Context: an optimization exercise on an open-source flow, tuned for small area. The choices shown serve that exercise and are no tape-out recipe.
In this exercise RTL edits were held to simulation tests only and were not proved equivalent to the original.
Not every run is shown, and edits may drop behaviour that the tests do not exercise.
Power figures rest on the tool's default switching activity, not on a simulated workload.

`config.mk`:
```
export PLATFORM = sky130hd
export DESIGN_NAME = hub75
export DESIGN_NICKNAME = hub75
export VERILOG_FILES = /design/flow/design.v
export SDC_FILE = /design/flow/constraint.sdc
export NUM_CORES = 4
export LEC_CHECK = 0
export CAP_MARGIN = 20
export CORE_MARGIN = 2
export CORE_UTILIZATION = 65
export PLACE_DENSITY = 0.75
export SLEW_MARGIN = 20
```
`constraint.sdc`:
```
create_clock -name core_clock -period 10.0 [get_ports {clk}]
set_input_delay 2.0000 -clock core_clock [delete_from_list [all_inputs] [get_ports {clk}]]
set_output_delay 2.0000 -clock core_clock [all_outputs]
set_load 0.01 [all_outputs]
```
`design.v`:
```
`default_nettype none
module hub75 #(
    parameter FIFO_WIDTH = 64,
    parameter OUT_REG = 6,
    parameter CLK_SPEED = 40_000_000
) (
    input wire clk,
    input wire s_axi_valid,
    output logic s_axi_ready,
    input wire reset_n,
    input wire [FIFO_WIDTH - 1 : 0] r0_in,
    input wire [FIFO_WIDTH - 1 : 0] g0_in,
    input wire [FIFO_WIDTH - 1 : 0] b0_in,
    input wire [FIFO_WIDTH - 1 : 0] r1_in,
    input wire [FIFO_WIDTH - 1 : 0] g1_in,
    input wire [FIFO_WIDTH - 1 : 0] b1_in,
    output logic r0_out,
    output logic g0_out,
    output logic b0_out,
    output logic r1_out,
    output logic g1_out,
    output logic b1_out,
    output logic [5 - 1 : 0] addr_out,
    output logic blank,
    output logic latch_out,
    output logic clk_out
);
  logic ld_n;             
  logic sh, s3, s4, s5, s6, vd;
  logic [2:0] addr_cnt;
  logic [13:0] tmr;      
  logic tz;               
  logic [6:0] cnt;      
  logic [13:0] tload;
  logic done, rst_st, tterm, ldv;
  logic [5:0] head, col_q;
  logic [62:0] ring [6];
  logic [63:0] din [6];
  assign din[0] = r0_in;
  assign din[1] = g0_in;
  assign din[2] = b0_in;
  assign din[3] = r1_in;
  assign din[4] = g1_in;
  assign din[5] = b1_in;
  assign tload[0] = 8'b11101000 >> addr_cnt;
  assign tload[1] = 8'b01001010 >> addr_cnt;
  assign tload[2] = 8'b00001010 >> addr_cnt;
  assign tload[3] = 8'b10001000 >> addr_cnt;
  assign tload[4] = 8'b01001100 >> addr_cnt;
  assign tload[5] = 8'b10101010 >> addr_cnt;
  assign tload[6] = 8'b11101000 >> addr_cnt;
  assign tload[7] = 8'b00010110 >> addr_cnt;
  assign tload[8] = 8'b11000100 >> addr_cnt;
  assign tload[9] = 8'b11110010 >> addr_cnt;
  assign tload[10] = 8'b10000110 >> addr_cnt;
  assign tload[11] = 8'b00101100 >> addr_cnt;
  assign tload[12] = 8'b00100010 >> addr_cnt;
  assign tload[13] = 8'b10101010 >> addr_cnt;
  assign done = (cnt == 7'd0);
  assign tterm = (tmr == 14'd5077);
  assign rst_st = ~(s_axi_ready | sh | s3 | s4 | s5 | s6);
  assign ldv = s_axi_ready & s_axi_valid;
  always_ff @(posedge clk) begin
    if (reset_n == 1'b0) begin
      s_axi_ready <= 1'b0;
      ld_n <= 1'b1;
      sh <= 1'b0;
      clk_out <= 1'b0;
      s3 <= 1'b0;
      s4 <= 1'b0;
      s5 <= 1'b0;
      s6 <= 1'b0;
      latch_out <= 1'b0;
      blank <= 1'b1;
      vd <= 1'b0;
      addr_cnt <= '0;
      addr_out <= '0;
      tz <= 1'b1;
    end else begin
      s_axi_ready <= s6 | rst_st | (s_axi_ready & ~s_axi_valid);
      ld_n <= ~(s6 | rst_st | (s_axi_ready & ~s_axi_valid));
      sh <= ldv | (sh & ~(clk_out & done));
      clk_out <= sh & ~clk_out;
      s3 <= (clk_out & done) | (s3 & ~tz);
      s4 <= s3 & tz;
      s5 <= s4;
      s6 <= s5;
      latch_out <= s6;
      blank <= ~(vd & (s_axi_ready | sh | s3));
      if (s6) vd <= 1'b1;
      if (s6) addr_cnt <= addr_cnt + 3'd1;
      if (s5 && vd && addr_cnt == 3'd0) addr_out <= addr_out + 5'd1;
      tz <= ~s6 & (tz | tterm);
    end
  end
  always_ff @(posedge clk) begin
    if (s6) tmr <= tload;
    else tmr <= {tmr[12:0], ~(^{tmr[13], tmr[12], tmr[11], tmr[1]})};
    if (s_axi_ready) cnt <= 7'd0;
    else cnt <= {cnt[5:0], ~(^{cnt[6], cnt[5]})};
  end
  always_ff @(posedge clk) begin
    ring[0][1] <= ~((ld_n | din[0][1]) & (s_axi_ready | ring[0][2]));
    ring[0][3] <= ~((ld_n | din[0][2]) & (s_axi_ready | ring[0][4]));
    ring[0][5] <= ~((ld_n | din[0][3]) & (s_axi_ready | ring[0][6]));
    ring[0][7] <= ~((ld_n | din[0][4]) & (s_axi_ready | ring[0][8]));
    ring[0][9] <= ~((ld_n | din[0][5]) & (s_axi_ready | ring[0][10]));
    ring[0][11] <= ~((ld_n | din[0][6]) & (s_axi_ready | ring[0][12]));
    ring[0][13] <= ~((ld_n | din[0][7]) & (s_axi_ready | ring[0][14]));
    ring[0][15] <= ~((ld_n | din[0][8]) & (s_axi_ready | ring[0][16]));
    ring[0][17] <= ~((ld_n | din[0][9]) & (s_axi_ready | ring[0][18]));
    ring[0][19] <= ~((ld_n | din[0][10]) & (s_axi_ready | ring[0][20]));
    ring[0][21] <= ~((ld_n | din[0][11]) & (s_axi_ready | ring[0][22]));
    ring[0][23] <= ~((ld_n | din[0][12]) & (s_axi_ready | ring[0][24]));
    ring[0][25] <= ~((ld_n | din[0][13]) & (s_axi_ready | ring[0][26]));
    ring[0][27] <= ~((ld_n | din[0][14]) & (s_axi_ready | ring[0][28]));
    ring[0][29] <= ~((ld_n | din[0][15]) & (s_axi_ready | ring[0][30]));
    ring[0][31] <= ~((ld_n | din[0][16]) & (s_axi_ready | ring[0][32]));
    ring[0][33] <= ~((ld_n | din[0][17]) & (s_axi_ready | ring[0][34]));
    ring[0][35] <= ~((ld_n | din[0][18]) & (s_axi_ready | ring[0][36]));
    ring[0][37] <= ~((ld_n | din[0][19]) & (s_axi_ready | ring[0][38]));
    ring[0][39] <= ~((ld_n | din[0][20]) & (s_axi_ready | ring[0][40]));
    ring[0][41] <= ~((ld_n | din[0][21]) & (s_axi_ready | ring[0][42]));
    ring[0][43] <= ~((ld_n | din[0][22]) & (s_axi_ready | ring[0][44]));
    ring[0][45] <= ~((ld_n | din[0][23]) & (s_axi_ready | ring[0][46]));
    ring[0][47] <= ~((ld_n | din[0][24]) & (s_axi_ready | ring[0][48]));
    ring[0][49] <= ~((ld_n | din[0][25]) & (s_axi_ready | ring[0][50]));
    ring[0][51] <= ~((ld_n | din[0][26]) & (s_axi_ready | ring[0][52]));
    ring[0][53] <= ~((ld_n | din[0][27]) & (s_axi_ready | ring[0][54]));
    ring[0][55] <= ~((ld_n | din[0][28]) & (s_axi_ready | ring[0][56]));
    ring[0][57] <= ~((ld_n | din[0][29]) & (s_axi_ready | ring[0][58]));
    ring[0][59] <= ~((ld_n | din[0][30]) & (s_axi_ready | ring[0][60]));
    ring[0][61] <= ~((ld_n | din[0][31]) & (s_axi_ready | ring[0][62]));
    ring[0][0] <= ~((ld_n | din[0][32]) & (s_axi_ready | ring[0][1]));
    ring[0][2] <= ~((ld_n | din[0][33]) & (s_axi_ready | ring[0][3]));
    ring[0][4] <= ~((ld_n | din[0][34]) & (s_axi_ready | ring[0][5]));
    ring[0][6] <= ~((ld_n | din[0][35]) & (s_axi_ready | ring[0][7]));
    ring[0][8] <= ~((ld_n | din[0][36]) & (s_axi_ready | ring[0][9]));
    ring[0][10] <= ~((ld_n | din[0][37]) & (s_axi_ready | ring[0][11]));
    ring[0][12] <= ~((ld_n | din[0][38]) & (s_axi_ready | ring[0][13]));
    ring[0][14] <= ~((ld_n | din[0][39]) & (s_axi_ready | ring[0][15]));
    ring[0][16] <= ~((ld_n | din[0][40]) & (s_axi_ready | ring[0][17]));
    ring[0][18] <= ~((ld_n | din[0][41]) & (s_axi_ready | ring[0][19]));
    ring[0][20] <= ~((ld_n | din[0][42]) & (s_axi_ready | ring[0][21]));
    ring[0][22] <= ~((ld_n | din[0][43]) & (s_axi_ready | ring[0][23]));
    ring[0][24] <= ~((ld_n | din[0][44]) & (s_axi_ready | ring[0][25]));
    ring[0][26] <= ~((ld_n | din[0][45]) & (s_axi_ready | ring[0][27]));
    ring[0][28] <= ~((ld_n | din[0][46]) & (s_axi_ready | ring[0][29]));
    ring[0][30] <= ~((ld_n | din[0][47]) & (s_axi_ready | ring[0][31]));
    ring[0][32] <= ~((ld_n | din[0][48]) & (s_axi_ready | ring[0][33]));
    ring[0][34] <= ~((ld_n | din[0][49]) & (s_axi_ready | ring[0][35]));
    ring[0][36] <= ~((ld_n | din[0][50]) & (s_axi_ready | ring[0][37]));
    ring[0][38] <= ~((ld_n | din[0][51]) & (s_axi_ready | ring[0][39]));
    ring[0][40] <= ~((ld_n | din[0][52]) & (s_axi_ready | ring[0][41]));
    ring[0][42] <= ~((ld_n | din[0][53]) & (s_axi_ready | ring[0][43]));
    ring[0][44] <= ~((ld_n | din[0][54]) & (s_axi_ready | ring[0][45]));
    ring[0][46] <= ~((ld_n | din[0][55]) & (s_axi_ready | ring[0][47]));
    ring[0][48] <= ~((ld_n | din[0][56]) & (s_axi_ready | ring[0][49]));
    ring[0][50] <= ~((ld_n | din[0][57]) & (s_axi_ready | ring[0][51]));
    ring[0][52] <= ~((ld_n | din[0][58]) & (s_axi_ready | ring[0][53]));
    ring[0][54] <= ~((ld_n | din[0][59]) & (s_axi_ready | ring[0][55]));
    ring[0][56] <= ~((ld_n | din[0][60]) & (s_axi_ready | ring[0][57]));
    ring[0][58] <= ~((ld_n | din[0][61]) & (s_axi_ready | ring[0][59]));
    ring[0][60] <= ~((ld_n | din[0][62]) & (s_axi_ready | ring[0][61]));
    ring[0][62] <= ~((ld_n | din[0][63]) & (s_axi_ready | ring[0][0]));
    ring[1][1] <= ~((ld_n | din[1][1]) & (s_axi_ready | ring[1][2]));
    ring[1][3] <= ~((ld_n | din[1][2]) & (s_axi_ready | ring[1][4]));
    ring[1][5] <= ~((ld_n | din[1][3]) & (s_axi_ready | ring[1][6]));
    ring[1][7] <= ~((ld_n | din[1][4]) & (s_axi_ready | ring[1][8]));
    ring[1][9] <= ~((ld_n | din[1][5]) & (s_axi_ready | ring[1][10]));
    ring[1][11] <= ~((ld_n | din[1][6]) & (s_axi_ready | ring[1][12]));
    ring[1][13] <= ~((ld_n | din[1][7]) & (s_axi_ready | ring[1][14]));
    ring[1][15] <= ~((ld_n | din[1][8]) & (s_axi_ready | ring[1][16]));
    ring[1][17] <= ~((ld_n | din[1][9]) & (s_axi_ready | ring[1][18]));
    ring[1][19] <= ~((ld_n | din[1][10]) & (s_axi_ready | ring[1][20]));
    ring[1][21] <= ~((ld_n | din[1][11]) & (s_axi_ready | ring[1][22]));
    ring[1][23] <= ~((ld_n | din[1][12]) & (s_axi_ready | ring[1][24]));
    ring[1][25] <= ~((ld_n | din[1][13]) & (s_axi_ready | ring[1][26]));
    ring[1][27] <= ~((ld_n | din[1][14]) & (s_axi_ready | ring[1][28]));
    ring[1][29] <= ~((ld_n | din[1][15]) & (s_axi_ready | ring[1][30]));
    ring[1][31] <= ~((ld_n | din[1][16]) & (s_axi_ready | ring[1][32]));
    ring[1][33] <= ~((ld_n | din[1][17]) & (s_axi_ready | ring[1][34]));
    ring[1][35] <= ~((ld_n | din[1][18]) & (s_axi_ready | ring[1][36]));
    ring[1][37] <= ~((ld_n | din[1][19]) & (s_axi_ready | ring[1][38]));
    ring[1][39] <= ~((ld_n | din[1][20]) & (s_axi_ready | ring[1][40]));
    ring[1][41] <= ~((ld_n | din[1][21]) & (s_axi_ready | ring[1][42]));
    ring[1][43] <= ~((ld_n | din[1][22]) & (s_axi_ready | ring[1][44]));
    ring[1][45] <= ~((ld_n | din[1][23]) & (s_axi_ready | ring[1][46]));
    ring[1][47] <= ~((ld_n | din[1][24]) & (s_axi_ready | ring[1][48]));
    ring[1][49] <= ~((ld_n | din[1][25]) & (s_axi_ready | ring[1][50]));
    ring[1][51] <= ~((ld_n | din[1][26]) & (s_axi_ready | ring[1][52]));
    ring[1][53] <= ~((ld_n | din[1][27]) & (s_axi_ready | ring[1][54]));
    ring[1][55] <= ~((ld_n | din[1][28]) & (s_axi_ready | ring[1][56]));
    ring[1][57] <= ~((ld_n | din[1][29]) & (s_axi_ready | ring[1][58]));
    ring[1][59] <= ~((ld_n | din[1][30]) & (s_axi_ready | ring[1][60]));
    ring[1][61] <= ~((ld_n | din[1][31]) & (s_axi_ready | ring[1][62]));
    ring[1][0] <= ~((ld_n | din[1][32]) & (s_axi_ready | ring[1][1]));
    ring[1][2] <= ~((ld_n | din[1][33]) & (s_axi_ready | ring[1][3]));
    ring[1][4] <= ~((ld_n | din[1][34]) & (s_axi_ready | ring[1][5]));
    ring[1][6] <= ~((ld_n | din[1][35]) & (s_axi_ready | ring[1][7]));
    ring[1][8] <= ~((ld_n | din[1][36]) & (s_axi_ready | ring[1][9]));
    ring[1][10] <= ~((ld_n | din[1][37]) & (s_axi_ready | ring[1][11]));
    ring[1][12] <= ~((ld_n | din[1][38]) & (s_axi_ready | ring[1][13]));
    ring[1][14] <= ~((ld_n | din[1][39]) & (s_axi_ready | ring[1][15]));
    ring[1][16] <= ~((ld_n | din[1][40]) & (s_axi_ready | ring[1][17]));
    ring[1][18] <= ~((ld_n | din[1][41]) & (s_axi_ready | ring[1][19]));
    ring[1][20] <= ~((ld_n | din[1][42]) & (s_axi_ready | ring[1][21]));
    ring[1][22] <= ~((ld_n | din[1][43]) & (s_axi_ready | ring[1][23]));
    ring[1][24] <= ~((ld_n | din[1][44]) & (s_axi_ready | ring[1][25]));
    ring[1][26] <= ~((ld_n | din[1][45]) & (s_axi_ready | ring[1][27]));
    ring[1][28] <= ~((ld_n | din[1][46]) & (s_axi_ready | ring[1][29]));
    ring[1][30] <= ~((ld_n | din[1][47]) & (s_axi_ready | ring[1][31]));
    ring[1][32] <= ~((ld_n | din[1][48]) & (s_axi_ready | ring[1][33]));
    ring[1][34] <= ~((ld_n | din[1][49]) & (s_axi_ready | ring[1][35]));
    ring[1][36] <= ~((ld_n | din[1][50]) & (s_axi_ready | ring[1][37]));
    ring[1][38] <= ~((ld_n | din[1][51]) & (s_axi_ready | ring[1][39]));
    ring[1][40] <= ~((ld_n | din[1][52]) & (s_axi_ready | ring[1][41]));
    ring[1][42] <= ~((ld_n | din[1][53]) & (s_axi_ready | ring[1][43]));
    ring[1][44] <= ~((ld_n | din[1][54]) & (s_axi_ready | ring[1][45]));
    ring[1][46] <= ~((ld_n | din[1][55]) & (s_axi_ready | ring[1][47]));
    ring[1][48] <= ~((ld_n | din[1][56]) & (s_axi_ready | ring[1][49]));
    ring[1][50] <= ~((ld_n | din[1][57]) & (s_axi_ready | ring[1][51]));
    ring[1][52] <= ~((ld_n | din[1][58]) & (s_axi_ready | ring[1][53]));
    ring[1][54] <= ~((ld_n | din[1][59]) & (s_axi_ready | ring[1][55]));
    ring[1][56] <= ~((ld_n | din[1][60]) & (s_axi_ready | ring[1][57]));
    ring[1][58] <= ~((ld_n | din[1][61]) & (s_axi_ready | ring[1][59]));
    ring[1][60] <= ~((ld_n | din[1][62]) & (s_axi_ready | ring[1][61]));
    ring[1][62] <= ~((ld_n | din[1][63]) & (s_axi_ready | ring[1][0]));
    ring[2][1] <= ~((ld_n | din[2][1]) & (s_axi_ready | ring[2][2]));
    ring[2][3] <= ~((ld_n | din[2][2]) & (s_axi_ready | ring[2][4]));
    ring[2][5] <= ~((ld_n | din[2][3]) & (s_axi_ready | ring[2][6]));
    ring[2][7] <= ~((ld_n | din[2][4]) & (s_axi_ready | ring[2][8]));
    ring[2][9] <= ~((ld_n | din[2][5]) & (s_axi_ready | ring[2][10]));
    ring[2][11] <= ~((ld_n | din[2][6]) & (s_axi_ready | ring[2][12]));
    ring[2][13] <= ~((ld_n | din[2][7]) & (s_axi_ready | ring[2][14]));
    ring[2][15] <= ~((ld_n | din[2][8]) & (s_axi_ready | ring[2][16]));
    ring[2][17] <= ~((ld_n | din[2][9]) & (s_axi_ready | ring[2][18]));
    ring[2][19] <= ~((ld_n | din[2][10]) & (s_axi_ready | ring[2][20]));
    ring[2][21] <= ~((ld_n | din[2][11]) & (s_axi_ready | ring[2][22]));
    ring[2][23] <= ~((ld_n | din[2][12]) & (s_axi_ready | ring[2][24]));
    ring[2][25] <= ~((ld_n | din[2][13]) & (s_axi_ready | ring[2][26]));
    ring[2][27] <= ~((ld_n | din[2][14]) & (s_axi_ready | ring[2][28]));
    ring[2][29] <= ~((ld_n | din[2][15]) & (s_axi_ready | ring[2][30]));
    ring[2][31] <= ~((ld_n | din[2][16]) & (s_axi_ready | ring[2][32]));
    ring[2][33] <= ~((ld_n | din[2][17]) & (s_axi_ready | ring[2][34]));
    ring[2][35] <= ~((ld_n | din[2][18]) & (s_axi_ready | ring[2][36]));
    ring[2][37] <= ~((ld_n | din[2][19]) & (s_axi_ready | ring[2][38]));
    ring[2][39] <= ~((ld_n | din[2][20]) & (s_axi_ready | ring[2][40]));
    ring[2][41] <= ~((ld_n | din[2][21]) & (s_axi_ready | ring[2][42]));
    ring[2][43] <= ~((ld_n | din[2][22]) & (s_axi_ready | ring[2][44]));
    ring[2][45] <= ~((ld_n | din[2][23]) & (s_axi_ready | ring[2][46]));
    ring[2][47] <= ~((ld_n | din[2][24]) & (s_axi_ready | ring[2][48]));
    ring[2][49] <= ~((ld_n | din[2][25]) & (s_axi_ready | ring[2][50]));
    ring[2][51] <= ~((ld_n | din[2][26]) & (s_axi_ready | ring[2][52]));
    ring[2][53] <= ~((ld_n | din[2][27]) & (s_axi_ready | ring[2][54]));
    ring[2][55] <= ~((ld_n | din[2][28]) & (s_axi_ready | ring[2][56]));
    ring[2][57] <= ~((ld_n | din[2][29]) & (s_axi_ready | ring[2][58]));
    ring[2][59] <= ~((ld_n | din[2][30]) & (s_axi_ready | ring[2][60]));
    ring[2][61] <= ~((ld_n | din[2][31]) & (s_axi_ready | ring[2][62]));
    ring[2][0] <= ~((ld_n | din[2][32]) & (s_axi_ready | ring[2][1]));
    ring[2][2] <= ~((ld_n | din[2][33]) & (s_axi_ready | ring[2][3]));
    ring[2][4] <= ~((ld_n | din[2][34]) & (s_axi_ready | ring[2][5]));
    ring[2][6] <= ~((ld_n | din[2][35]) & (s_axi_ready | ring[2][7]));
    ring[2][8] <= ~((ld_n | din[2][36]) & (s_axi_ready | ring[2][9]));
    ring[2][10] <= ~((ld_n | din[2][37]) & (s_axi_ready | ring[2][11]));
    ring[2][12] <= ~((ld_n | din[2][38]) & (s_axi_ready | ring[2][13]));
    ring[2][14] <= ~((ld_n | din[2][39]) & (s_axi_ready | ring[2][15]));
    ring[2][16] <= ~((ld_n | din[2][40]) & (s_axi_ready | ring[2][17]));
    ring[2][18] <= ~((ld_n | din[2][41]) & (s_axi_ready | ring[2][19]));
    ring[2][20] <= ~((ld_n | din[2][42]) & (s_axi_ready | ring[2][21]));
    ring[2][22] <= ~((ld_n | din[2][43]) & (s_axi_ready | ring[2][23]));
    ring[2][24] <= ~((ld_n | din[2][44]) & (s_axi_ready | ring[2][25]));
    ring[2][26] <= ~((ld_n | din[2][45]) & (s_axi_ready | ring[2][27]));
    ring[2][28] <= ~((ld_n | din[2][46]) & (s_axi_ready | ring[2][29]));
    ring[2][30] <= ~((ld_n | din[2][47]) & (s_axi_ready | ring[2][31]));
    ring[2][32] <= ~((ld_n | din[2][48]) & (s_axi_ready | ring[2][33]));
    ring[2][34] <= ~((ld_n | din[2][49]) & (s_axi_ready | ring[2][35]));
    ring[2][36] <= ~((ld_n | din[2][50]) & (s_axi_ready | ring[2][37]));
    ring[2][38] <= ~((ld_n | din[2][51]) & (s_axi_ready | ring[2][39]));
    ring[2][40] <= ~((ld_n | din[2][52]) & (s_axi_ready | ring[2][41]));
    ring[2][42] <= ~((ld_n | din[2][53]) & (s_axi_ready | ring[2][43]));
    ring[2][44] <= ~((ld_n | din[2][54]) & (s_axi_ready | ring[2][45]));
    ring[2][46] <= ~((ld_n | din[2][55]) & (s_axi_ready | ring[2][47]));
    ring[2][48] <= ~((ld_n | din[2][56]) & (s_axi_ready | ring[2][49]));
    ring[2][50] <= ~((ld_n | din[2][57]) & (s_axi_ready | ring[2][51]));
    ring[2][52] <= ~((ld_n | din[2][58]) & (s_axi_ready | ring[2][53]));
    ring[2][54] <= ~((ld_n | din[2][59]) & (s_axi_ready | ring[2][55]));
    ring[2][56] <= ~((ld_n | din[2][60]) & (s_axi_ready | ring[2][57]));
    ring[2][58] <= ~((ld_n | din[2][61]) & (s_axi_ready | ring[2][59]));
    ring[2][60] <= ~((ld_n | din[2][62]) & (s_axi_ready | ring[2][61]));
    ring[2][62] <= ~((ld_n | din[2][63]) & (s_axi_ready | ring[2][0]));
    ring[3][1] <= ~((ld_n | din[3][1]) & (s_axi_ready | ring[3][2]));
    ring[3][3] <= ~((ld_n | din[3][2]) & (s_axi_ready | ring[3][4]));
    ring[3][5] <= ~((ld_n | din[3][3]) & (s_axi_ready | ring[3][6]));
    ring[3][7] <= ~((ld_n | din[3][4]) & (s_axi_ready | ring[3][8]));
    ring[3][9] <= ~((ld_n | din[3][5]) & (s_axi_ready | ring[3][10]));
    ring[3][11] <= ~((ld_n | din[3][6]) & (s_axi_ready | ring[3][12]));
    ring[3][13] <= ~((ld_n | din[3][7]) & (s_axi_ready | ring[3][14]));
    ring[3][15] <= ~((ld_n | din[3][8]) & (s_axi_ready | ring[3][16]));
    ring[3][17] <= ~((ld_n | din[3][9]) & (s_axi_ready | ring[3][18]));
    ring[3][19] <= ~((ld_n | din[3][10]) & (s_axi_ready | ring[3][20]));
    ring[3][21] <= ~((ld_n | din[3][11]) & (s_axi_ready | ring[3][22]));
    ring[3][23] <= ~((ld_n | din[3][12]) & (s_axi_ready | ring[3][24]));
    ring[3][25] <= ~((ld_n | din[3][13]) & (s_axi_ready | ring[3][26]));
    ring[3][27] <= ~((ld_n | din[3][14]) & (s_axi_ready | ring[3][28]));
    ring[3][29] <= ~((ld_n | din[3][15]) & (s_axi_ready | ring[3][30]));
    ring[3][31] <= ~((ld_n | din[3][16]) & (s_axi_ready | ring[3][32]));
    ring[3][33] <= ~((ld_n | din[3][17]) & (s_axi_ready | ring[3][34]));
    ring[3][35] <= ~((ld_n | din[3][18]) & (s_axi_ready | ring[3][36]));
    ring[3][37] <= ~((ld_n | din[3][19]) & (s_axi_ready | ring[3][38]));
    ring[3][39] <= ~((ld_n | din[3][20]) & (s_axi_ready | ring[3][40]));
    ring[3][41] <= ~((ld_n | din[3][21]) & (s_axi_ready | ring[3][42]));
    ring[3][43] <= ~((ld_n | din[3][22]) & (s_axi_ready | ring[3][44]));
    ring[3][45] <= ~((ld_n | din[3][23]) & (s_axi_ready | ring[3][46]));
    ring[3][47] <= ~((ld_n | din[3][24]) & (s_axi_ready | ring[3][48]));
    ring[3][49] <= ~((ld_n | din[3][25]) & (s_axi_ready | ring[3][50]));
    ring[3][51] <= ~((ld_n | din[3][26]) & (s_axi_ready | ring[3][52]));
    ring[3][53] <= ~((ld_n | din[3][27]) & (s_axi_ready | ring[3][54]));
    ring[3][55] <= ~((ld_n | din[3][28]) & (s_axi_ready | ring[3][56]));
    ring[3][57] <= ~((ld_n | din[3][29]) & (s_axi_ready | ring[3][58]));
    ring[3][59] <= ~((ld_n | din[3][30]) & (s_axi_ready | ring[3][60]));
    ring[3][61] <= ~((ld_n | din[3][31]) & (s_axi_ready | ring[3][62]));
    ring[3][0] <= ~((ld_n | din[3][32]) & (s_axi_ready | ring[3][1]));
    ring[3][2] <= ~((ld_n | din[3][33]) & (s_axi_ready | ring[3][3]));
    ring[3][4] <= ~((ld_n | din[3][34]) & (s_axi_ready | ring[3][5]));
    ring[3][6] <= ~((ld_n | din[3][35]) & (s_axi_ready | ring[3][7]));
    ring[3][8] <= ~((ld_n | din[3][36]) & (s_axi_ready | ring[3][9]));
    ring[3][10] <= ~((ld_n | din[3][37]) & (s_axi_ready | ring[3][11]));
    ring[3][12] <= ~((ld_n | din[3][38]) & (s_axi_ready | ring[3][13]));
    ring[3][14] <= ~((ld_n | din[3][39]) & (s_axi_ready | ring[3][15]));
    ring[3][16] <= ~((ld_n | din[3][40]) & (s_axi_ready | ring[3][17]));
    ring[3][18] <= ~((ld_n | din[3][41]) & (s_axi_ready | ring[3][19]));
    ring[3][20] <= ~((ld_n | din[3][42]) & (s_axi_ready | ring[3][21]));
    ring[3][22] <= ~((ld_n | din[3][43]) & (s_axi_ready | ring[3][23]));
    ring[3][24] <= ~((ld_n | din[3][44]) & (s_axi_ready | ring[3][25]));
    ring[3][26] <= ~((ld_n | din[3][45]) & (s_axi_ready | ring[3][27]));
    ring[3][28] <= ~((ld_n | din[3][46]) & (s_axi_ready | ring[3][29]));
    ring[3][30] <= ~((ld_n | din[3][47]) & (s_axi_ready | ring[3][31]));
    ring[3][32] <= ~((ld_n | din[3][48]) & (s_axi_ready | ring[3][33]));
    ring[3][34] <= ~((ld_n | din[3][49]) & (s_axi_ready | ring[3][35]));
    ring[3][36] <= ~((ld_n | din[3][50]) & (s_axi_ready | ring[3][37]));
    ring[3][38] <= ~((ld_n | din[3][51]) & (s_axi_ready | ring[3][39]));
    ring[3][40] <= ~((ld_n | din[3][52]) & (s_axi_ready | ring[3][41]));
    ring[3][42] <= ~((ld_n | din[3][53]) & (s_axi_ready | ring[3][43]));
    ring[3][44] <= ~((ld_n | din[3][54]) & (s_axi_ready | ring[3][45]));
    ring[3][46] <= ~((ld_n | din[3][55]) & (s_axi_ready | ring[3][47]));
    ring[3][48] <= ~((ld_n | din[3][56]) & (s_axi_ready | ring[3][49]));
    ring[3][50] <= ~((ld_n | din[3][57]) & (s_axi_ready | ring[3][51]));
    ring[3][52] <= ~((ld_n | din[3][58]) & (s_axi_ready | ring[3][53]));
    ring[3][54] <= ~((ld_n | din[3][59]) & (s_axi_ready | ring[3][55]));
    ring[3][56] <= ~((ld_n | din[3][60]) & (s_axi_ready | ring[3][57]));
    ring[3][58] <= ~((ld_n | din[3][61]) & (s_axi_ready | ring[3][59]));
    ring[3][60] <= ~((ld_n | din[3][62]) & (s_axi_ready | ring[3][61]));
    ring[3][62] <= ~((ld_n | din[3][63]) & (s_axi_ready | ring[3][0]));
    ring[4][1] <= ~((ld_n | din[4][1]) & (s_axi_ready | ring[4][2]));
    ring[4][3] <= ~((ld_n | din[4][2]) & (s_axi_ready | ring[4][4]));
    ring[4][5] <= ~((ld_n | din[4][3]) & (s_axi_ready | ring[4][6]));
    ring[4][7] <= ~((ld_n | din[4][4]) & (s_axi_ready | ring[4][8]));
    ring[4][9] <= ~((ld_n | din[4][5]) & (s_axi_ready | ring[4][10]));
    ring[4][11] <= ~((ld_n | din[4][6]) & (s_axi_ready | ring[4][12]));
    ring[4][13] <= ~((ld_n | din[4][7]) & (s_axi_ready | ring[4][14]));
    ring[4][15] <= ~((ld_n | din[4][8]) & (s_axi_ready | ring[4][16]));
    ring[4][17] <= ~((ld_n | din[4][9]) & (s_axi_ready | ring[4][18]));
    ring[4][19] <= ~((ld_n | din[4][10]) & (s_axi_ready | ring[4][20]));
    ring[4][21] <= ~((ld_n | din[4][11]) & (s_axi_ready | ring[4][22]));
    ring[4][23] <= ~((ld_n | din[4][12]) & (s_axi_ready | ring[4][24]));
    ring[4][25] <= ~((ld_n | din[4][13]) & (s_axi_ready | ring[4][26]));
    ring[4][27] <= ~((ld_n | din[4][14]) & (s_axi_ready | ring[4][28]));
    ring[4][29] <= ~((ld_n | din[4][15]) & (s_axi_ready | ring[4][30]));
    ring[4][31] <= ~((ld_n | din[4][16]) & (s_axi_ready | ring[4][32]));
    ring[4][33] <= ~((ld_n | din[4][17]) & (s_axi_ready | ring[4][34]));
    ring[4][35] <= ~((ld_n | din[4][18]) & (s_axi_ready | ring[4][36]));
    ring[4][37] <= ~((ld_n | din[4][19]) & (s_axi_ready | ring[4][38]));
    ring[4][39] <= ~((ld_n | din[4][20]) & (s_axi_ready | ring[4][40]));
    ring[4][41] <= ~((ld_n | din[4][21]) & (s_axi_ready | ring[4][42]));
    ring[4][43] <= ~((ld_n | din[4][22]) & (s_axi_ready | ring[4][44]));
    ring[4][45] <= ~((ld_n | din[4][23]) & (s_axi_ready | ring[4][46]));
    ring[4][47] <= ~((ld_n | din[4][24]) & (s_axi_ready | ring[4][48]));
    ring[4][49] <= ~((ld_n | din[4][25]) & (s_axi_ready | ring[4][50]));
    ring[4][51] <= ~((ld_n | din[4][26]) & (s_axi_ready | ring[4][52]));
    ring[4][53] <= ~((ld_n | din[4][27]) & (s_axi_ready | ring[4][54]));
    ring[4][55] <= ~((ld_n | din[4][28]) & (s_axi_ready | ring[4][56]));
    ring[4][57] <= ~((ld_n | din[4][29]) & (s_axi_ready | ring[4][58]));
    ring[4][59] <= ~((ld_n | din[4][30]) & (s_axi_ready | ring[4][60]));
    ring[4][61] <= ~((ld_n | din[4][31]) & (s_axi_ready | ring[4][62]));
    ring[4][0] <= ~((ld_n | din[4][32]) & (s_axi_ready | ring[4][1]));
    ring[4][2] <= ~((ld_n | din[4][33]) & (s_axi_ready | ring[4][3]));
    ring[4][4] <= ~((ld_n | din[4][34]) & (s_axi_ready | ring[4][5]));
    ring[4][6] <= ~((ld_n | din[4][35]) & (s_axi_ready | ring[4][7]));
    ring[4][8] <= ~((ld_n | din[4][36]) & (s_axi_ready | ring[4][9]));
    ring[4][10] <= ~((ld_n | din[4][37]) & (s_axi_ready | ring[4][11]));
    ring[4][12] <= ~((ld_n | din[4][38]) & (s_axi_ready | ring[4][13]));
    ring[4][14] <= ~((ld_n | din[4][39]) & (s_axi_ready | ring[4][15]));
    ring[4][16] <= ~((ld_n | din[4][40]) & (s_axi_ready | ring[4][17]));
    ring[4][18] <= ~((ld_n | din[4][41]) & (s_axi_ready | ring[4][19]));
    ring[4][20] <= ~((ld_n | din[4][42]) & (s_axi_ready | ring[4][21]));
    ring[4][22] <= ~((ld_n | din[4][43]) & (s_axi_ready | ring[4][23]));
    ring[4][24] <= ~((ld_n | din[4][44]) & (s_axi_ready | ring[4][25]));
    ring[4][26] <= ~((ld_n | din[4][45]) & (s_axi_ready | ring[4][27]));
    ring[4][28] <= ~((ld_n | din[4][46]) & (s_axi_ready | ring[4][29]));
    ring[4][30] <= ~((ld_n | din[4][47]) & (s_axi_ready | ring[4][31]));
    ring[4][32] <= ~((ld_n | din[4][48]) & (s_axi_ready | ring[4][33]));
    ring[4][34] <= ~((ld_n | din[4][49]) & (s_axi_ready | ring[4][35]));
    ring[4][36] <= ~((ld_n | din[4][50]) & (s_axi_ready | ring[4][37]));
    ring[4][38] <= ~((ld_n | din[4][51]) & (s_axi_ready | ring[4][39]));
    ring[4][40] <= ~((ld_n | din[4][52]) & (s_axi_ready | ring[4][41]));
    ring[4][42] <= ~((ld_n | din[4][53]) & (s_axi_ready | ring[4][43]));
    ring[4][44] <= ~((ld_n | din[4][54]) & (s_axi_ready | ring[4][45]));
    ring[4][46] <= ~((ld_n | din[4][55]) & (s_axi_ready | ring[4][47]));
    ring[4][48] <= ~((ld_n | din[4][56]) & (s_axi_ready | ring[4][49]));
    ring[4][50] <= ~((ld_n | din[4][57]) & (s_axi_ready | ring[4][51]));
    ring[4][52] <= ~((ld_n | din[4][58]) & (s_axi_ready | ring[4][53]));
    ring[4][54] <= ~((ld_n | din[4][59]) & (s_axi_ready | ring[4][55]));
    ring[4][56] <= ~((ld_n | din[4][60]) & (s_axi_ready | ring[4][57]));
    ring[4][58] <= ~((ld_n | din[4][61]) & (s_axi_ready | ring[4][59]));
    ring[4][60] <= ~((ld_n | din[4][62]) & (s_axi_ready | ring[4][61]));
    ring[4][62] <= ~((ld_n | din[4][63]) & (s_axi_ready | ring[4][0]));
    ring[5][1] <= ~((ld_n | din[5][1]) & (s_axi_ready | ring[5][2]));
    ring[5][3] <= ~((ld_n | din[5][2]) & (s_axi_ready | ring[5][4]));
    ring[5][5] <= ~((ld_n | din[5][3]) & (s_axi_ready | ring[5][6]));
    ring[5][7] <= ~((ld_n | din[5][4]) & (s_axi_ready | ring[5][8]));
    ring[5][9] <= ~((ld_n | din[5][5]) & (s_axi_ready | ring[5][10]));
    ring[5][11] <= ~((ld_n | din[5][6]) & (s_axi_ready | ring[5][12]));
    ring[5][13] <= ~((ld_n | din[5][7]) & (s_axi_ready | ring[5][14]));
    ring[5][15] <= ~((ld_n | din[5][8]) & (s_axi_ready | ring[5][16]));
    ring[5][17] <= ~((ld_n | din[5][9]) & (s_axi_ready | ring[5][18]));
    ring[5][19] <= ~((ld_n | din[5][10]) & (s_axi_ready | ring[5][20]));
    ring[5][21] <= ~((ld_n | din[5][11]) & (s_axi_ready | ring[5][22]));
    ring[5][23] <= ~((ld_n | din[5][12]) & (s_axi_ready | ring[5][24]));
    ring[5][25] <= ~((ld_n | din[5][13]) & (s_axi_ready | ring[5][26]));
    ring[5][27] <= ~((ld_n | din[5][14]) & (s_axi_ready | ring[5][28]));
    ring[5][29] <= ~((ld_n | din[5][15]) & (s_axi_ready | ring[5][30]));
    ring[5][31] <= ~((ld_n | din[5][16]) & (s_axi_ready | ring[5][32]));
    ring[5][33] <= ~((ld_n | din[5][17]) & (s_axi_ready | ring[5][34]));
    ring[5][35] <= ~((ld_n | din[5][18]) & (s_axi_ready | ring[5][36]));
    ring[5][37] <= ~((ld_n | din[5][19]) & (s_axi_ready | ring[5][38]));
    ring[5][39] <= ~((ld_n | din[5][20]) & (s_axi_ready | ring[5][40]));
    ring[5][41] <= ~((ld_n | din[5][21]) & (s_axi_ready | ring[5][42]));
    ring[5][43] <= ~((ld_n | din[5][22]) & (s_axi_ready | ring[5][44]));
    ring[5][45] <= ~((ld_n | din[5][23]) & (s_axi_ready | ring[5][46]));
    ring[5][47] <= ~((ld_n | din[5][24]) & (s_axi_ready | ring[5][48]));
    ring[5][49] <= ~((ld_n | din[5][25]) & (s_axi_ready | ring[5][50]));
    ring[5][51] <= ~((ld_n | din[5][26]) & (s_axi_ready | ring[5][52]));
    ring[5][53] <= ~((ld_n | din[5][27]) & (s_axi_ready | ring[5][54]));
    ring[5][55] <= ~((ld_n | din[5][28]) & (s_axi_ready | ring[5][56]));
    ring[5][57] <= ~((ld_n | din[5][29]) & (s_axi_ready | ring[5][58]));
    ring[5][59] <= ~((ld_n | din[5][30]) & (s_axi_ready | ring[5][60]));
    ring[5][61] <= ~((ld_n | din[5][31]) & (s_axi_ready | ring[5][62]));
    ring[5][0] <= ~((ld_n | din[5][32]) & (s_axi_ready | ring[5][1]));
    ring[5][2] <= ~((ld_n | din[5][33]) & (s_axi_ready | ring[5][3]));
    ring[5][4] <= ~((ld_n | din[5][34]) & (s_axi_ready | ring[5][5]));
    ring[5][6] <= ~((ld_n | din[5][35]) & (s_axi_ready | ring[5][7]));
    ring[5][8] <= ~((ld_n | din[5][36]) & (s_axi_ready | ring[5][9]));
    ring[5][10] <= ~((ld_n | din[5][37]) & (s_axi_ready | ring[5][11]));
    ring[5][12] <= ~((ld_n | din[5][38]) & (s_axi_ready | ring[5][13]));
    ring[5][14] <= ~((ld_n | din[5][39]) & (s_axi_ready | ring[5][15]));
    ring[5][16] <= ~((ld_n | din[5][40]) & (s_axi_ready | ring[5][17]));
    ring[5][18] <= ~((ld_n | din[5][41]) & (s_axi_ready | ring[5][19]));
    ring[5][20] <= ~((ld_n | din[5][42]) & (s_axi_ready | ring[5][21]));
    ring[5][22] <= ~((ld_n | din[5][43]) & (s_axi_ready | ring[5][23]));
    ring[5][24] <= ~((ld_n | din[5][44]) & (s_axi_ready | ring[5][25]));
    ring[5][26] <= ~((ld_n | din[5][45]) & (s_axi_ready | ring[5][27]));
    ring[5][28] <= ~((ld_n | din[5][46]) & (s_axi_ready | ring[5][29]));
    ring[5][30] <= ~((ld_n | din[5][47]) & (s_axi_ready | ring[5][31]));
    ring[5][32] <= ~((ld_n | din[5][48]) & (s_axi_ready | ring[5][33]));
    ring[5][34] <= ~((ld_n | din[5][49]) & (s_axi_ready | ring[5][35]));
    ring[5][36] <= ~((ld_n | din[5][50]) & (s_axi_ready | ring[5][37]));
    ring[5][38] <= ~((ld_n | din[5][51]) & (s_axi_ready | ring[5][39]));
    ring[5][40] <= ~((ld_n | din[5][52]) & (s_axi_ready | ring[5][41]));
    ring[5][42] <= ~((ld_n | din[5][53]) & (s_axi_ready | ring[5][43]));
    ring[5][44] <= ~((ld_n | din[5][54]) & (s_axi_ready | ring[5][45]));
    ring[5][46] <= ~((ld_n | din[5][55]) & (s_axi_ready | ring[5][47]));
    ring[5][48] <= ~((ld_n | din[5][56]) & (s_axi_ready | ring[5][49]));
    ring[5][50] <= ~((ld_n | din[5][57]) & (s_axi_ready | ring[5][51]));
    ring[5][52] <= ~((ld_n | din[5][58]) & (s_axi_ready | ring[5][53]));
    ring[5][54] <= ~((ld_n | din[5][59]) & (s_axi_ready | ring[5][55]));
    ring[5][56] <= ~((ld_n | din[5][60]) & (s_axi_ready | ring[5][57]));
    ring[5][58] <= ~((ld_n | din[5][61]) & (s_axi_ready | ring[5][59]));
    ring[5][60] <= ~((ld_n | din[5][62]) & (s_axi_ready | ring[5][61]));
    ring[5][62] <= ~((ld_n | din[5][63]) & (s_axi_ready | ring[5][0]));
  end
  always_ff @(posedge clk) begin
    for (int c = 0; c < 6; c++) begin
      if (s_axi_ready) col_q[c] <= din[c][0];
      else if (clk_out) col_q[c] <= ring[c][0];
    end
  end
  always_comb begin
    r0_out = col_q[0];
    g0_out = col_q[1];
    b0_out = col_q[2];
    r1_out = col_q[3];
    g1_out = col_q[4];
    b1_out = col_q[5];
  end
endmodule
```
`flow/run.sh`:
```
#!/bin/bash
# Standard layout, with the smallest buffer on the ports and a leaner clock tree.
set -euo pipefail
bash standard.sh "BUFFER_PORTS_ARGS=-buffer_cell sky130_fd_sc_hd__buf_1" \
  "CTS_ARGS=-sink_clustering_enable -repair_clock_nets -buf_list {sky130_fd_sc_hd__clkbuf_8 sky130_fd_sc_hd__clkbuf_16} -sink_clustering_size 30 -sink_clustering_max_diameter 100 -dont_use_dummy_load" \
  finish > standard_flow.log 2>&1
```
`standard.sh`:
```
#!/bin/bash
# synth_recipe.tcl (not shown) runs the flow's synth.tcl, then flattens the netlist and writes it again
# the make line also repeats each setting of config.mk as NAME=value (left out here)
make -C /OpenROAD-flow-scripts/flow DESIGN_CONFIG=/design/flow/config.mk WORK_HOME=/design/flow/orfs CLKGATE_MAP_FILE= SYNTH_SCRIPT=/design/flow/synth_recipe.tcl "${@:-finish}"
```
==> results.ini, run 1 <==
[yosys]
synth_cell_types=38
ys_warn_count=3
yosysMostFrequentCell=dfxtp_1
synth.area.mux_share=0.0123
synthAdderAreaFrac=0.00923
yosys.area.top_type=dfxtp_1
async_flop_share=0
synth.yosys.seq_area_share=0.702
synth-edff-count=6
synth-simple-area-share=0.0272
ys_seq_elements=425
synth.area.top_cells=dfxtp_1 69%, o22ai_1 19%, buf_2 3.1%
synth_cells=1013
yosys.area.top_type_share=0.687
synth_ff_type=dfxtp_1
synth_compound_area_frac=0.207
synth_area_um2=12200
synth_top_family_by_area=compound AO/OA/AOI/OAI gates
synth_fp_nets=1409
ys_top_cells_by_count=419 x dfxtp_1, 378 x o22ai_1, 76 x buf_2
synth_xor_area_frac=0.00359
syn_area_per_cell_um2=12.1

[global_route]
grt_pass1_vias=8295
antenna_found_initial=4
gr-total-overflow=0
grt_pass1_wl_um=44200
grt.total_usage=0.282
grt_start_max_net_pins=113

[power_and_ir_drop]
peakVddDrop_uv=152
leakage_uw=0.00517
p_per_area_nw_per_um2=252
p_total_uw=3550

[cts]
postCtsSetupRepairBufs=0
cts_root_buf=clkbuf_16
numCtsBuffers=18
tritoncts=done
path_clk_slew_ns=0.11
htree_levels=1
ctsHoldBuffers=0
cts.sinks=425
clk_path_buf_depth=3
cts_resized=0

[finish]
multi_input_area_um2=3170
fillers=1382
drive_gt1_frac=0.0305
synthToLayoutAreaGrowth_pct=15.4
fin_nets=1744
register_area_um2=8580

[floorplanning]
start_util=0.657
design.die.area_um2=19900
die_h_um=141
num_rows=50
coreArea_um2=18600
die_width_um=141
io_pins=402

[min_path]
hold_path_class=flip-flop to flip-flop

[sta]
rsz0062_at_grt=false
fin_hold_ws_ns=0.355
fmax_mhz=290
tightestPinTransition_ns=1.10
slew_violations=0
slew_headroom=0.269
hold_viol_final=0
finalSetupViolCount=0
fin_crit_sh=0.345

[detailed_routing]
wl_per_cell_um=19.0
initialDrtViolationCount=575
drc=0
viasPerCell=5.59
ant_nets=0
dr.pass1.iters=4

[place]
routabilityCongestion=0.835
hpwl_um=21200
portBuffers=401

[worst_setup_path]
r2r_slack_ns=6.79
end_kind=primary output
cp.required_ns=8.00
critPathMaxStageDelay_ns=0.68
path_cells=buf_1
critPathLaunchType=flip-flop
cpMaxStageDelayCell=dfxtp_4
worstPathArrival_ns=1.45
critical_path.max_fanout=51
path_buf_inv=1
path_class=flip-flop to primary output
path_delay_family=flip-flops

[outcome]
outcome=timing/DRC/antenna clean

[job]
max_cap_violations=0

run 1: cells by family after synthesis:
kind of cell	Yosys count
buf+inv	100
mux	14
xor+xnor	5
flops	425
simple gates	54
compound gates	406
fa+ha+maj	9
run 1: through the flow:
stage          setup slack (ns)  std cells  instance area [µm²]
2_1_floorplan              7.50       1013                12200
3_3_place_gp               6.87       1562                13600
3_5_place_dp               6.85       1562                13600
4_1_cts                    6.53       1580                14100
5_1_grt                    6.46       1583                14100
6_report                   6.55       1586                14100
run 1: routing by layer:
metal  wire length, µm  track usage
met1             12500        0.360
met2             14200        0.460
met3              2280       0.0761
met4              1080        0.112
met5                 0            0
run 1: cell type report:
| class | count | area share |
|---|---|---|
| flip-flops and latches | 425 | 0.609 |
| multi-input cells | 488 | 0.225 |
| repair buffers | 408 | 0.111 |
| clock buffers | 18 | 0.0320 |
| well taps | 234 | 0.0208 |
| inverters | 7 | 0.00187 |
| diodes | 6 | 0.00107 |
run 1: layout by cell type (no fill, tap or decap), types with 3 or more instances in the layout:
master	instances
inv_1	7
mux2_2	8
nor2b_1	14
a21oi_1	15
o22ai_1	378
and2_1	4
ha_1	9
nand2_1	3
xor2_1	3
nand3_1	4
edfxtp_1	6
dfxtp_1	416
or3_1	4
clkbuf_16	18
buf_1	401
nor2_1	12
diode_2	6
mux2i_1	6
buf_4	7
o21ai_0	5
run 1: report_power, final:
part / switching [µW] / internal (µW)
clock: 478 / 326
combinational: 234 / 239
sequential: 157 / 2120
total: 868 / 2690
run 1: registers in the layout (all words and copies together) (netlist names), 3 cells and up:
name,count
addr_out,5
cnt,7
addr_cnt,3
ring,378
tmr,14
col_q,6
run 1: final timing paths:
kind               start          end  cells past startpoint
min reg2reg  ring[0][39]  ring[0][38]                      1
min          ring[0][39]  ring[0][38]                      1
max reg2reg  s_axi_ready     col_q[4]                      3
max          s_axi_ready  s_axi_ready                      1
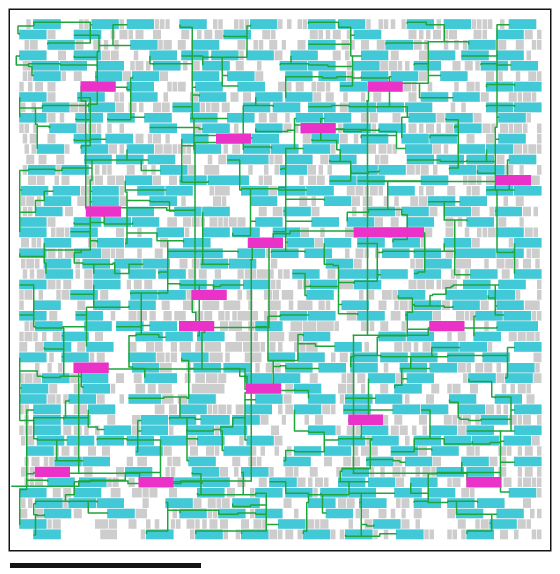
run_1/clk_routes.png
Scale bar: 50 µm.
- clock drivers: magenta (count 18)
- clock wires: green (length 3,600 µm)
- flip-flops: cyan (count 425)
- flops lie: widely spread
- routed clock nets: 19
Clk power: 804 µW
Skew-Pair Late Insertion Delay: 0.52 ns
Clk pwr share: 0.226
Clock Skews: 0.0603 ns

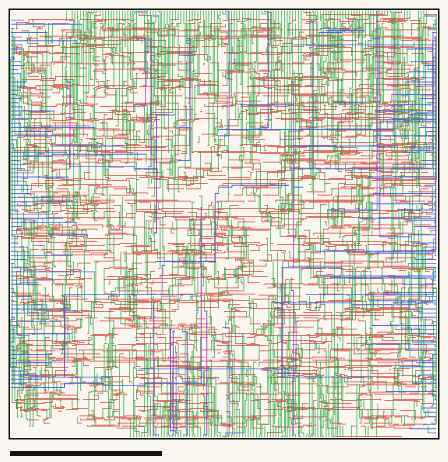
run_1/wires.png
Scale bar: 50 µm.
- metal 3: blue (wire length 2,280 µm)
- metal 2: green (wire length 14,200 µm)
- metal 1: red (wire length 12,500 µm)
- metal 4: purple (wire length 1,080 µm)

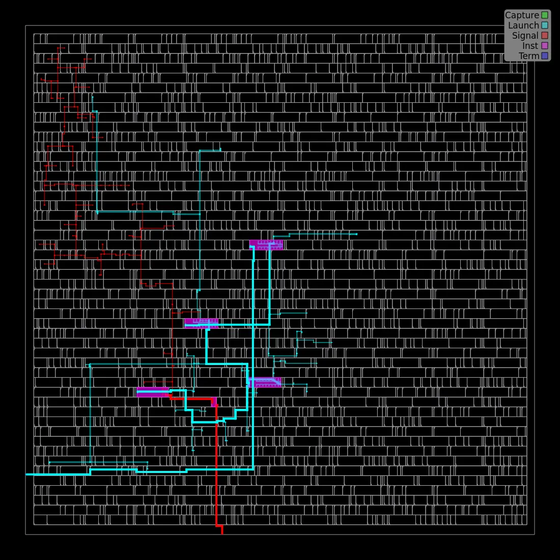
run_1/worst_path.png
Sum Neg Setup Slack: 0 ns
Period minus WS final: 3.45 ns
Non-Filler Instances: 1,586
final core occ: 0.758

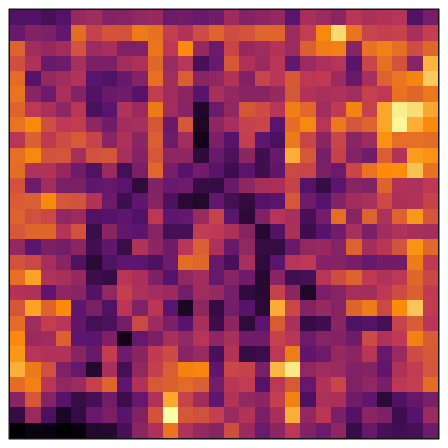
run_1/metal_density.png
28 x 28 tiles, from black (low) to pale yellow (high), scaled to the fullest tile. Values are wire area over tile area, all layers added.
- fullest tile: 0.58
- emptiest ninth of the die: center
- mean over tiles: 0.25
- nearly empty tiles: 0.40%
final WL: 30,100 µm
total number of vias: 8,870

run_1/io_fan.png
Scale bar: 50 µm.
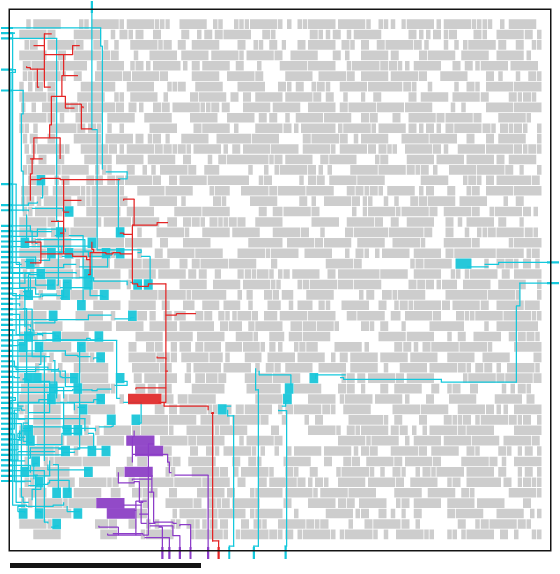

==> run 1 -> run 2 <==
--- a/config.mk
+++ b/config.mk
@@ -9,4 +9,3 @@
 export CORE_MARGIN = 2
-export CORE_UTILIZATION = 65
-export PLACE_DENSITY = 0.75
+export CORE_UTILIZATION = 40
 export SLEW_MARGIN = 20
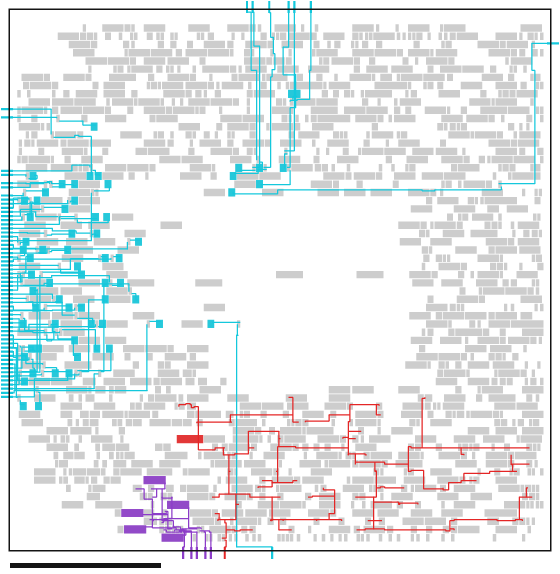
run_2/io_fan.png
Scale bar: 50 µm.
- s_axi_ready: red (direction output; edge south; end cells 1; wire 674 µm)
- addr_out: purple (direction output; edge south; end cells 5; wire 181 µm)
- r0_in: cyan (direction input; edge 56 west, 6 north, 1 east, 1 south; end cells 64; wire 2,050 µm)
Ports: 402
port buffer count: 401

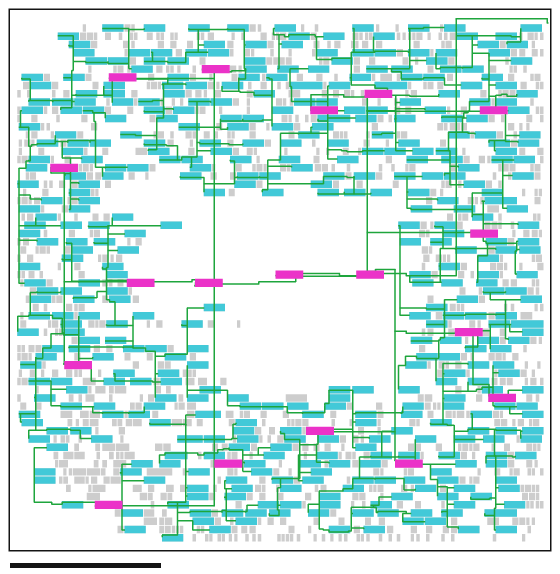
run_2/clk_routes.png
Scale bar: 50 µm.
- flip-flops: cyan (count 425)
- clock drivers: magenta (count 18)
- clock wires: green (length 4,200 µm)
- routed clock nets: 19
- flops lie: widely spread

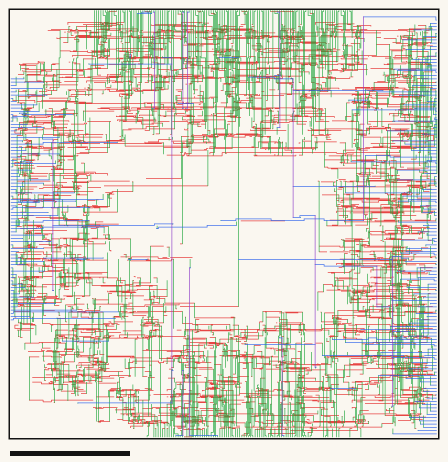
run_2/wires.png
Scale bar: 50 µm.
- metal 2: green (wire length 13,700 µm)
- metal 3: blue (wire length 2,740 µm)
- metal 1: red (wire length 12,900 µm)
- metal 4: purple (wire length 800 µm)
Avg WL per Cell: 17.4 µm
final WL: 30,100 µm
gr usage total: 0.172
total number of vias: 8,804

==> run 2 against run 1 <==
  * Still clean on timing, DRC and antenna
  * Die area is 61% higher
  * Worst hold slack better by 0.040 ns
  * Register-to-register slack improved by 0.25 ns
  * Clock skew is 0.0090 ns lower
  * First-iteration DRC count grew 3.3%
  * Largest cell class unchanged
  * Highest routed layer unchanged
==> results.ini, run 2 <==
[detailed_routing]
dr.pass1.iters=4
initialDrtViolationCount=594
wl_met1_um=12900
drc=0
dr_wl_met2_um=13700

[place]
dp_slack_ns=6.80
hpwl_um=20300
routabilityCongestion=0.796
numPlacedInstances=1716

[finish]
fin_area_um2=14300
final_cell_mix=416 x dfxtp_1, 401 x buf_1, 378 x o22ai_1
fin_util=0.478
multi_input_area_um2=3170
reg.largest.list=ring x378, tmr x14, cnt x7
synthToLayoutAreaGrowth_pct=16.9
largest_reg_flops=378
fin_nets=1742
regMostFlops=ring
fillers=2849
register_area_um2=8580
final_common_cell=dfxtp_1

[yosys]
yosys.area.top_type_share=0.687
ys_seq_elements=425
synth_ff_type=dfxtp_1
synth_area_um2=12200
async_flop_share=0
ys_top_cells_by_count=419 x dfxtp_1, 378 x o22ai_1, 76 x buf_2
synth-edff-count=6
syn_area_per_cell_um2=12.1
yosysMostFrequentCell=dfxtp_1

[floorplanning]
design.die.area_um2=31900
start_util=0.409
die_h_um=179
die_width_um=179
num_rows=63
coreArea_um2=29900

[power_and_ir_drop]
combPwrFrac=0.131
pwr-share-seq=0.639
p_per_area_nw_per_um2=250
netSwitchingFraction=0.246
p_switching_uw=878

[worst_setup_path]
critPathMaxStageDelay_ns=1.01
critical_path.max_fanout=96
critPathLaunchType=flip-flop
worstPathArrival_ns=1.76
end_kind=primary output
path_cells=buf_1

[cts]
cts_root_buf=clkbuf_16
numCtsBuffers=18
postCtsSetupRepairBufs=0
tritoncts=done
cts.sinks=425
htree_levels=1

[sta]
slew_violations=0
period_needed_ns=3.76
fmax_mhz=266
tns_ns=0
slew_headroom=0.308
setup_ws_ns=6.24
rsz0062_at_grt=false

[job]
max_cap_violations=0

[global_route]
antenna_found_initial=1
grt_pass1_vias=8283
gr-total-overflow=0

[outcome]
outcome=timing/DRC/antenna clean

run 2: cell counts after synthesis:
Identical to the previous run, type by type.
run 2: kinds of logic after synthesis:
kind of cell	Yosys count	synth area share
simple gates	54	0.0272
xor+xnor	5	0.00359
buf+inv	100	0.0385
flops	425	0.702
fa+ha+maj	9	0.00923
compound gates	406	0.207
mux	14	0.0123
run 2: power groups by stage:
| stage | Combinational (µW) | Sequential (µW) | Clock [µW] |
|---|---|---|---|
| after floorplan | 374 | 2250 | 0 |
| after global placement | 451 | 2320 | 0 |
| after detailed placement | 469 | 2310 | 0 |
| after CTS | 471 | 2280 | 849 |
| after global routing | 528 | 2320 | 904 |
| final | 468 | 2280 | 818 |
run 2: final cells by class:
| cell class | count | share of cell area |
|---|---|---|
| inverter | 7 | 0.00184 |
| clock buffer | 18 | 0.0316 |
| sequential | 425 | 0.601 |
| antenna | 1 | 0.000175 |
| timing repair buffer | 406 | 0.109 |
| tap | 390 | 0.0342 |
| multi-input combinational | 488 | 0.222 |
run 2: path summary, 6_finish.rpt:
path	cells past startpoint	to	slack [ns]	start
worst max register to register	3	ring[3][33]	7.04	ld_n
worst min-delay path	2	tmr[5]	0.40	tmr[4]
worst max-delay path	1	s_axi_ready	6.24	s_axi_ready
worst min register to register	2	tmr[5]	0.40	tmr[4]
run 2: per-layer routing:
metal / GRT usage / vias up
met2: 0.276 / 282
met1: 0.225 / 4027
li1: - / 4458
met3: 0.0536 / 37
met4: 0.0464 / 0
met5: 0 / -
run 2: per-stage QoR:
| step | hold WS [ns] | total power (µW) |
|---|---|---|
| final | 0.395 | 3570 |
| after global routing | 0.425 | 3750 |
| after CTS | 0.397 | 3600 |
| after detailed placement | 0.405 | 2780 |
| after global placement | 0.400 | 2770 |
| after floorplan | 0.399 | 2620 |
run_2/metal_density.png
36 x 36 tiles, from black (low) to pale yellow (high), scaled to the fullest tile. Values are wire area over tile area, all layers added.
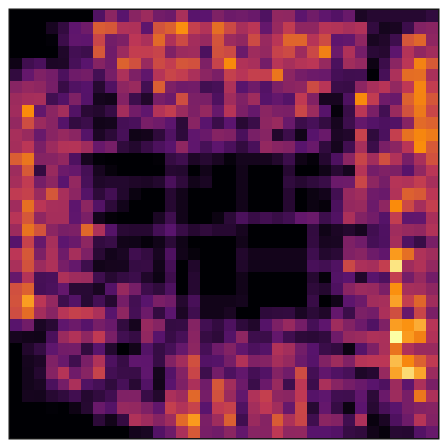

--- run 3: outline of the changes from run 2 ---
design.v: 496 -> 493 lines; modules unchanged: 0
  hub75: edited, 495 -> 492 lines
==> flow/run.sh (replaced) <==
#!/bin/bash
# Standard layout, with the smallest buffer on the ports and a leaner clock tree.
set -euo pipefail
bash standard.sh "BUFFER_PORTS_ARGS=-buffer_cell sky130_fd_sc_hd__buf_1" \
  "CTS_ARGS=-sink_clustering_enable -repair_clock_nets -buf_list {sky130_fd_sc_hd__clkbuf_8} -sink_clustering_size 20 -sink_clustering_max_diameter 100 -dont_use_dummy_load" \
  finish > standard_flow.log 2>&1
--- a/config.mk
+++ b/config.mk
@@ -8,4 +8,5 @@
 export CAP_MARGIN = 20
 export CORE_MARGIN = 2
-export CORE_UTILIZATION = 40
+export CORE_UTILIZATION = 65
+export PLACE_DENSITY = 0.75
 export SLEW_MARGIN = 20
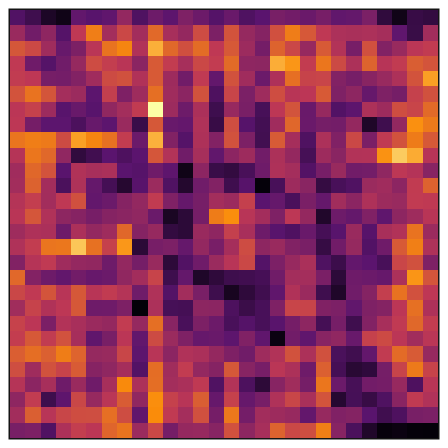
run_3/metal_density.png
28 x 28 tiles, from black (low) to pale yellow (high), scaled to the fullest tile. Values are wire area over tile area, all layers added.
- emptiest ninth of the die: center
- nearly empty tiles: 0.60%
- mean over tiles: 0.25
- fullest tile: 0.61
- tiles over half the peak: 28%
Avg WL per Cell: 18.7 µm
gr usage total: 0.286
final WL: 29,700 µm

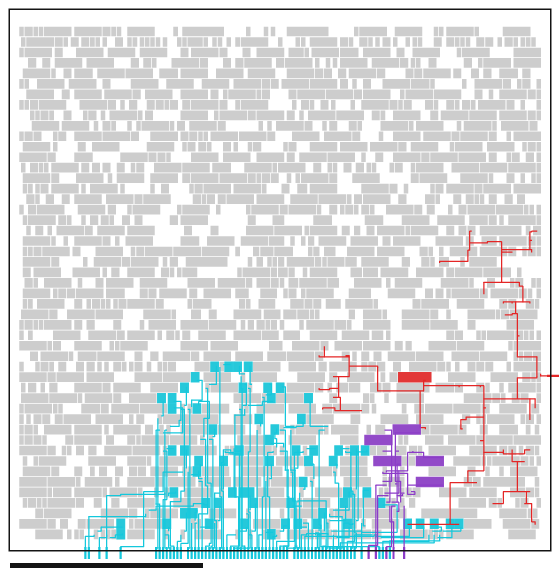
run_3/io_fan.png
Scale bar: 50 µm.
- addr_out: purple (direction output; edge south; end cells 5; wire 204 µm)
- s_axi_ready: red (direction output; edge east; end cells 1; wire 372 µm)
- r0_in: cyan (direction input; edge south; end cells 64; wire 1,820 µm)

==> run 3 against run 2 <==
  * First-iteration DRC count down 12%
  * Wire length fell by 1.5%
  * Largest cell class unchanged
  * Clock power down 16%
  * Highest routed layer unchanged
  * Synthesized area shrank 1.2%
  * Still clean on timing, DRC and antenna
  * Count of clock-buffer cells in the layout up 7
  * Die area fell by 38%
  * Cell count fell by 8.5%
  * Global-route usage increased by 11 points
==> results.ini, run 3 <==
[yosys]
synth_cell_types=35
synth_top_family_by_area=compound AO/OA/AOI/OAI gates
synth_compound_area_frac=0.210
synth-edff-count=6
synth-simple-area-share=0.0243
synth_xor_area_frac=0.00508
synth_ff_type=dfxtp_1
yosys.area.top_type=dfxtp_1
synthAdderAreaFrac=0.00726

[worst_setup_path]
r2r-start=s_axi_ready
path_buf_inv=1
critical_path.max_fanout=62
cp.required_ns=8.00
path_cells=buf_1
crit_start=s_axi_ready
worstPathArrival_ns=1.52
path_class=flip-flop to primary output

[detailed_routing]
dr.pass1.iters=5

[floorplanning]
num_rows=49
start_util=0.667
die_h_um=140
die_width_um=140

[sta]
slew_headroom=0.313
rsz0062_at_grt=false
tightestPinTransition_ns=1.03
hold_viol_final=0
finalSetupViolCount=0
fin_crit_sh=0.352

[cts]
cts_root_buf=clkbuf_8
htree_levels=1
path_clk_slew_ns=0.12
cts.sinks=424
clk_path_buf_depth=3

[place]
hpwl_um=20700
routabilityCongestion=0.850

[finish]
synthToLayoutAreaGrowth_pct=15.4
drive_gt1_frac=0.0347
reg.largest.list=ring x378, tmr x14, cnt x7
regMostFlops=ring
final_cell_mix=416 x dfxtp_1, 401 x buf_1, 379 x o22ai_1
stdcell_count=1587

[outcome]
outcome=timing/DRC/antenna clean

[global_route]
grt_start_max_net_pins=118

[power_and_ir_drop]
peakVddDrop_uv=170

[min_path]
hold_start=ring[1][26]

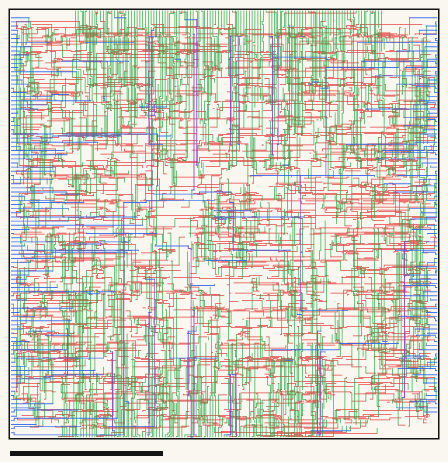
run_3/wires.png
Scale bar: 50 µm.
- metal 2: green (wire length 14,300 µm)
- metal 1: red (wire length 12,100 µm)
- metal 3: blue (wire length 2,320 µm)
- metal 4: purple (wire length 960 µm)

[run 3: cell count changes in the layout (fill, tap and decap cells not counted), sizes merged, moves of 3 or more]
| cell | change |
|---|---|
| nor2b | -6 |
| nand2 | +4 |
| clkbuf | +7 |
| nor2 | +6 |
| xnor2 | +3 |
| a21boi | -3 |
| and2 | -3 |
[run 3: kinds of logic (layout without fill, tap and decap cells)]
family,count (synthesis),in the layout
muxes,15,15
AOI/OAI and AO/OA,405,405
other,0,2
xor gates and xnor gates,7,7
and+or+nand+nor,55,55
DFF,424,424
buffers and inverters,102,443
adders and majority gates,7,7
[run 3: final timing paths]
check	cells after the start	slack [ns]	to
worst max-delay path	1	6.48	s_axi_ready
worst min-delay path	1	0.34	ring[1][25]
worst max register to register	3	6.81	col_q[2]
worst min register to register	1	0.34	ring[1][25]
[run 3: report_power, final]
part           switching, µW  total [µW]  internal, µW
Sequential               113        2090          1980
Combinational            195         391           196
Clock                    462         688           226
[run 3: per-stage QoR]
step           instance area [µm²]  hold slack [ns]  total power (µW)  utilization
6_report                     13900            0.343              3170        0.770
5_1_grt                      13900            0.352              3310        0.770
3_3_place_gp                 13600            0.400              2490        0.750
4_1_cts                      13900            0.347              3180        0.769
2_1_floorplan                12100            0.381              2370            -
3_5_place_dp                 13600            0.404              2510        0.750
[run 3: final cells by class]
type	instances	area [µm²]	share of cell area
inverters	10	38.8	0.00279
multi-input cells	489	3130	0.225
repair buffers	408	1560	0.112
diodes	2	5.00	0.000359
flip-flops and latches	424	8560	0.615
clock buffers	25	344	0.0247
well taps	229	287	0.0206
[run 3: metal layers]
layer / GRT usage / part of all wire
met1: 0.365 / 0.41
met2: 0.467 / 0.48
met3: 0.0790 / 0.078
met4: 0.108 / 0.032
met5: 0 / 0
run_3/clk_routes.png
Scale bar: 50 µm.
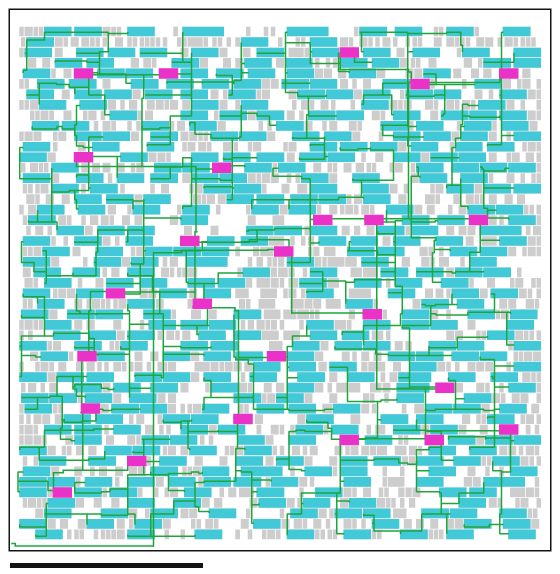

==> run 3 -> run 4 <==
--- a/design.v
+++ b/design.v
@@ -27,3 +27,3 @@
 );
-  logic sh, s3, s4, s5, s6, vd;
+  logic sh, s3, post, s5, s6, vd;
   logic [2:0] addr_cnt;
@@ -33,4 +33,4 @@
   logic [13:0] tload;
-  logic done, rst_st, tterm, ldv;
-  logic [5:0] head, col_q;
+  logic done, rst_st, tfb, ldv;
+  logic [5:0] col_q;
   logic [62:0] ring [6];
@@ -43,19 +43,22 @@
   assign din[5] = b1_in;
-  assign tload[0] = 8'b00011111 >> addr_cnt;
-  assign tload[1] = 8'b10010010 >> addr_cnt;
-  assign tload[2] = 8'b10100001 >> addr_cnt;
-  assign tload[3] = 8'b11011000 >> addr_cnt;
-  assign tload[4] = 8'b10111110 >> addr_cnt;
-  assign tload[5] = 8'b10110110 >> addr_cnt;
-  assign tload[6] = 8'b01101100 >> addr_cnt;
-  assign tload[7] = 8'b01101001 >> addr_cnt;
-  assign tload[8] = 8'b10001101 >> addr_cnt;
-  assign tload[9] = 8'b01011010 >> addr_cnt;
-  assign tload[10] = 8'b10101001 >> addr_cnt;
-  assign tload[11] = 8'b01011110 >> addr_cnt;
-  assign tload[12] = 8'b11111011 >> addr_cnt;
-  assign tload[13] = 8'b01000100 >> addr_cnt;
-  assign done = (cnt == 7'd0);
-  assign tterm = (tmr == 14'd9714);
-  assign rst_st = ~(s_axi_ready | sh | s3 | s4 | s5 | s6);
+  assign tload[0] = 8'b10111111 >> addr_cnt;
+  assign tload[1] = 8'b01011100 >> addr_cnt;
+  assign tload[2] = 8'b01101111 >> addr_cnt;
+  assign tload[3] = 8'b11100101 >> addr_cnt;
+  assign tload[4] = 8'b11111011 >> addr_cnt;
+  assign tload[5] = 8'b10010110 >> addr_cnt;
+  assign tload[6] = 8'b01011100 >> addr_cnt;
+  assign tload[7] = 8'b11111010 >> addr_cnt;
+  assign tload[8] = 8'b11001000 >> addr_cnt;
+  assign tload[9] = 8'b10101000 >> addr_cnt;
+  assign tload[10] = 8'b10110101 >> addr_cnt;
+  assign tload[11] = 8'b01010100 >> addr_cnt;
+  assign tload[12] = 8'b11101000 >> addr_cnt;
+  assign tload[13] = 8'b10000010 >> addr_cnt;
+  assign done = (cnt == 7'd66);
+  assign tz = ~vd | (&tmr);
+  assign tfb = ~(^{tmr[13], tmr[12], tmr[11], tmr[1]}) | (&tmr[12:0]);
+  assign s5 = post & cnt[2];
+  assign s6 = post & cnt[0];
+  assign rst_st = ~(s_axi_ready | sh | s3 | post);
   assign ldv = s_axi_ready & s_axi_valid;
@@ -67,5 +70,3 @@
       s3 <= 1'b0;
-      s4 <= 1'b0;
-      s5 <= 1'b0;
-      s6 <= 1'b0;
+      post <= 1'b0;
       latch_out <= 1'b0;
@@ -75,3 +76,2 @@
       addr_out <= '0;
-      tz <= 1'b1;
     end else begin
@@ -81,5 +81,3 @@
       s3 <= (clk_out & done) | (s3 & ~tz);
-      s4 <= s3 & tz;
-      s5 <= s4;
-      s6 <= s5;
+      post <= (s3 & tz) | (post & ~cnt[0]);
       latch_out <= s6;
@@ -89,3 +87,2 @@
       if (s5 && vd && addr_cnt == 3'd0) addr_out <= addr_out + 5'd1;
-      tz <= ~s6 & (tz | tterm);
     end
@@ -94,4 +91,4 @@
     if (s6) tmr <= tload;
-    else tmr <= {tmr[12:0], ~(^{tmr[13], tmr[12], tmr[11], tmr[1]})};
-    if (s_axi_ready) cnt <= 7'd0;
+    else tmr <= {tmr[12:0], tfb};
+    if (s_axi_ready | s3) cnt <= 7'd66;
     else cnt <= {cnt[5:0], ~(^{cnt[6], cnt[5]})};
--- a/config.mk
+++ b/config.mk
@@ -7,3 +7,3 @@
 export LEC_CHECK = 0
-export CAP_MARGIN = 20
+export CAP_MARGIN = 5
 export CORE_MARGIN = 2
@@ -11,2 +11,2 @@
 export PLACE_DENSITY = 0.75
-export SLEW_MARGIN = 20
+export SLEW_MARGIN = 5
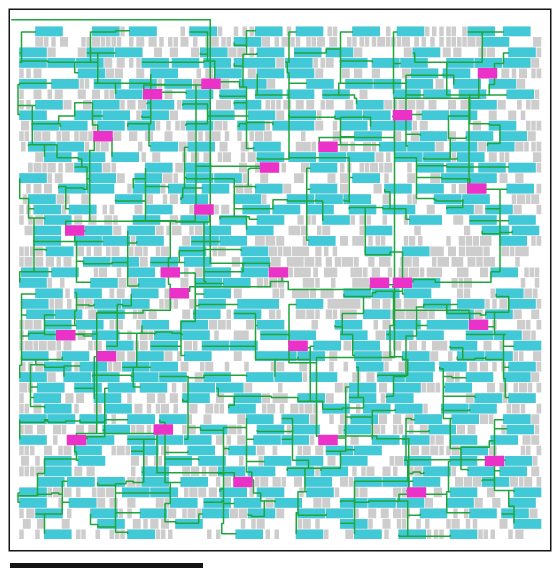
run_4/clk_routes.png
Scale bar: 50 µm.
- clock drivers: magenta (count 25)
- flip-flops: cyan (count 421)
- clock wires: green (length 3,610 µm)
- routed clock nets: 26
- flops lie: widely spread

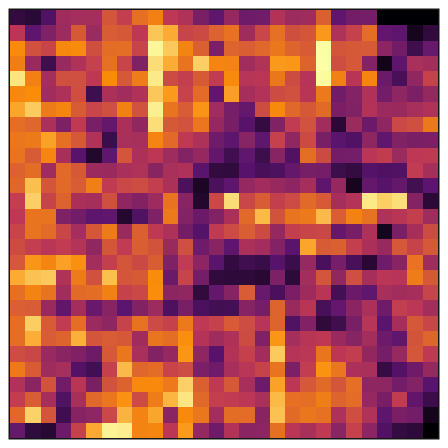
run_4/metal_density.png
28 x 28 tiles, from black (low) to pale yellow (high), scaled to the fullest tile. Values are wire area over tile area, all layers added.
- nearly empty tiles: 0.60%
- tiles over half the peak: 48%
- fullest tile: 0.52
final WL: 29,900 µm
total number of vias: 9,119

==> run 4 against run 3 <==
  * Final area shrank 0.33%
  * Die area about the same
  * Largest cell class unchanged
  * Highest routed layer unchanged
  * Synthesized area about the same
  * Register-to-register slack got worse by 0.14 ns
==> results.ini, run 4 <==
[yosys]
synth_fp_nets=1412
yosys.area.top_type=dfxtp_1
syn_area_per_cell_um2=11.8
ys_warn_count=3
ys_top_cells_by_count=415 x dfxtp_1, 378 x o22ai_1, 60 x clkbuf_1
async_flop_share=0
synth_cells=1018
yosys.area.top_type_share=0.689
synth-edff-count=6
yosysMostFrequentCell=dfxtp_1
synth.area.top_cells=dfxtp_1 69%, o22ai_1 20%, clkbuf_1 1.9%
synth_cell_types=44
synth_ff_type=dfxtp_1
ys_seq_elements=421
synth.yosys.seq_area_share=0.704
synth_area_um2=12100

[worst_setup_path]
path_cells=buf_1
worstPathArrival_ns=1.88
path_buf_inv=1
path_class=flip-flop to primary output
critical_path.max_fanout=110
cpMaxStageDelayCell=dfxtp_4
critPathMaxStageDelay_ns=1.09
cp.required_ns=8.00
end_kind=primary output
path_delay_family=flip-flops
critPathLaunchType=flip-flop

[cts]
tritoncts=done
htree_levels=1
postCtsSetupRepairBufs=0
numCtsBuffers=25
cts_root_buf=clkbuf_8
path_clk_slew_ns=0.11
cts_resized=0
ctsHoldBuffers=0
cts.sinks=421
clock_latency_ns=0.56
clk_path_buf_depth=3

[global_route]
grt_start_max_net_pins=125
antenna_found_initial=6
grt_pass1_vias=8725
gr-total-overflow=0
grt_pass1_wl_um=44900

[detailed_routing]
drc=0
ant_nets=0
initialDrtViolationCount=571
viasPerCell=5.73
dr.pass1.iters=7

[floorplanning]
die_h_um=140
die_width_um=140
num_rows=49
coreArea_um2=18100
io_pins=402
start_util=0.667
design.die.area_um2=19700

[job]
max_cap_violations=0

[power_and_ir_drop]
leakage_uw=0.00498
peakVddDrop_uv=157
p_per_area_nw_per_um2=225
p_total_uw=3130

[place]
routabilityCongestion=0.858
hpwl_um=20400
portBuffers=401

[finish]
register_area_um2=8500
multi_input_area_um2=3160
final_common_cell=dfxtp_1
synthToLayoutAreaGrowth_pct=15.1
largest_reg_flops=378
fillers=1296
reg.largest.list=ring x378, tmr x14, cnt x7
regMostFlops=ring
drive_gt1_frac=0.0303
final_cell_mix=413 x dfxtp_1, 401 x buf_1, 378 x o22ai_1
fin_nets=1751

[sta]
tns_ns=0
slew_headroom=0.219
tightestPinTransition_ns=1.17
finalSetupViolCount=0
rsz0062_at_grt=false
period_needed_ns=3.88
skew_ns=0.0674
slew_violations=0
hold_viol_final=0
fin_crit_sh=0.388
fmax_mhz=257

[outcome]
outcome=timing/DRC/antenna clean

[min_path]
hold_path_class=flip-flop to flip-flop

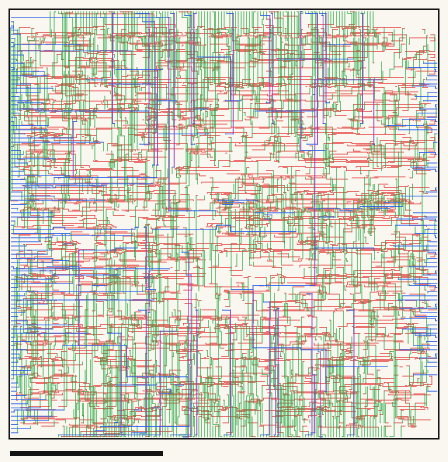
run_4/wires.png
Scale bar: 50 µm.
- metal 3: blue (wire length 2,320 µm)
- metal 1: red (wire length 12,100 µm)
- metal 4: purple (wire length 1,430 µm)
- metal 2: green (wire length 14,000 µm)
Avg WL per Cell: 18.8 µm
gr usage total: 0.288

## run 4: cell count changes after synthesis, sizes merged, moves of 7 or more
cell / delta
buf: +23
clkbuf: -20
nand2: +9
nor2: -7
nor2b: -7
## run 4: power breakdown
| part | switching (µW) | internal, µW | leakage (µW) |
|---|---|---|---|
| combinational | 176 | 193 | 0.00125 |
| clock | 462 | 226 | 0.000180 |
| sequential | 118 | 1950 | 0.00355 |
| total | 756 | 2370 | 0.00498 |
## run 4: logic make-up (layout without fill, tap and decap cells)
group	after synthesis	in the layout	share of synthesized area
other	0	7	0
XOR/XNOR	5	5	0.00488
buffers and inverters	102	439	0.0343
multiplexers	8	8	0.00726
AND/OR/NAND/NOR	61	61	0.0269
flip-flops	421	421	0.704
adder cells (fa/ha/maj)	7	7	0.00726
AO/OA/AOI/OAI	414	414	0.215
## run 4: per-layer routing
metal	global-route usage	part of all wire
met1	0.376	0.41
met3	0.0776	0.078
met2	0.450	0.47
met5	0	0
met4	0.135	0.048
## run 4: worst paths after layout
path / start / to / cells after the start / slack (ns)
setup / recovery: s_axi_ready / s_axi_ready / 1 / 6.12
hold / removal: ring[4][55] / ring[4][54] / 1 / 0.35
setup reg to reg: s_axi_ready / col_q[4] / 3 / 6.67
hold reg to reg: ring[4][55] / ring[4][54] / 1 / 0.35
## run 4: metrics by stage
| stage | hold WS (ns) | utilization | instance area (µm²) | cells | setup slack [ns] |
|---|---|---|---|---|---|
| after CTS | 0.348 | 0.766 | 13900 | 1584 | 6.10 |
| final | 0.351 | 0.767 | 13900 | 1591 | 6.12 |
| after floorplan | 0.399 | - | 12100 | 1018 | 7.27 |
| after detailed placement | 0.404 | 0.747 | 13500 | 1559 | 6.72 |
| after global routing | 0.378 | 0.767 | 13900 | 1589 | 5.99 |
| after global placement | 0.400 | 0.747 | 13500 | 1559 | 6.72 |
## run 4: area by class of cell
cell class | instances | area share
diodes | 7 | 0.00126
flip-flops and latches | 421 | 0.612
clock buffers | 25 | 0.0248
well taps | 229 | 0.0206
repair buffers | 407 | 0.112
multi-input cells | 495 | 0.227
inverters | 7 | 0.00189
run_4/io_fan.png
Scale bar: 50 µm.
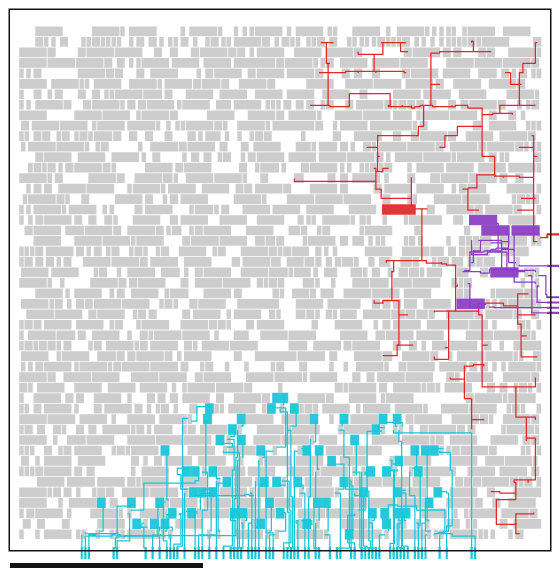

==> run 4 -> run 5 <==
--- a/config.mk
+++ b/config.mk
@@ -7,3 +7,3 @@
 export LEC_CHECK = 0
-export CAP_MARGIN = 5
+export CAP_MARGIN = 20
 export CORE_MARGIN = 2
@@ -11,2 +11,2 @@
 export PLACE_DENSITY = 0.75
-export SLEW_MARGIN = 5
+export SLEW_MARGIN = 20
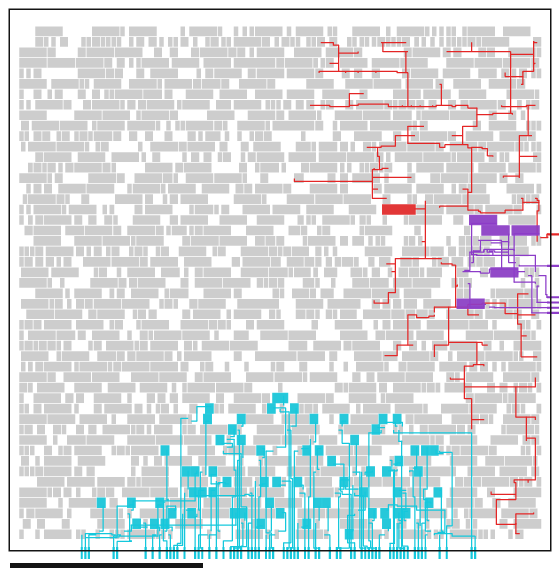
run_5/io_fan.png
Scale bar: 50 µm.
- s_axi_ready: red (direction output; edge east; end cells 1; wire 757 µm)
- r0_in: cyan (direction input; edge south; end cells 64; wire 1,570 µm)
- addr_out: purple (direction output; edge east; end cells 5; wire 207 µm)

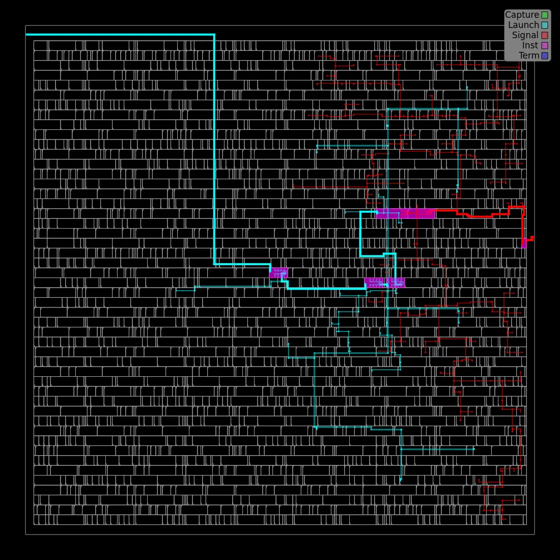
run_5/worst_path.png
final worst setup slack: 6.25 ns
Period minus WS final: 3.75 ns
Non-Filler Instances: 1,593

==> run 5 against run 4 <==
  * Via count is essentially flat
  * Sequential cell count unchanged
  * Core utilization up 0.17 points
  * Synthesized cell count unchanged
  * First-iteration DRC count rose by 3.5%
  * Cell count is 0.13% higher
  * Clock power about the same
  * Wire length is 0.18% higher
==> results.ini, run 5 <==
[worst_setup_path]
reg2reg_to=col_q[4]
worstPathArrival_ns=1.75
critPathLaunchType=flip-flop
r2r-start=s_axi_ready
critical_path.max_fanout=65
path_class=flip-flop to primary output
end_kind=primary output
cp.required_ns=8.00

[floorplanning]
start_util=0.667
die_width_um=140
design.die.area_um2=19700
die_h_um=140
num_rows=49
coreArea_um2=18100
io_pins=402

[yosys]
synth.area.top_cells=dfxtp_1 69%, o22ai_1 20%, clkbuf_1 1.9%
synth_area_um2=12100
yosys.area.top_type=dfxtp_1
synth_xor_area_frac=0.00488
yosys.area.top_type_share=0.689
syn_area_per_cell_um2=11.8
async_flop_share=0
synth_cell_types=44
ys_seq_elements=421
synth.area.mux_share=0.00726
synth.yosys.seq_area_share=0.704
synth-simple-area-share=0.0269
ys_warn_count=3
synth_ff_type=dfxtp_1

[sta]
rsz0062_at_grt=false
slew_headroom=0.339
fin_hold_ws_ns=0.353
fmax_mhz=267
hold_viol_final=0
tightestPinTransition_ns=0.991
finalSetupViolCount=0

[finish]
final_cell_mix=413 x dfxtp_1, 401 x buf_1, 378 x o22ai_1
reg.largest.list=ring x378, tmr x14, cnt x7
final_common_cell=dfxtp_1
drive_gt1_frac=0.0310
fin_nets=1752
synthToLayoutAreaGrowth_pct=15.3

[min_path]
min_path_cells=1
hold_end=ring[4][54]
hold_path_class=flip-flop to flip-flop

[global_route]
grt_start_max_net_pins=125
grt.total_usage=0.288
antenna_found_initial=6
gr-total-overflow=0
grt_pass1_vias=8725

[detailed_routing]
wl_per_cell_um=18.8
drc=0
viasPerCell=5.72
dr.pass1.iters=5
initialDrtViolationCount=591
wirelength_um=30000
vias=9113

[cts]
path_clk_slew_ns=0.11
tritoncts=done
htree_levels=1
cts_resized=0
numCtsBuffers=25
cts_root_buf=clkbuf_8

[power_and_ir_drop]
p_per_area_nw_per_um2=225
peakVddDrop_uv=157
leakage_uw=0.00500

[place]
numPlacedInstances=1559
routabilityCongestion=0.858

[job]
max_cap_violations=0

[outcome]
outcome=timing/DRC/antenna clean

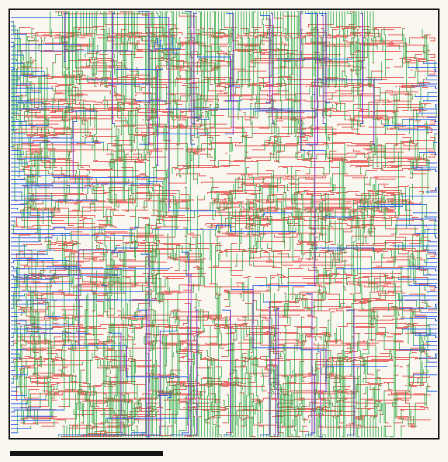
run_5/wires.png
Scale bar: 50 µm.
- metal 4: purple (wire length 1,380 µm)
- metal 1: red (wire length 12,300 µm)
- metal 3: blue (wire length 2,320 µm)
- metal 2: green (wire length 14,000 µm)

run 5: cell types whose count changed in the layout (fill, tap and decap cells not counted), sizes merged:
cell   change
diode      +1
buf        +1
run 5: power by group:
group          internal [µW]  switching (µW)
logic                    195             185
registers               1950             111
clock network            226             463
run 5: stage by stage:
step | cell area [µm²] | util | power (µW)
2_1_floorplan | 12100 | - | 2330
3_3_place_gp | 13500 | 0.747 | 2450
3_5_place_dp | 13500 | 0.747 | 2470
4_1_cts | 13900 | 0.766 | 3140
5_1_grt | 13900 | 0.768 | 3270
6_report | 13900 | 0.769 | 3130
run 5: cells by family after synthesis:
group / after synthesis
multiplexers: 8
adder cells (fa/ha/maj): 7
AO/OA/AOI/OAI: 414
flip-flops: 421
AND/OR/NAND/NOR: 61
XOR/XNOR: 5
buffers and inverters: 102
run 5: worst max-delay path, cell delays in order (launching register included):
cell and delay, ns:
dfxtp_4 0.68, buf_12 0.33, buf_1 0.18
run 5: worst max path at each step:
stage | startpoint | endpoint | cells after the start
6_report | s_axi_ready | s_axi_ready | 2
5_1_grt | s_axi_ready | s_axi_ready | 2
4_1_cts | s_axi_ready | s_axi_ready | 1
3_5_place_dp | s_axi_ready | col_q[4] | 3
3_3_place_gp | s_axi_ready | col_q[4] | 3
2_1_floorplan | reset_n | addr_cnt[0] | 4
run 5: metal layers:
layer	GRT usage	part of all wire
met3	0.0776	0.077
met4	0.135	0.046
met2	0.450	0.47
met5	0	0
met1	0.376	0.41
run 5: layout make-up:
class	instances	area [µm²]
Multi-Input combinational cell	495	3160
Antenna cell	8	20.0
Tap cell	229	287
Clock buffer	25	344
Inverter	7	26.3
Fill cell	1289	4180
Timing Repair Buffer	408	1580
Sequential cell	421	8500
run_5/metal_density.png
28 x 28 tiles, from black (low) to pale yellow (high), scaled to the fullest tile. Values are wire area over tile area, all layers added.
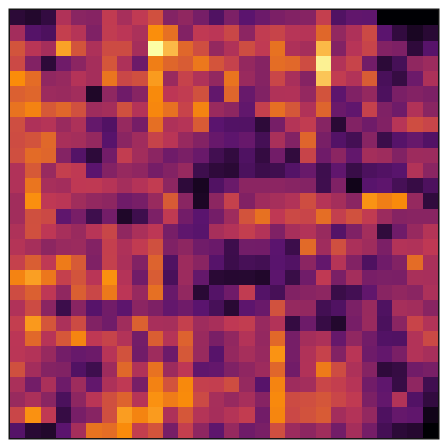

==> run 5 -> run 6 <==
--- a/design.v
+++ b/design.v
@@ -74,3 +74,3 @@
       vd <= 1'b0;
-      addr_cnt <= '0;
+      addr_cnt <= 3'd0;
       addr_out <= '0;
@@ -85,4 +85,4 @@
       if (s6) vd <= 1'b1;
-      if (s6) addr_cnt <= addr_cnt + 3'd1;
-      if (s5 && vd && addr_cnt == 3'd0) addr_out <= addr_out + 5'd1;
+      if (s6) addr_cnt <= {addr_cnt[2] ^ (addr_cnt[1] & addr_cnt[0]), addr_cnt[1] ^ addr_cnt[0], ~addr_cnt[0]};
+      if (s5 && vd && addr_cnt == 3'd0) addr_out <= addr_out ^ {&addr_out[3:0], &addr_out[2:0], &addr_out[1:0], addr_out[0], 1'b1};
     end
==> flow/run.sh (replaced) <==
#!/bin/bash
# The standard layout (standard.sh), with three changes:
#  - no half/full-adder cells from Yosys's extract_fa (plain gates for abc instead);
#  - the smallest buffer on the ports;
#  - a clock tree of clkbuf_8 leaves, about 20 flip-flops each, without dummy loads.
set -euo pipefail
bash standard.sh "ADDER_MAP_FILE=" \
  "BUFFER_PORTS_ARGS=-buffer_cell sky130_fd_sc_hd__buf_1" \
  "CTS_ARGS=-sink_clustering_enable -repair_clock_nets -buf_list {sky130_fd_sc_hd__clkbuf_8} -sink_clustering_size 20 -sink_clustering_max_diameter 100 -dont_use_dummy_load" \
  finish > standard_flow.log 2>&1
--- a/config.mk
+++ b/config.mk
@@ -7,3 +7,3 @@
 export LEC_CHECK = 0
-export CAP_MARGIN = 20
+export CAP_MARGIN = 5
 export CORE_MARGIN = 2
@@ -11,2 +11,2 @@
 export PLACE_DENSITY = 0.75
-export SLEW_MARGIN = 20
+export SLEW_MARGIN = 5
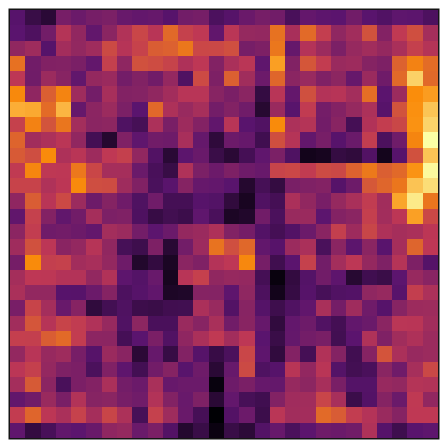
run_6/metal_density.png
28 x 28 tiles, from black (low) to pale yellow (high), scaled to the fullest tile. Values are wire area over tile area, all layers added.
- fullest tile: 0.68
- mean over tiles: 0.26
- nearly empty tiles: 0.10%
- tiles over half the peak: 20%

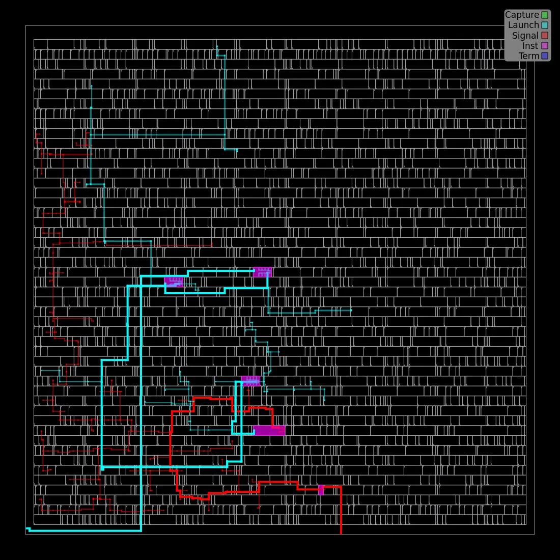
run_6/worst_path.png
Non-Filler Instances: 1,585
final worst setup slack: 6.21 ns
Period minus WS final: 3.79 ns

==> run 6 against run 5 <==
  * Highest routed layer unchanged
  * Critical endpoint unchanged
  * Via count down 0.19%
  * Final area is 0.61% lower
  * Critical path type unchanged
  * Cell count fell by 0.50%
==> results.ini, run 6 <==
[place]
hpwl_um=20700
routabilityCongestion=0.864
portBuffers=401

[detailed_routing]
dr.pass1.iters=6
vias=9096
wirelength_um=29800
ant_nets=0
viasPerCell=5.74
initialDrtViolationCount=621
wl_per_cell_um=18.8
drc=0

[finish]
fin_util=0.767
largest_reg_flops=378
drive_gt1_frac=0.0311
final_cell_mix=413 x dfxtp_1, 401 x buf_1, 378 x o22ai_1
regMostFlops=ring
synthToLayoutAreaGrowth_pct=15.2
final_common_cell=dfxtp_1
reg.largest.list=ring x378, tmr x14, cnt x7

[worst_setup_path]
cp.required_ns=8.00
path_class=flip-flop to primary output
critPathLaunchType=flip-flop
r2r-start=s_axi_ready
path_cells=buf_1
end_kind=primary output
path_buf_inv=1
worstPathArrival_ns=1.79
reg2reg_to=col_q[2]
critical_path.max_fanout=89
path_delay_family=flip-flops
r2r_slack_ns=6.52
ff2ff_path_depth=3

[power_and_ir_drop]
leakage_uw=0.00495
p_int_uw=2360
netSwitchingFraction=0.243
p_switching_uw=756
power.share.clock=0.222
peakVddDrop_uv=177
combPwrFrac=0.114
p_per_area_nw_per_um2=225
pwr-share-seq=0.664

[cts]
path_clk_slew_ns=0.11
cts.sinks=421
cts_resized=0
ctsHoldBuffers=0
postCtsSetupRepairBufs=0
tritoncts=done
numCtsBuffers=25
clock_latency_ns=0.58
clk_path_buf_depth=3

[outcome]
outcome=timing/DRC/antenna clean

[sta]
tightestPinTransition_ns=1.10
skew_ns=0.0701
slew_headroom=0.264
fmax_mhz=264
fin_hold_ws_ns=0.356
fin_crit_sh=0.379
rsz0062_at_grt=false
finalSetupViolCount=0
tns_ns=0
slew_violations=0
hold_viol_final=0

[yosys]
yosysMostFrequentCell=dfxtp_1
ys_top_cells_by_count=415 x dfxtp_1, 378 x o22ai_1, 77 x clkbuf_1
synth-edff-count=6
yosys.area.top_type_share=0.693
synth_area_um2=12000
ys_seq_elements=421
synth.yosys.seq_area_share=0.708
synth_cells=1014
ys_warn_count=3
synth_cell_types=46
synth_ff_type=dfxtp_1
syn_area_per_cell_um2=11.8
yosys.area.top_type=dfxtp_1

[min_path]
min_path_cells=1
hold_path_class=flip-flop to flip-flop
hold_start=ring[0][9]
hold_end=ring[0][8]

[floorplanning]
die_width_um=140
io_pins=402
design.die.area_um2=19600
start_util=0.665
num_rows=49
coreArea_um2=18000
die_h_um=140

[global_route]
grt.total_usage=0.287
antenna_found_initial=4
grt_pass1_vias=8528
grt_start_max_net_pins=118
grt_pass1_wl_um=44600

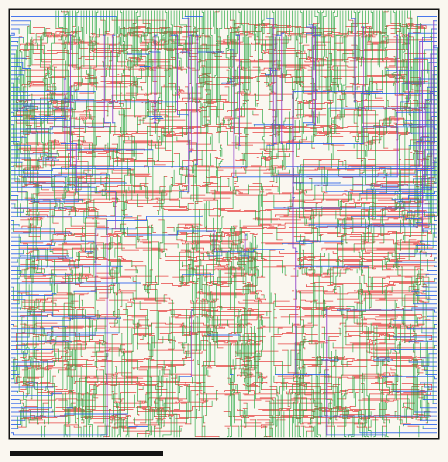
run_6/wires.png
Scale bar: 50 µm.
- metal 1: red (wire length 12,100 µm)
- metal 4: purple (wire length 1,220 µm)
- metal 3: blue (wire length 2,970 µm)
- metal 2: green (wire length 13,600 µm)

-- run 6: changes by cell type after synthesis, moves of 4 or more --
cell,change
or4_1,+4
o21ai_0,-5
clkbuf_1,+17
ha_1,-7
buf_2,-17
nor2_1,+5
-- run 6: how the worst max path moves through the flow --
stage                     start           to  slack (ns)  cells past startpoint
finish              s_axi_ready  s_axi_ready        6.21                      1
floorplan               reset_n           s3        7.27                      4
global route        s_axi_ready  s_axi_ready        6.10                      1
global placement    s_axi_ready     col_q[4]        6.61                      3
CTS                 s_axi_ready  s_axi_ready        6.19                      1
detailed placement  s_axi_ready     col_q[3]        6.61                      3
-- run 6: per-layer routing --
metal,vias to the layer above,wire [µm],global-route usage
met5,-,0,0
met4,0,1220,0.123
met3,82,2970,0.103
met2,364,13600,0.438
met1,4143,12100,0.372
li1,4507,-,-
-- run 6: through the flow --
stage / instance area (µm²) / power, µW / setup WS, ns / cells
floorplan: 12000 / 2320 / 7.27 / 1014
global placement: 13500 / 2440 / 6.61 / 1555
detailed placement: 13500 / 2450 / 6.61 / 1555
CTS: 13800 / 3130 / 6.19 / 1580
global route: 13800 / 3250 / 6.10 / 1582
finish: 13800 / 3110 / 6.21 / 1585
-- run 6: final cells by class --
type	count	area (µm²)
multi-input combinational	493	3110
inverter	5	18.8
clock buffer	25	344
antenna	5	12.5
fill	1332	4200
tap	229	287
timing repair buffer	407	1550
sequential	421	8500
-- run 6: power by group through the flow --
stage	clock, µW	combinational, µW	sequential [µW]
2_1_floorplan	0	271	2050
3_3_place_gp	0	341	2100
3_5_place_dp	0	356	2100
4_1_cts	703	356	2070
5_1_grt	758	399	2090
6_report	690	356	2070
-- run 6: cells by family (layout without fill, tap and decap cells) --
kind of cell,after synthesis,in the layout,share of synthesized area
mux,9,9,0.00824
buf+inv,100,437,0.0328
other cells,0,5,0
xor+xnor,8,8,0.00584
simple gates,65,65,0.0297
flops,421,421,0.708
compound gates,411,411,0.216
run_6/clk_routes.png
Scale bar: 50 µm.
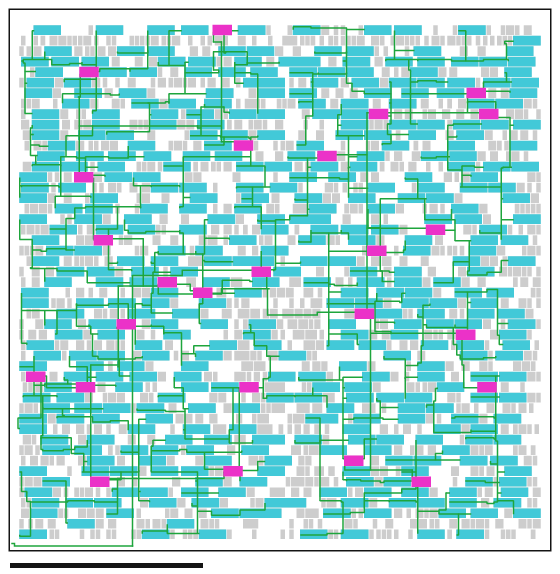

==> run 6 -> run 7 <==
--- a/flow/run.sh
+++ b/flow/run.sh
@@ -1,4 +1,5 @@
 #!/bin/bash
-# The standard layout (standard.sh), with three changes:
-#  - no half/full-adder cells from Yosys's extract_fa (plain gates for abc instead);
+# The standard layout (standard.sh), with these changes:
+#  - synthesis: no half/full-adder cells from Yosys's extract_fa, and an area-oriented abc
+#    script (flow/area.abc) through flow/synth.tcl, a copy of synth_recipe.tcl;
 #  - the smallest buffer on the ports;
@@ -6,3 +7,6 @@
 set -euo pipefail
-bash standard.sh "ADDER_MAP_FILE=" \
+here=$(pwd)
+FLOW_ABC_SCRIPT=$here/flow/area.abc bash standard.sh \
+  "SYNTH_SCRIPT=$here/flow/synth.tcl" \
+  "ADDER_MAP_FILE=" \
   "BUFFER_PORTS_ARGS=-buffer_cell sky130_fd_sc_hd__buf_1" \
==> flow/area.abc (new file) <==
&get -n
&st
&syn2
&dch -f
&nf -a -R 1000
&put
==> flow/synth.tcl (new file) <==
# The standard flow's synthesis script (synth_recipe.tcl), with abc's mapping script replaced by
# FLOW_ABC_SCRIPT when that is set: an area-oriented script instead of ORFS's speed one.
# Only abc's combinational mapping changes; the registers come from the same passes.
proc synth {args} { yosys synth -nofsm -noshare {*}$args }
proc abc {args} {
  set i [lsearch -exact $args -script]
  if { $i >= 0 && [info exists ::env(FLOW_ABC_SCRIPT)] } {
    lset args [expr {$i + 1}] $::env(FLOW_ABC_SCRIPT)
  }
  yosys abc {*}$args
}
source $::env(SCRIPTS_DIR)/synth.tcl
# left out here: clear keep_hierarchy, flatten, clean up, hide names made inside functions, write 1_2_yosys.v
--- a/config.mk
+++ b/config.mk
@@ -9,4 +9,4 @@
 export CORE_MARGIN = 2
-export CORE_UTILIZATION = 65
-export PLACE_DENSITY = 0.75
+export CORE_UTILIZATION = 72
+export PLACE_DENSITY = 0.8
 export SLEW_MARGIN = 5
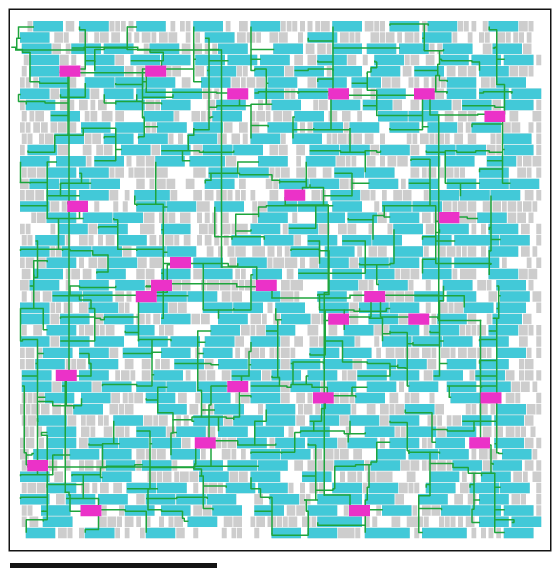
run_7/clk_routes.png
Scale bar: 50 µm.
- flip-flops: cyan (count 421)
- clock drivers: magenta (count 25)
- clock wires: green (length 3,440 µm)
- routed clock nets: 26
- flops lie: widely spread
Skew-Pair Late Insertion Delay: 0.56 ns
Clk pwr share: 0.222
Clk power: 690 µW
Clock Skews: 0.0662 ns

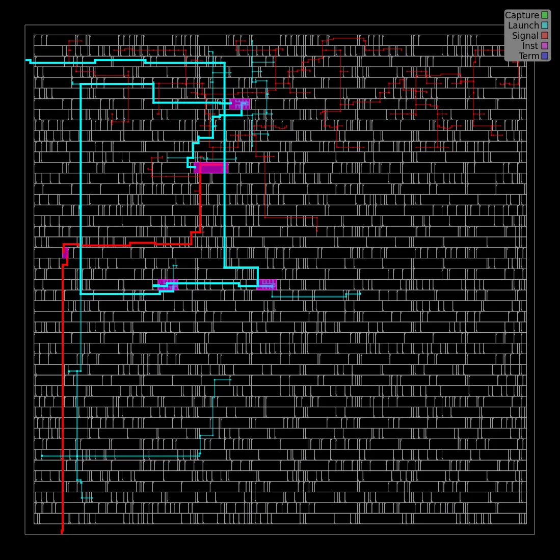
run_7/worst_path.png
Non-Filler Instances: 1,562
final worst setup slack: 6.13 ns
final core occ: 0.868
Period minus WS final: 3.87 ns

==> run 7 against run 6 <==
  * Sequential share of layout area grew 0.62 points
  * Combinational power is essentially flat
  * Register-to-register slack lost 0.05 ns
  * Clock power is essentially flat
  * Setup slack lost 0.081 ns
  * Critical endpoint unchanged
==> results.ini, run 7 <==
[outcome]
outcome=timing/DRC/antenna clean

[worst_setup_path]
critical_path.max_fanout=97
path_cells=buf_1
cpMaxStageDelayCell=dfxtp_4
cp.required_ns=8.00
critPathLaunchType=flip-flop
worstPathArrival_ns=1.87
path_class=flip-flop to primary output
ff2ff_path_depth=3
r2r-start=s_axi_ready
path_buf_inv=1
crit_start=s_axi_ready
end_kind=primary output
path_delay_family=flip-flops
critPathMaxStageDelay_ns=1.00

[cts]
clk_path_buf_depth=3
postCtsSetupRepairBufs=0
ctsHoldBuffers=0
tritoncts=done
cts_resized=0
numCtsBuffers=25
path_clk_slew_ns=0.11

[sta]
slew_violations=0
tns_ns=0
tightestPinTransition_ns=1.13
finalSetupViolCount=0
fin_crit_sh=0.387
slew_headroom=0.244
rsz0062_at_grt=false

[finish]
synthToLayoutAreaGrowth_pct=19.0
reg.largest.list=ring x378, tmr x14, cnt x7
fin_nets=1731
final_cell_mix=413 x dfxtp_1, 401 x buf_1, 378 x o22ai_1
largest_reg_flops=378
drive_gt1_frac=0.0246
fin_area_um2=13700

[floorplanning]
start_util=0.729
coreArea_um2=15800
die_h_um=130
num_rows=46
io_pins=402
die_width_um=130

[yosys]
ys_warn_count=3
yosysMostFrequentCell=dfxtp_1
synth.yosys.seq_area_share=0.738
synth_cell_types=34
synth_area_um2=11500
ys_seq_elements=421
async_flop_share=0
synth.area.top_cells=dfxtp_1 72%, o22ai_1 21%, edfxtp_1 1.6%
yosys.area.top_type=dfxtp_1
ys_top_cells_by_count=415 x dfxtp_1, 378 x o22ai_1, 19 x nand2_1
synth_ff_type=dfxtp_1
synth_cells=910
yosys.area.top_type_share=0.722
synth_fp_nets=1297

[power_and_ir_drop]
p_switching_uw=759
pwr-share-seq=0.663
leakage_uw=0.00491
peakVddDrop_uv=183
p_per_area_nw_per_um2=227

[detailed_routing]
dr.pass1.iters=5
viasPerCell=5.86
drc=0
initialDrtViolationCount=632
ant_nets=0

[global_route]
grt_pass1_vias=8599
gr-total-overflow=0
grt_pass1_wl_um=45200
grt_start_max_net_pins=118

[min_path]
hold_path_class=flip-flop to flip-flop

[place]
portBuffers=401
placed_cell_area_um2=13300

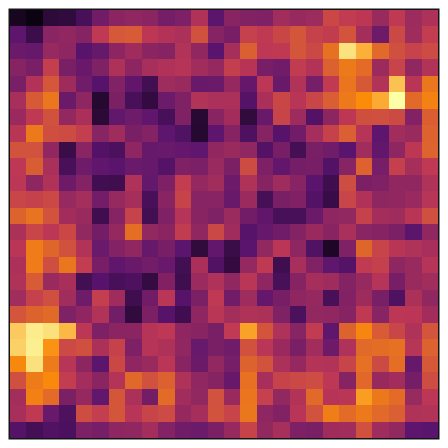
run_7/metal_density.png
26 x 26 tiles, from black (low) to pale yellow (high), scaled to the fullest tile. Values are wire area over tile area, all layers added.
- tiles over half the peak: 28%
- mean over tiles: 0.31
- fullest tile: 0.73
final WL: 31,500 µm
total number of vias: 9,159
gr usage total: 0.343
Avg WL per Cell: 20.2 µm

==> run 7: cell count changes in the layout (fill, tap and decap cells not counted), sizes merged, moves of 3 or more <==
cell | previous run | this run
a21oi | 6 | 9
and2 | 5 | 9
inv | 5 | 0
nand2 | 13 | 19
nand4 | 5 | 2
nor2 | 16 | 13
nor2b | 2 | 5
o21ai | 8 | 12
or4 | 4 | 0
==> run 7: kinds of logic (layout without fill, tap and decap cells) <==
group | after synthesis | after routing | share of synthesized area
DFF | 421 | 421 | 0.738
xor gates and xnor gates | 5 | 5 | 0.00381
other | 0 | 4 | 0
buffers and inverters | 2 | 434 | 0.000653
and+or+nand+nor | 64 | 64 | 0.0282
muxes | 6 | 6 | 0.00587
AOI/OAI and AO/OA | 412 | 412 | 0.223
==> run 7: metal layers <==
layer / up-vias / routed length, µm / track usage
met5: - / 0 / 0
met4: 0 / 1460 / 0.156
met3: 104 / 2700 / 0.107
met2: 378 / 15200 / 0.567
met1: 4239 / 12200 / 0.418
li1: 4438 / - / -
==> run 7: how the worst min path moves through the flow <==
stage | from | slack (ns) | depth (start not counted) | endpoint
2_1_floorplan | ring[0][1] | 0.40 | 1 | ring[0][0]
3_3_place_gp | ring[3][2] | 0.40 | 1 | ring[3][1]
3_5_place_dp | ring[5][8] | 0.40 | 1 | ring[5][7]
4_1_cts | ring[5][39] | 0.37 | 1 | ring[5][38]
5_1_grt | ring[5][39] | 0.39 | 1 | ring[5][38]
6_report | ring[5][39] | 0.38 | 1 | ring[5][38]
==> run 7: final cells by class <==
| cell class | count | area [µm²] |
|---|---|---|
| Antenna cell | 4 | 10.0 |
| Clock buffer | 25 | 344 |
| Fill cell | 874 | 2090 |
| Inverter | 2 | 7.51 |
| Multi-Input combinational cell | 487 | 3010 |
| Sequential cell | 421 | 8500 |
| Tap cell | 216 | 270 |
| Timing Repair Buffer | 407 | 1550 |
==> run 7: metrics by stage <==
stage / setup WS [ns] / cells / total power [µW] / hold WS (ns) / utilization
2_1_floorplan: 1.39 / 910 / 2320 / 0.399 / -
5_1_grt: 6.03 / 1559 / 3230 / 0.386 / 0.867
4_1_cts: 6.11 / 1558 / 3100 / 0.374 / 0.867
3_5_place_dp: 6.57 / 1533 / 2430 / 0.404 / 0.845
6_report: 6.13 / 1562 / 3110 / 0.375 / 0.868
3_3_place_gp: 6.59 / 1533 / 2410 / 0.400 / 0.845
==> run 7: power by group through the flow <==
stage / clock, µW / combinational [µW] / sequential [µW]
floorplan: 0 / 217 / 2100
global placement: 0 / 330 / 2080
detailed placement: 0 / 348 / 2090
CTS: 692 / 352 / 2060
global route: 754 / 395 / 2080
finish: 690 / 355 / 2060
run_7/wires.png
Scale bar: 50 µm.
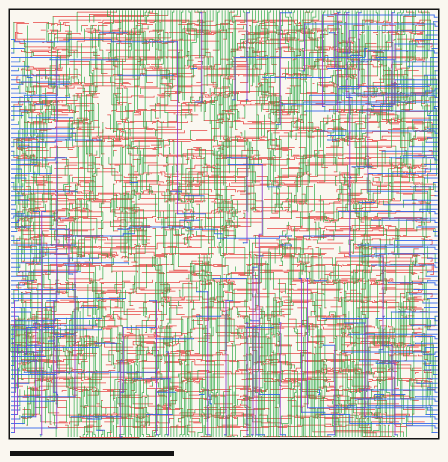

==> run 7 -> run 8 <==
--- a/config.mk
+++ b/config.mk
@@ -9,4 +9,4 @@
 export CORE_MARGIN = 2
-export CORE_UTILIZATION = 72
-export PLACE_DENSITY = 0.8
+export CORE_UTILIZATION = 65
+export PLACE_DENSITY = 0.75
 export SLEW_MARGIN = 5
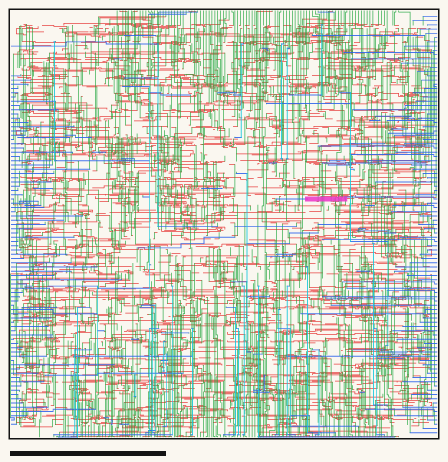
run_8/wires.png
Scale bar: 50 µm.
- metal 4: cyan (wire length 1,210 µm)
- metal 1: red (wire length 11,900 µm)
- metal 5: magenta (wire length 12.0 µm)
- metal 3: blue (wire length 2,710 µm)
- metal 2: green (wire length 14,700 µm)
gr usage total: 0.304
final WL: 30,500 µm
Avg WL per Cell: 19.4 µm
total number of vias: 9,137

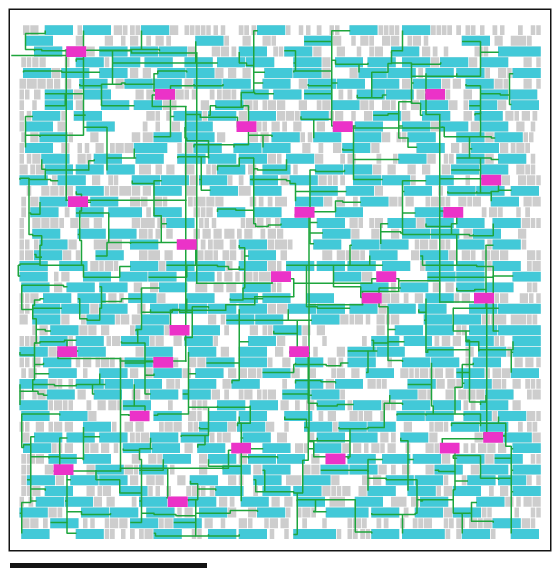
run_8/clk_routes.png
Scale bar: 50 µm.
- clock drivers: magenta (count 25)
- flip-flops: cyan (count 421)
- clock wires: green (length 3,580 µm)
- flops lie: widely spread
- routed clock nets: 26

==> run 8 against run 7 <==
  * Sequential cell count did not move
  * Synthesized cell count did not move
  * Die area rose by 10%
  * Clock skew rose by 0.0079 ns
  * Wire length fell by 3.1%
  * Setup slack improved by 0.41 ns
  * Critical endpoint unchanged
  * Largest power group unchanged
  * Highest routed layer is now met5
==> results.ini, run 8 <==
[worst_setup_path]
r2r_slack_ns=6.80
cp.required_ns=8.00
critPathMaxStageDelay_ns=0.68
path_buf_inv=1
r2r-start=s_axi_ready
path_cells=buf_1

[sta]
fin_hold_ws_ns=0.331
fmax_mhz=289
slew_headroom=0.130
fin_crit_sh=0.346

[min_path]
min_path_cells=1

[cts]
numCtsBuffers=25
htree_levels=1

[floorplanning]
die_h_um=137
design.die.area_um2=18800
num_rows=48

[yosys]
synth_area_um2=11500
synth.yosys.seq_area_share=0.738
synth_cell_types=34
synth_fp_nets=1297
ys_seq_elements=421
synth_cells=910
ys_top_cells_by_count=415 x dfxtp_1, 378 x o22ai_1, 19 x nand2_1
async_flop_share=0
synth.area.top_cells=dfxtp_1 72%, o22ai_1 21%, edfxtp_1 1.6%

[power_and_ir_drop]
p_switching_uw=748
power.share.clock=0.223
netSwitchingFraction=0.242

[finish]
fin_nets=1730
final_common_cell=dfxtp_1
final_cell_mix=413 x dfxtp_1, 401 x buf_1, 378 x o22ai_1

[global_route]
grt_pass1_vias=8462
gr-total-overflow=0
grt_pass1_wl_um=43900

[detailed_routing]
drc=0
viasPerCell=5.81
dr.pass1.iters=5
wl_met1_um=11900
top_layer_used=met5

[job]
max_cap_violations=0

[outcome]
outcome=timing/DRC/antenna clean

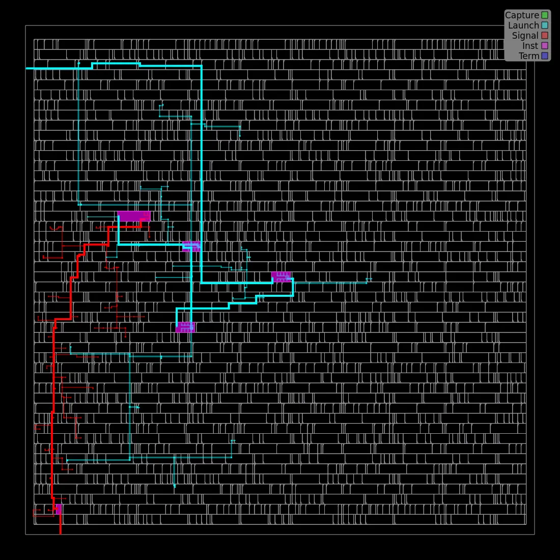
run_8/worst_path.png
Period minus WS final: 3.46 ns
Non-Filler Instances: 1,573
final worst setup slack: 6.54 ns

[run 8: cells by family (layout without fill, tap and decap cells)]
| kind of cell | after synthesis | in the layout | share of synthesized area |
|---|---|---|---|
| AO/OA/AOI/OAI | 412 | 412 | 0.223 |
| XOR/XNOR | 5 | 5 | 0.00381 |
| flip-flops | 421 | 421 | 0.738 |
| buffers and inverters | 2 | 433 | 0.000653 |
| other | 0 | 7 | 0 |
| multiplexers | 6 | 6 | 0.00587 |
| AND/OR/NAND/NOR | 64 | 64 | 0.0282 |
[run 8: worst max path at each step]
stage / depth (start not counted) / slack, ns / from / endpoint
after floorplan: 0 / 1.39 / s_axi_ready / s_axi_ready
after global placement: 3 / 7.02 / sh / ring[5][5]
after detailed placement: 3 / 6.97 / sh / ring[4][25]
after CTS: 1 / 6.51 / s_axi_ready / s_axi_ready
after global routing: 1 / 6.45 / s_axi_ready / s_axi_ready
final: 1 / 6.54 / s_axi_ready / s_axi_ready
[run 8: per-layer routing]
metal,GRT usage,vias to the layer above
met5,0,-
met4,0.142,2
met3,0.0867,77
met2,0.489,370
met1,0.379,4246
li1,-,4442
[run 8: power groups by stage]
stage	Clock, µW	Combinational, µW	Sequential (µW)
floorplan	0	217	2100
global placement	0	335	2080
detailed placement	0	353	2080
CTS	699	354	2050
global route	756	395	2070
finish	690	355	2050
[run 8: metrics by stage]
step / instance area [µm²] / instances / power [µW] / utilization
after global routing: 13700 / 1573 / 3220 / 0.792
after floorplan: 11500 / 910 / 2320 / -
after CTS: 13700 / 1566 / 3100 / 0.791
after global placement: 13300 / 1541 / 2420 / 0.772
after detailed placement: 13300 / 1541 / 2430 / 0.772
final: 13700 / 1573 / 3090 / 0.792
[run 8: layout make-up]
| type | instances | area [µm²] | share of cell area |
|---|---|---|---|
| repair buffers | 406 | 1560 | 0.113 |
| clock buffers | 25 | 344 | 0.0251 |
| multi-input cells | 487 | 3010 | 0.219 |
| well taps | 225 | 282 | 0.0205 |
| diodes | 7 | 17.5 | 0.00128 |
| flip-flops and latches | 421 | 8500 | 0.620 |
| inverters | 2 | 7.51 | 0.000548 |
run_8/metal_density.png
27 x 27 tiles, from black (low) to pale yellow (high), scaled to the fullest tile. Values are wire area over tile area, all layers added.
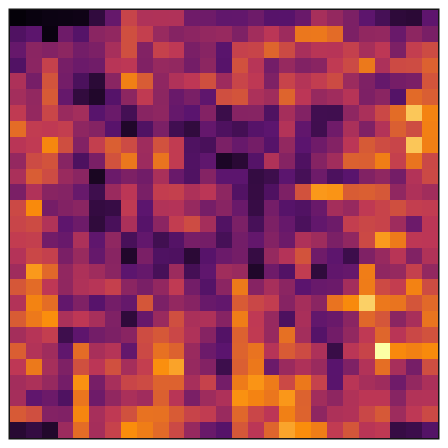

==> run 8 -> run 9 <==
==> flow/area.abc (replaced) <==
&get -n
&st
&dc2
&dch -f
&nf -a -R 1000
&put
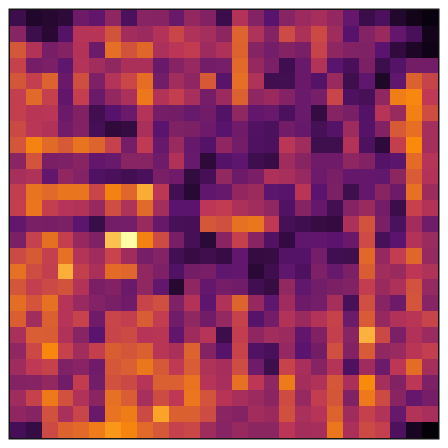
run_9/metal_density.png
27 x 27 tiles, from black (low) to pale yellow (high), scaled to the fullest tile. Values are wire area over tile area, all layers added.
- fullest tile: 0.66
- tiles over half the peak: 28%
- mean over tiles: 0.27
- nearly empty tiles: 0.10%

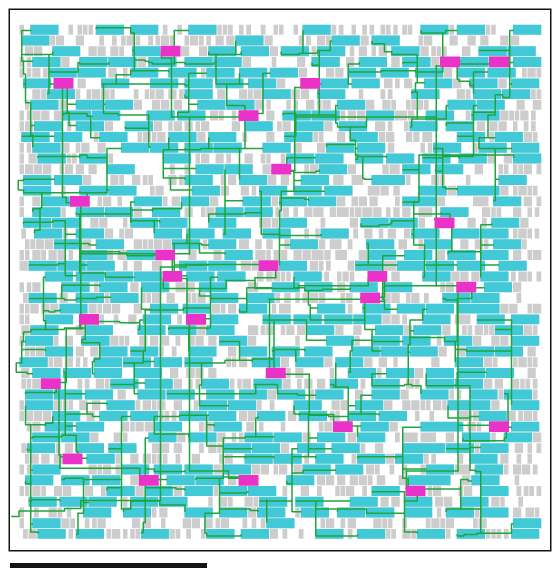
run_9/clk_routes.png
Scale bar: 50 µm.
- flip-flops: cyan (count 421)
- clock drivers: magenta (count 25)
- clock wires: green (length 3,710 µm)
- flops lie: widely spread
Clk power: 694 µW
Clk pwr share: 0.221

==> run 9 against run 8 <==
  * Sequential cell count stayed put
  * Sequential share of layout area is 0.14 points higher
  * Still clean
  * Largest cell class unchanged
  * Count of clock-buffer cells in the layout stayed put
  * Clock skew is 0.0090 ns lower
  * Clock power is 0.6% higher
  * Worst hold slack better by 0.0067 ns
  * Maximum frequency is 5.4% lower
==> results.ini, run 9 <==
[outcome]
outcome=timing/DRC/antenna clean

[place]
hpwl_um=20600
placed_cell_area_um2=13300
portBuffers=401

[worst_setup_path]
end_kind=primary output
r2r-start=s_axi_ready
crit_path_end=s_axi_ready
crit_start=s_axi_ready
path_class=flip-flop to primary output
ff2ff_path_depth=3
reg2reg_to=ring[5][30]
critPathLaunchType=flip-flop
r2r_slack_ns=6.82
path_delay_family=flip-flops
path_buf_inv=1
path_cells=buf_1
worstPathArrival_ns=1.66

[power_and_ir_drop]
p_int_uw=2370
pwr-share-seq=0.662
p_per_area_nw_per_um2=230
leakage_uw=0.00492
combPwrFrac=0.117

[yosys]
synthAdderAreaFrac=0
synth_ff_type=dfxtp_1
synth_fp_nets=1294
synth.area.top_cells=dfxtp_1 72%, o22ai_1 21%, edfxtp_1 1.6%
synth_top_family_by_area=compound AO/OA/AOI/OAI gates
ys_top_cells_by_count=415 x dfxtp_1, 378 x o22ai_1, 17 x nand2_1
synth.area.mux_share=0.00588
synth_cells=907
synth.yosys.seq_area_share=0.739
ys_warn_count=3
yosys.area.top_type=dfxtp_1
async_flop_share=0
syn_area_per_cell_um2=12.7
yosysMostFrequentCell=dfxtp_1
yosys.area.top_type_share=0.723
synth-edff-count=6
synth_compound_area_frac=0.225

[floorplanning]
design.die.area_um2=18700
die_h_um=137
die_width_um=137
coreArea_um2=17300
start_util=0.664
io_pins=402

[detailed_routing]
wirelength_um=29800
drc=0
viasPerCell=5.71
initialDrtViolationCount=428
dr.pass1.iters=4
vias=8947

[cts]
cts_root_buf=clkbuf_8
cts.sinks=421
ctsHoldBuffers=0
path_clk_slew_ns=0.11

[finish]
synthToLayoutAreaGrowth_pct=19.1
fillers=1163
fin_nets=1728
reg.largest.list=ring x378, tmr x14, cnt x7
final_cell_mix=413 x dfxtp_1, 401 x buf_1, 378 x o22ai_1
final_common_cell=dfxtp_1

[sta]
fin_crit_sh=0.366
slew_violations=0
hold_viol_final=0
fmax_mhz=274
tns_ns=0

[global_route]
grt_start_max_net_pins=114
grt_pass1_vias=8506

[job]
max_cap_violations=0

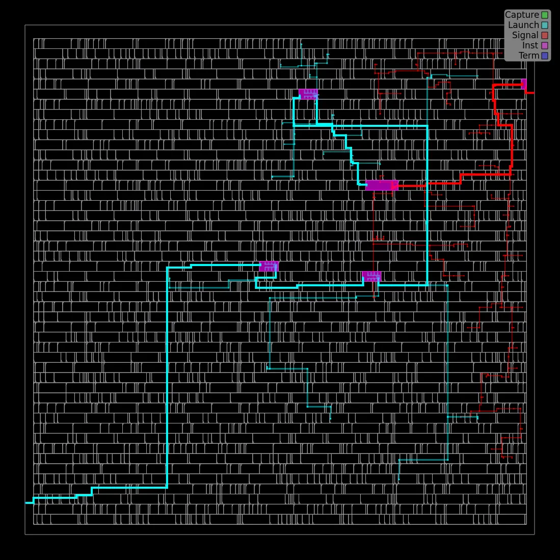
run_9/worst_path.png
Non-Filler Instances: 1,567
final core occ: 0.791
Period minus WS final: 3.66 ns
final worst setup slack: 6.34 ns

[run 9: changes by cell type in the layout (fill, tap and decap cells not counted), moves of 2 or more]
| cell | previous run | this run |
|---|---|---|
| xnor2_1 | 2 | 5 |
| diode_2 | 7 | 3 |
| a21o_1 | 1 | 3 |
| nand2_1 | 19 | 17 |
| xor2_1 | 3 | 0 |
| o31ai_1 | 2 | 0 |
| nand3_1 | 3 | 5 |
| o21ai_0 | 12 | 15 |
| nor2_1 | 13 | 9 |
| buf_4 | 4 | 6 |
| a21oi_1 | 9 | 12 |
| and2_0 | 9 | 7 |
[run 9: routing by layer]
| layer | GRT usage | share of wire | up-vias |
|---|---|---|---|
| li1 | - | - | 4442 |
| met1 | 0.367 | 0.40 | 4084 |
| met2 | 0.478 | 0.47 | 326 |
| met3 | 0.0989 | 0.085 | 91 |
| met4 | 0.148 | 0.050 | 4 |
| met5 | 0 | 0.00097 | - |
[run 9: kinds of logic (layout without fill, tap and decap cells)]
logic type,Yosys count,after routing
AOI/OAI and AO/OA,416,416
buffers and inverters,2,434
and+or+nand+nor,57,57
muxes,6,6
DFF,421,421
other,0,3
xor gates and xnor gates,5,5
[run 9: final cells by class]
cell class / instances / area (µm²) / area share
Multi-Input combinational cell: 484 / 2990 / 0.219
Clock buffer: 25 / 344 / 0.0252
Inverter: 2 / 7.51 / 0.000549
Sequential cell: 421 / 8500 / 0.621
Timing Repair Buffer: 407 / 1550 / 0.113
Tap cell: 225 / 282 / 0.0206
Antenna cell: 3 / 7.51 / 0.000549
[run 9: how the worst min path moves through the flow]
stage | end | slack (ns) | depth (start not counted) | from
floorplan | ring[0][0] | 0.40 | 1 | ring[0][1]
global placement | ring[4][9] | 0.40 | 1 | ring[4][10]
detailed placement | ring[4][12] | 0.40 | 1 | ring[4][13]
CTS | ring[5][28] | 0.33 | 1 | ring[5][29]
global route | ring[5][28] | 0.33 | 1 | ring[5][29]
finish | ring[5][28] | 0.34 | 1 | ring[5][29]
[run 9: power groups by stage]
stage               Sequential (µW)  Combinational, µW  Clock, µW
finish                         2080                369        694
global route                   2100                413        756
CTS                            2080                369        705
detailed placement             2110                368          0
global placement               2110                353          0
floorplan                      2130                231          0
[run 9: stage by stage]
stage	hold WS, ns	utilization	setup WS, ns	cells
after floorplan	0.399	-	1.39	907
after global placement	0.401	0.770	6.95	1539
after detailed placement	0.404	0.770	6.93	1539
after CTS	0.334	0.790	6.31	1564
after global routing	0.333	0.791	6.23	1566
final	0.338	0.791	6.34	1567
[run 9: worst reg2reg max path: stages, from the launching register on]
cell	delay, ns
dfxtp_4	0.86
buf_4	0.88
buf_4	1.03
o22ai_1	0.18

## Gallery

Wires at chosen ports, followed through buffers.
Scale bar: 50 µm.
picture 1
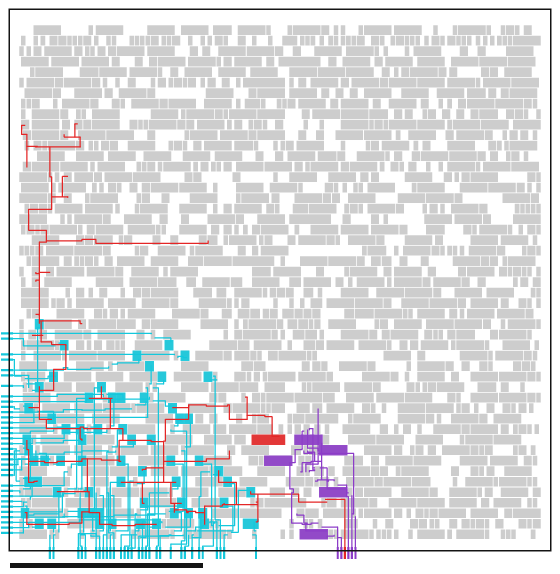
picture 2
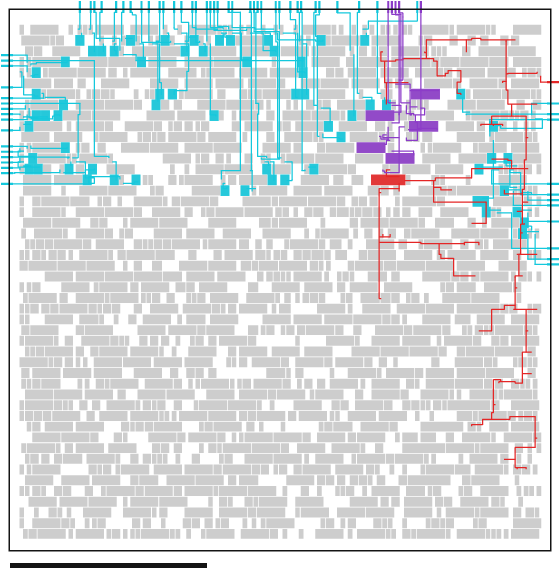
picture 3
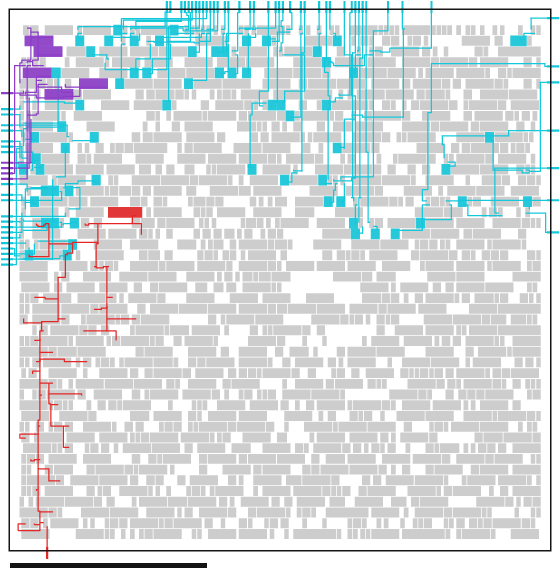
picture 4
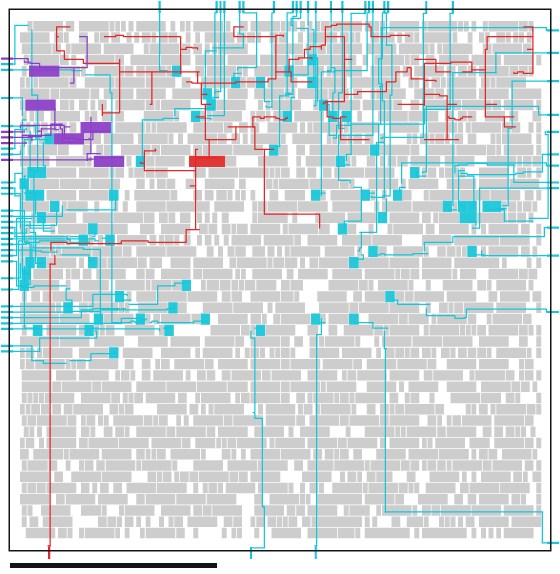
picture 4: run 7
picture 2: run 9
picture 1: run 6
picture 3: run 8


==> screenshots <==
Worst path highlighted.
image #1
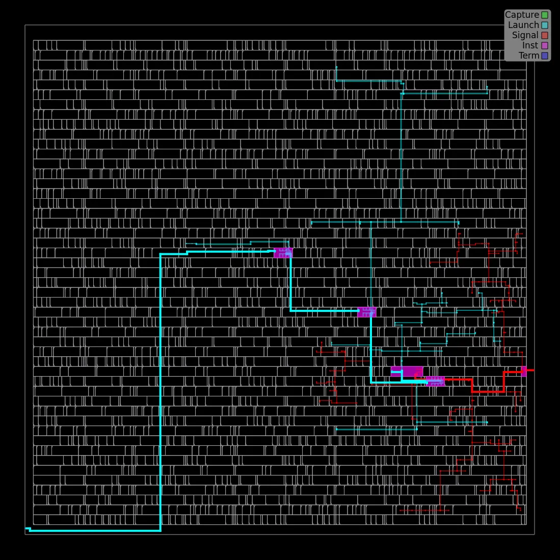
image #2
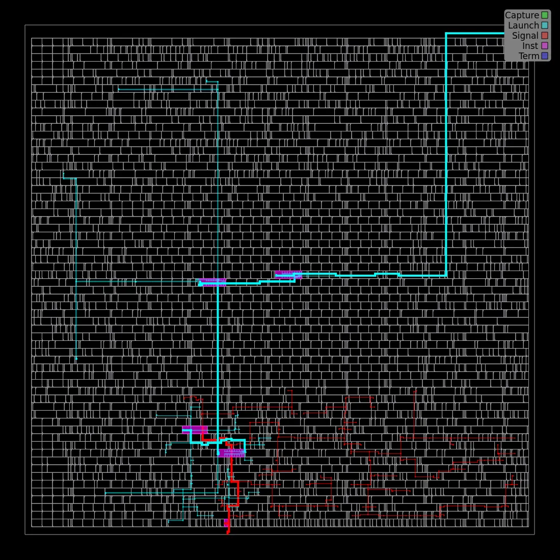
Run 2 is image #2.
Run 3 is image #1.
The one with the highest utilization is image #1.

what the ideal ports hide:
No port has a modelled driver above. Below, the same layouts with a new extraction and two added sets of constraints. Step 1: set_driving_cell puts a clkbuf_16 on clk and a buf_2 on each other input, an assumption about the parent block. Step 2 times the ports against the registers' clock, not the clock port: input delays grow and output delays shrink by t, the midpoint of the rising clock arrivals with the driver on. a / b / c = ideal / step 1 / step 2; a / b = the first two.
| run | shift t [ns] | setup WS [ns] | hold WS [ns] |
|---|---|---|---|
| run 1 | 0.534 | 6.552 / 6.506 / 6.790 | 0.355 / 0.355 / 0.355 |
| run 2 | 0.543 | 6.243 / 6.194 / 6.737 | 0.395 / 0.395 / 0.395 |
| run 3 | 0.580 | 6.481 / 6.436 / 6.811 | 0.343 / 0.343 / 0.343 |
| run 4 | 0.571 | 6.116 / 6.076 / 6.647 | 0.351 / 0.351 / 0.351 |
| run 5 | 0.573 | 6.251 / 6.210 / 6.783 | 0.353 / 0.353 / 0.353 |
| run 6 | 0.589 | 6.212 / 6.171 / 6.517 | 0.356 / 0.356 / 0.356 |
| run 7 | 0.569 | 6.131 / 6.092 / 6.467 | 0.375 / 0.375 / 0.375 |
| run 8 | 0.572 | 6.540 / 6.498 / 6.798 | 0.331 / 0.331 / 0.331 |
| run 9 | 0.582 | 6.344 / 6.303 / 6.819 | 0.338 / 0.338 / 0.338 |
After both steps every run listed still meets setup and hold.
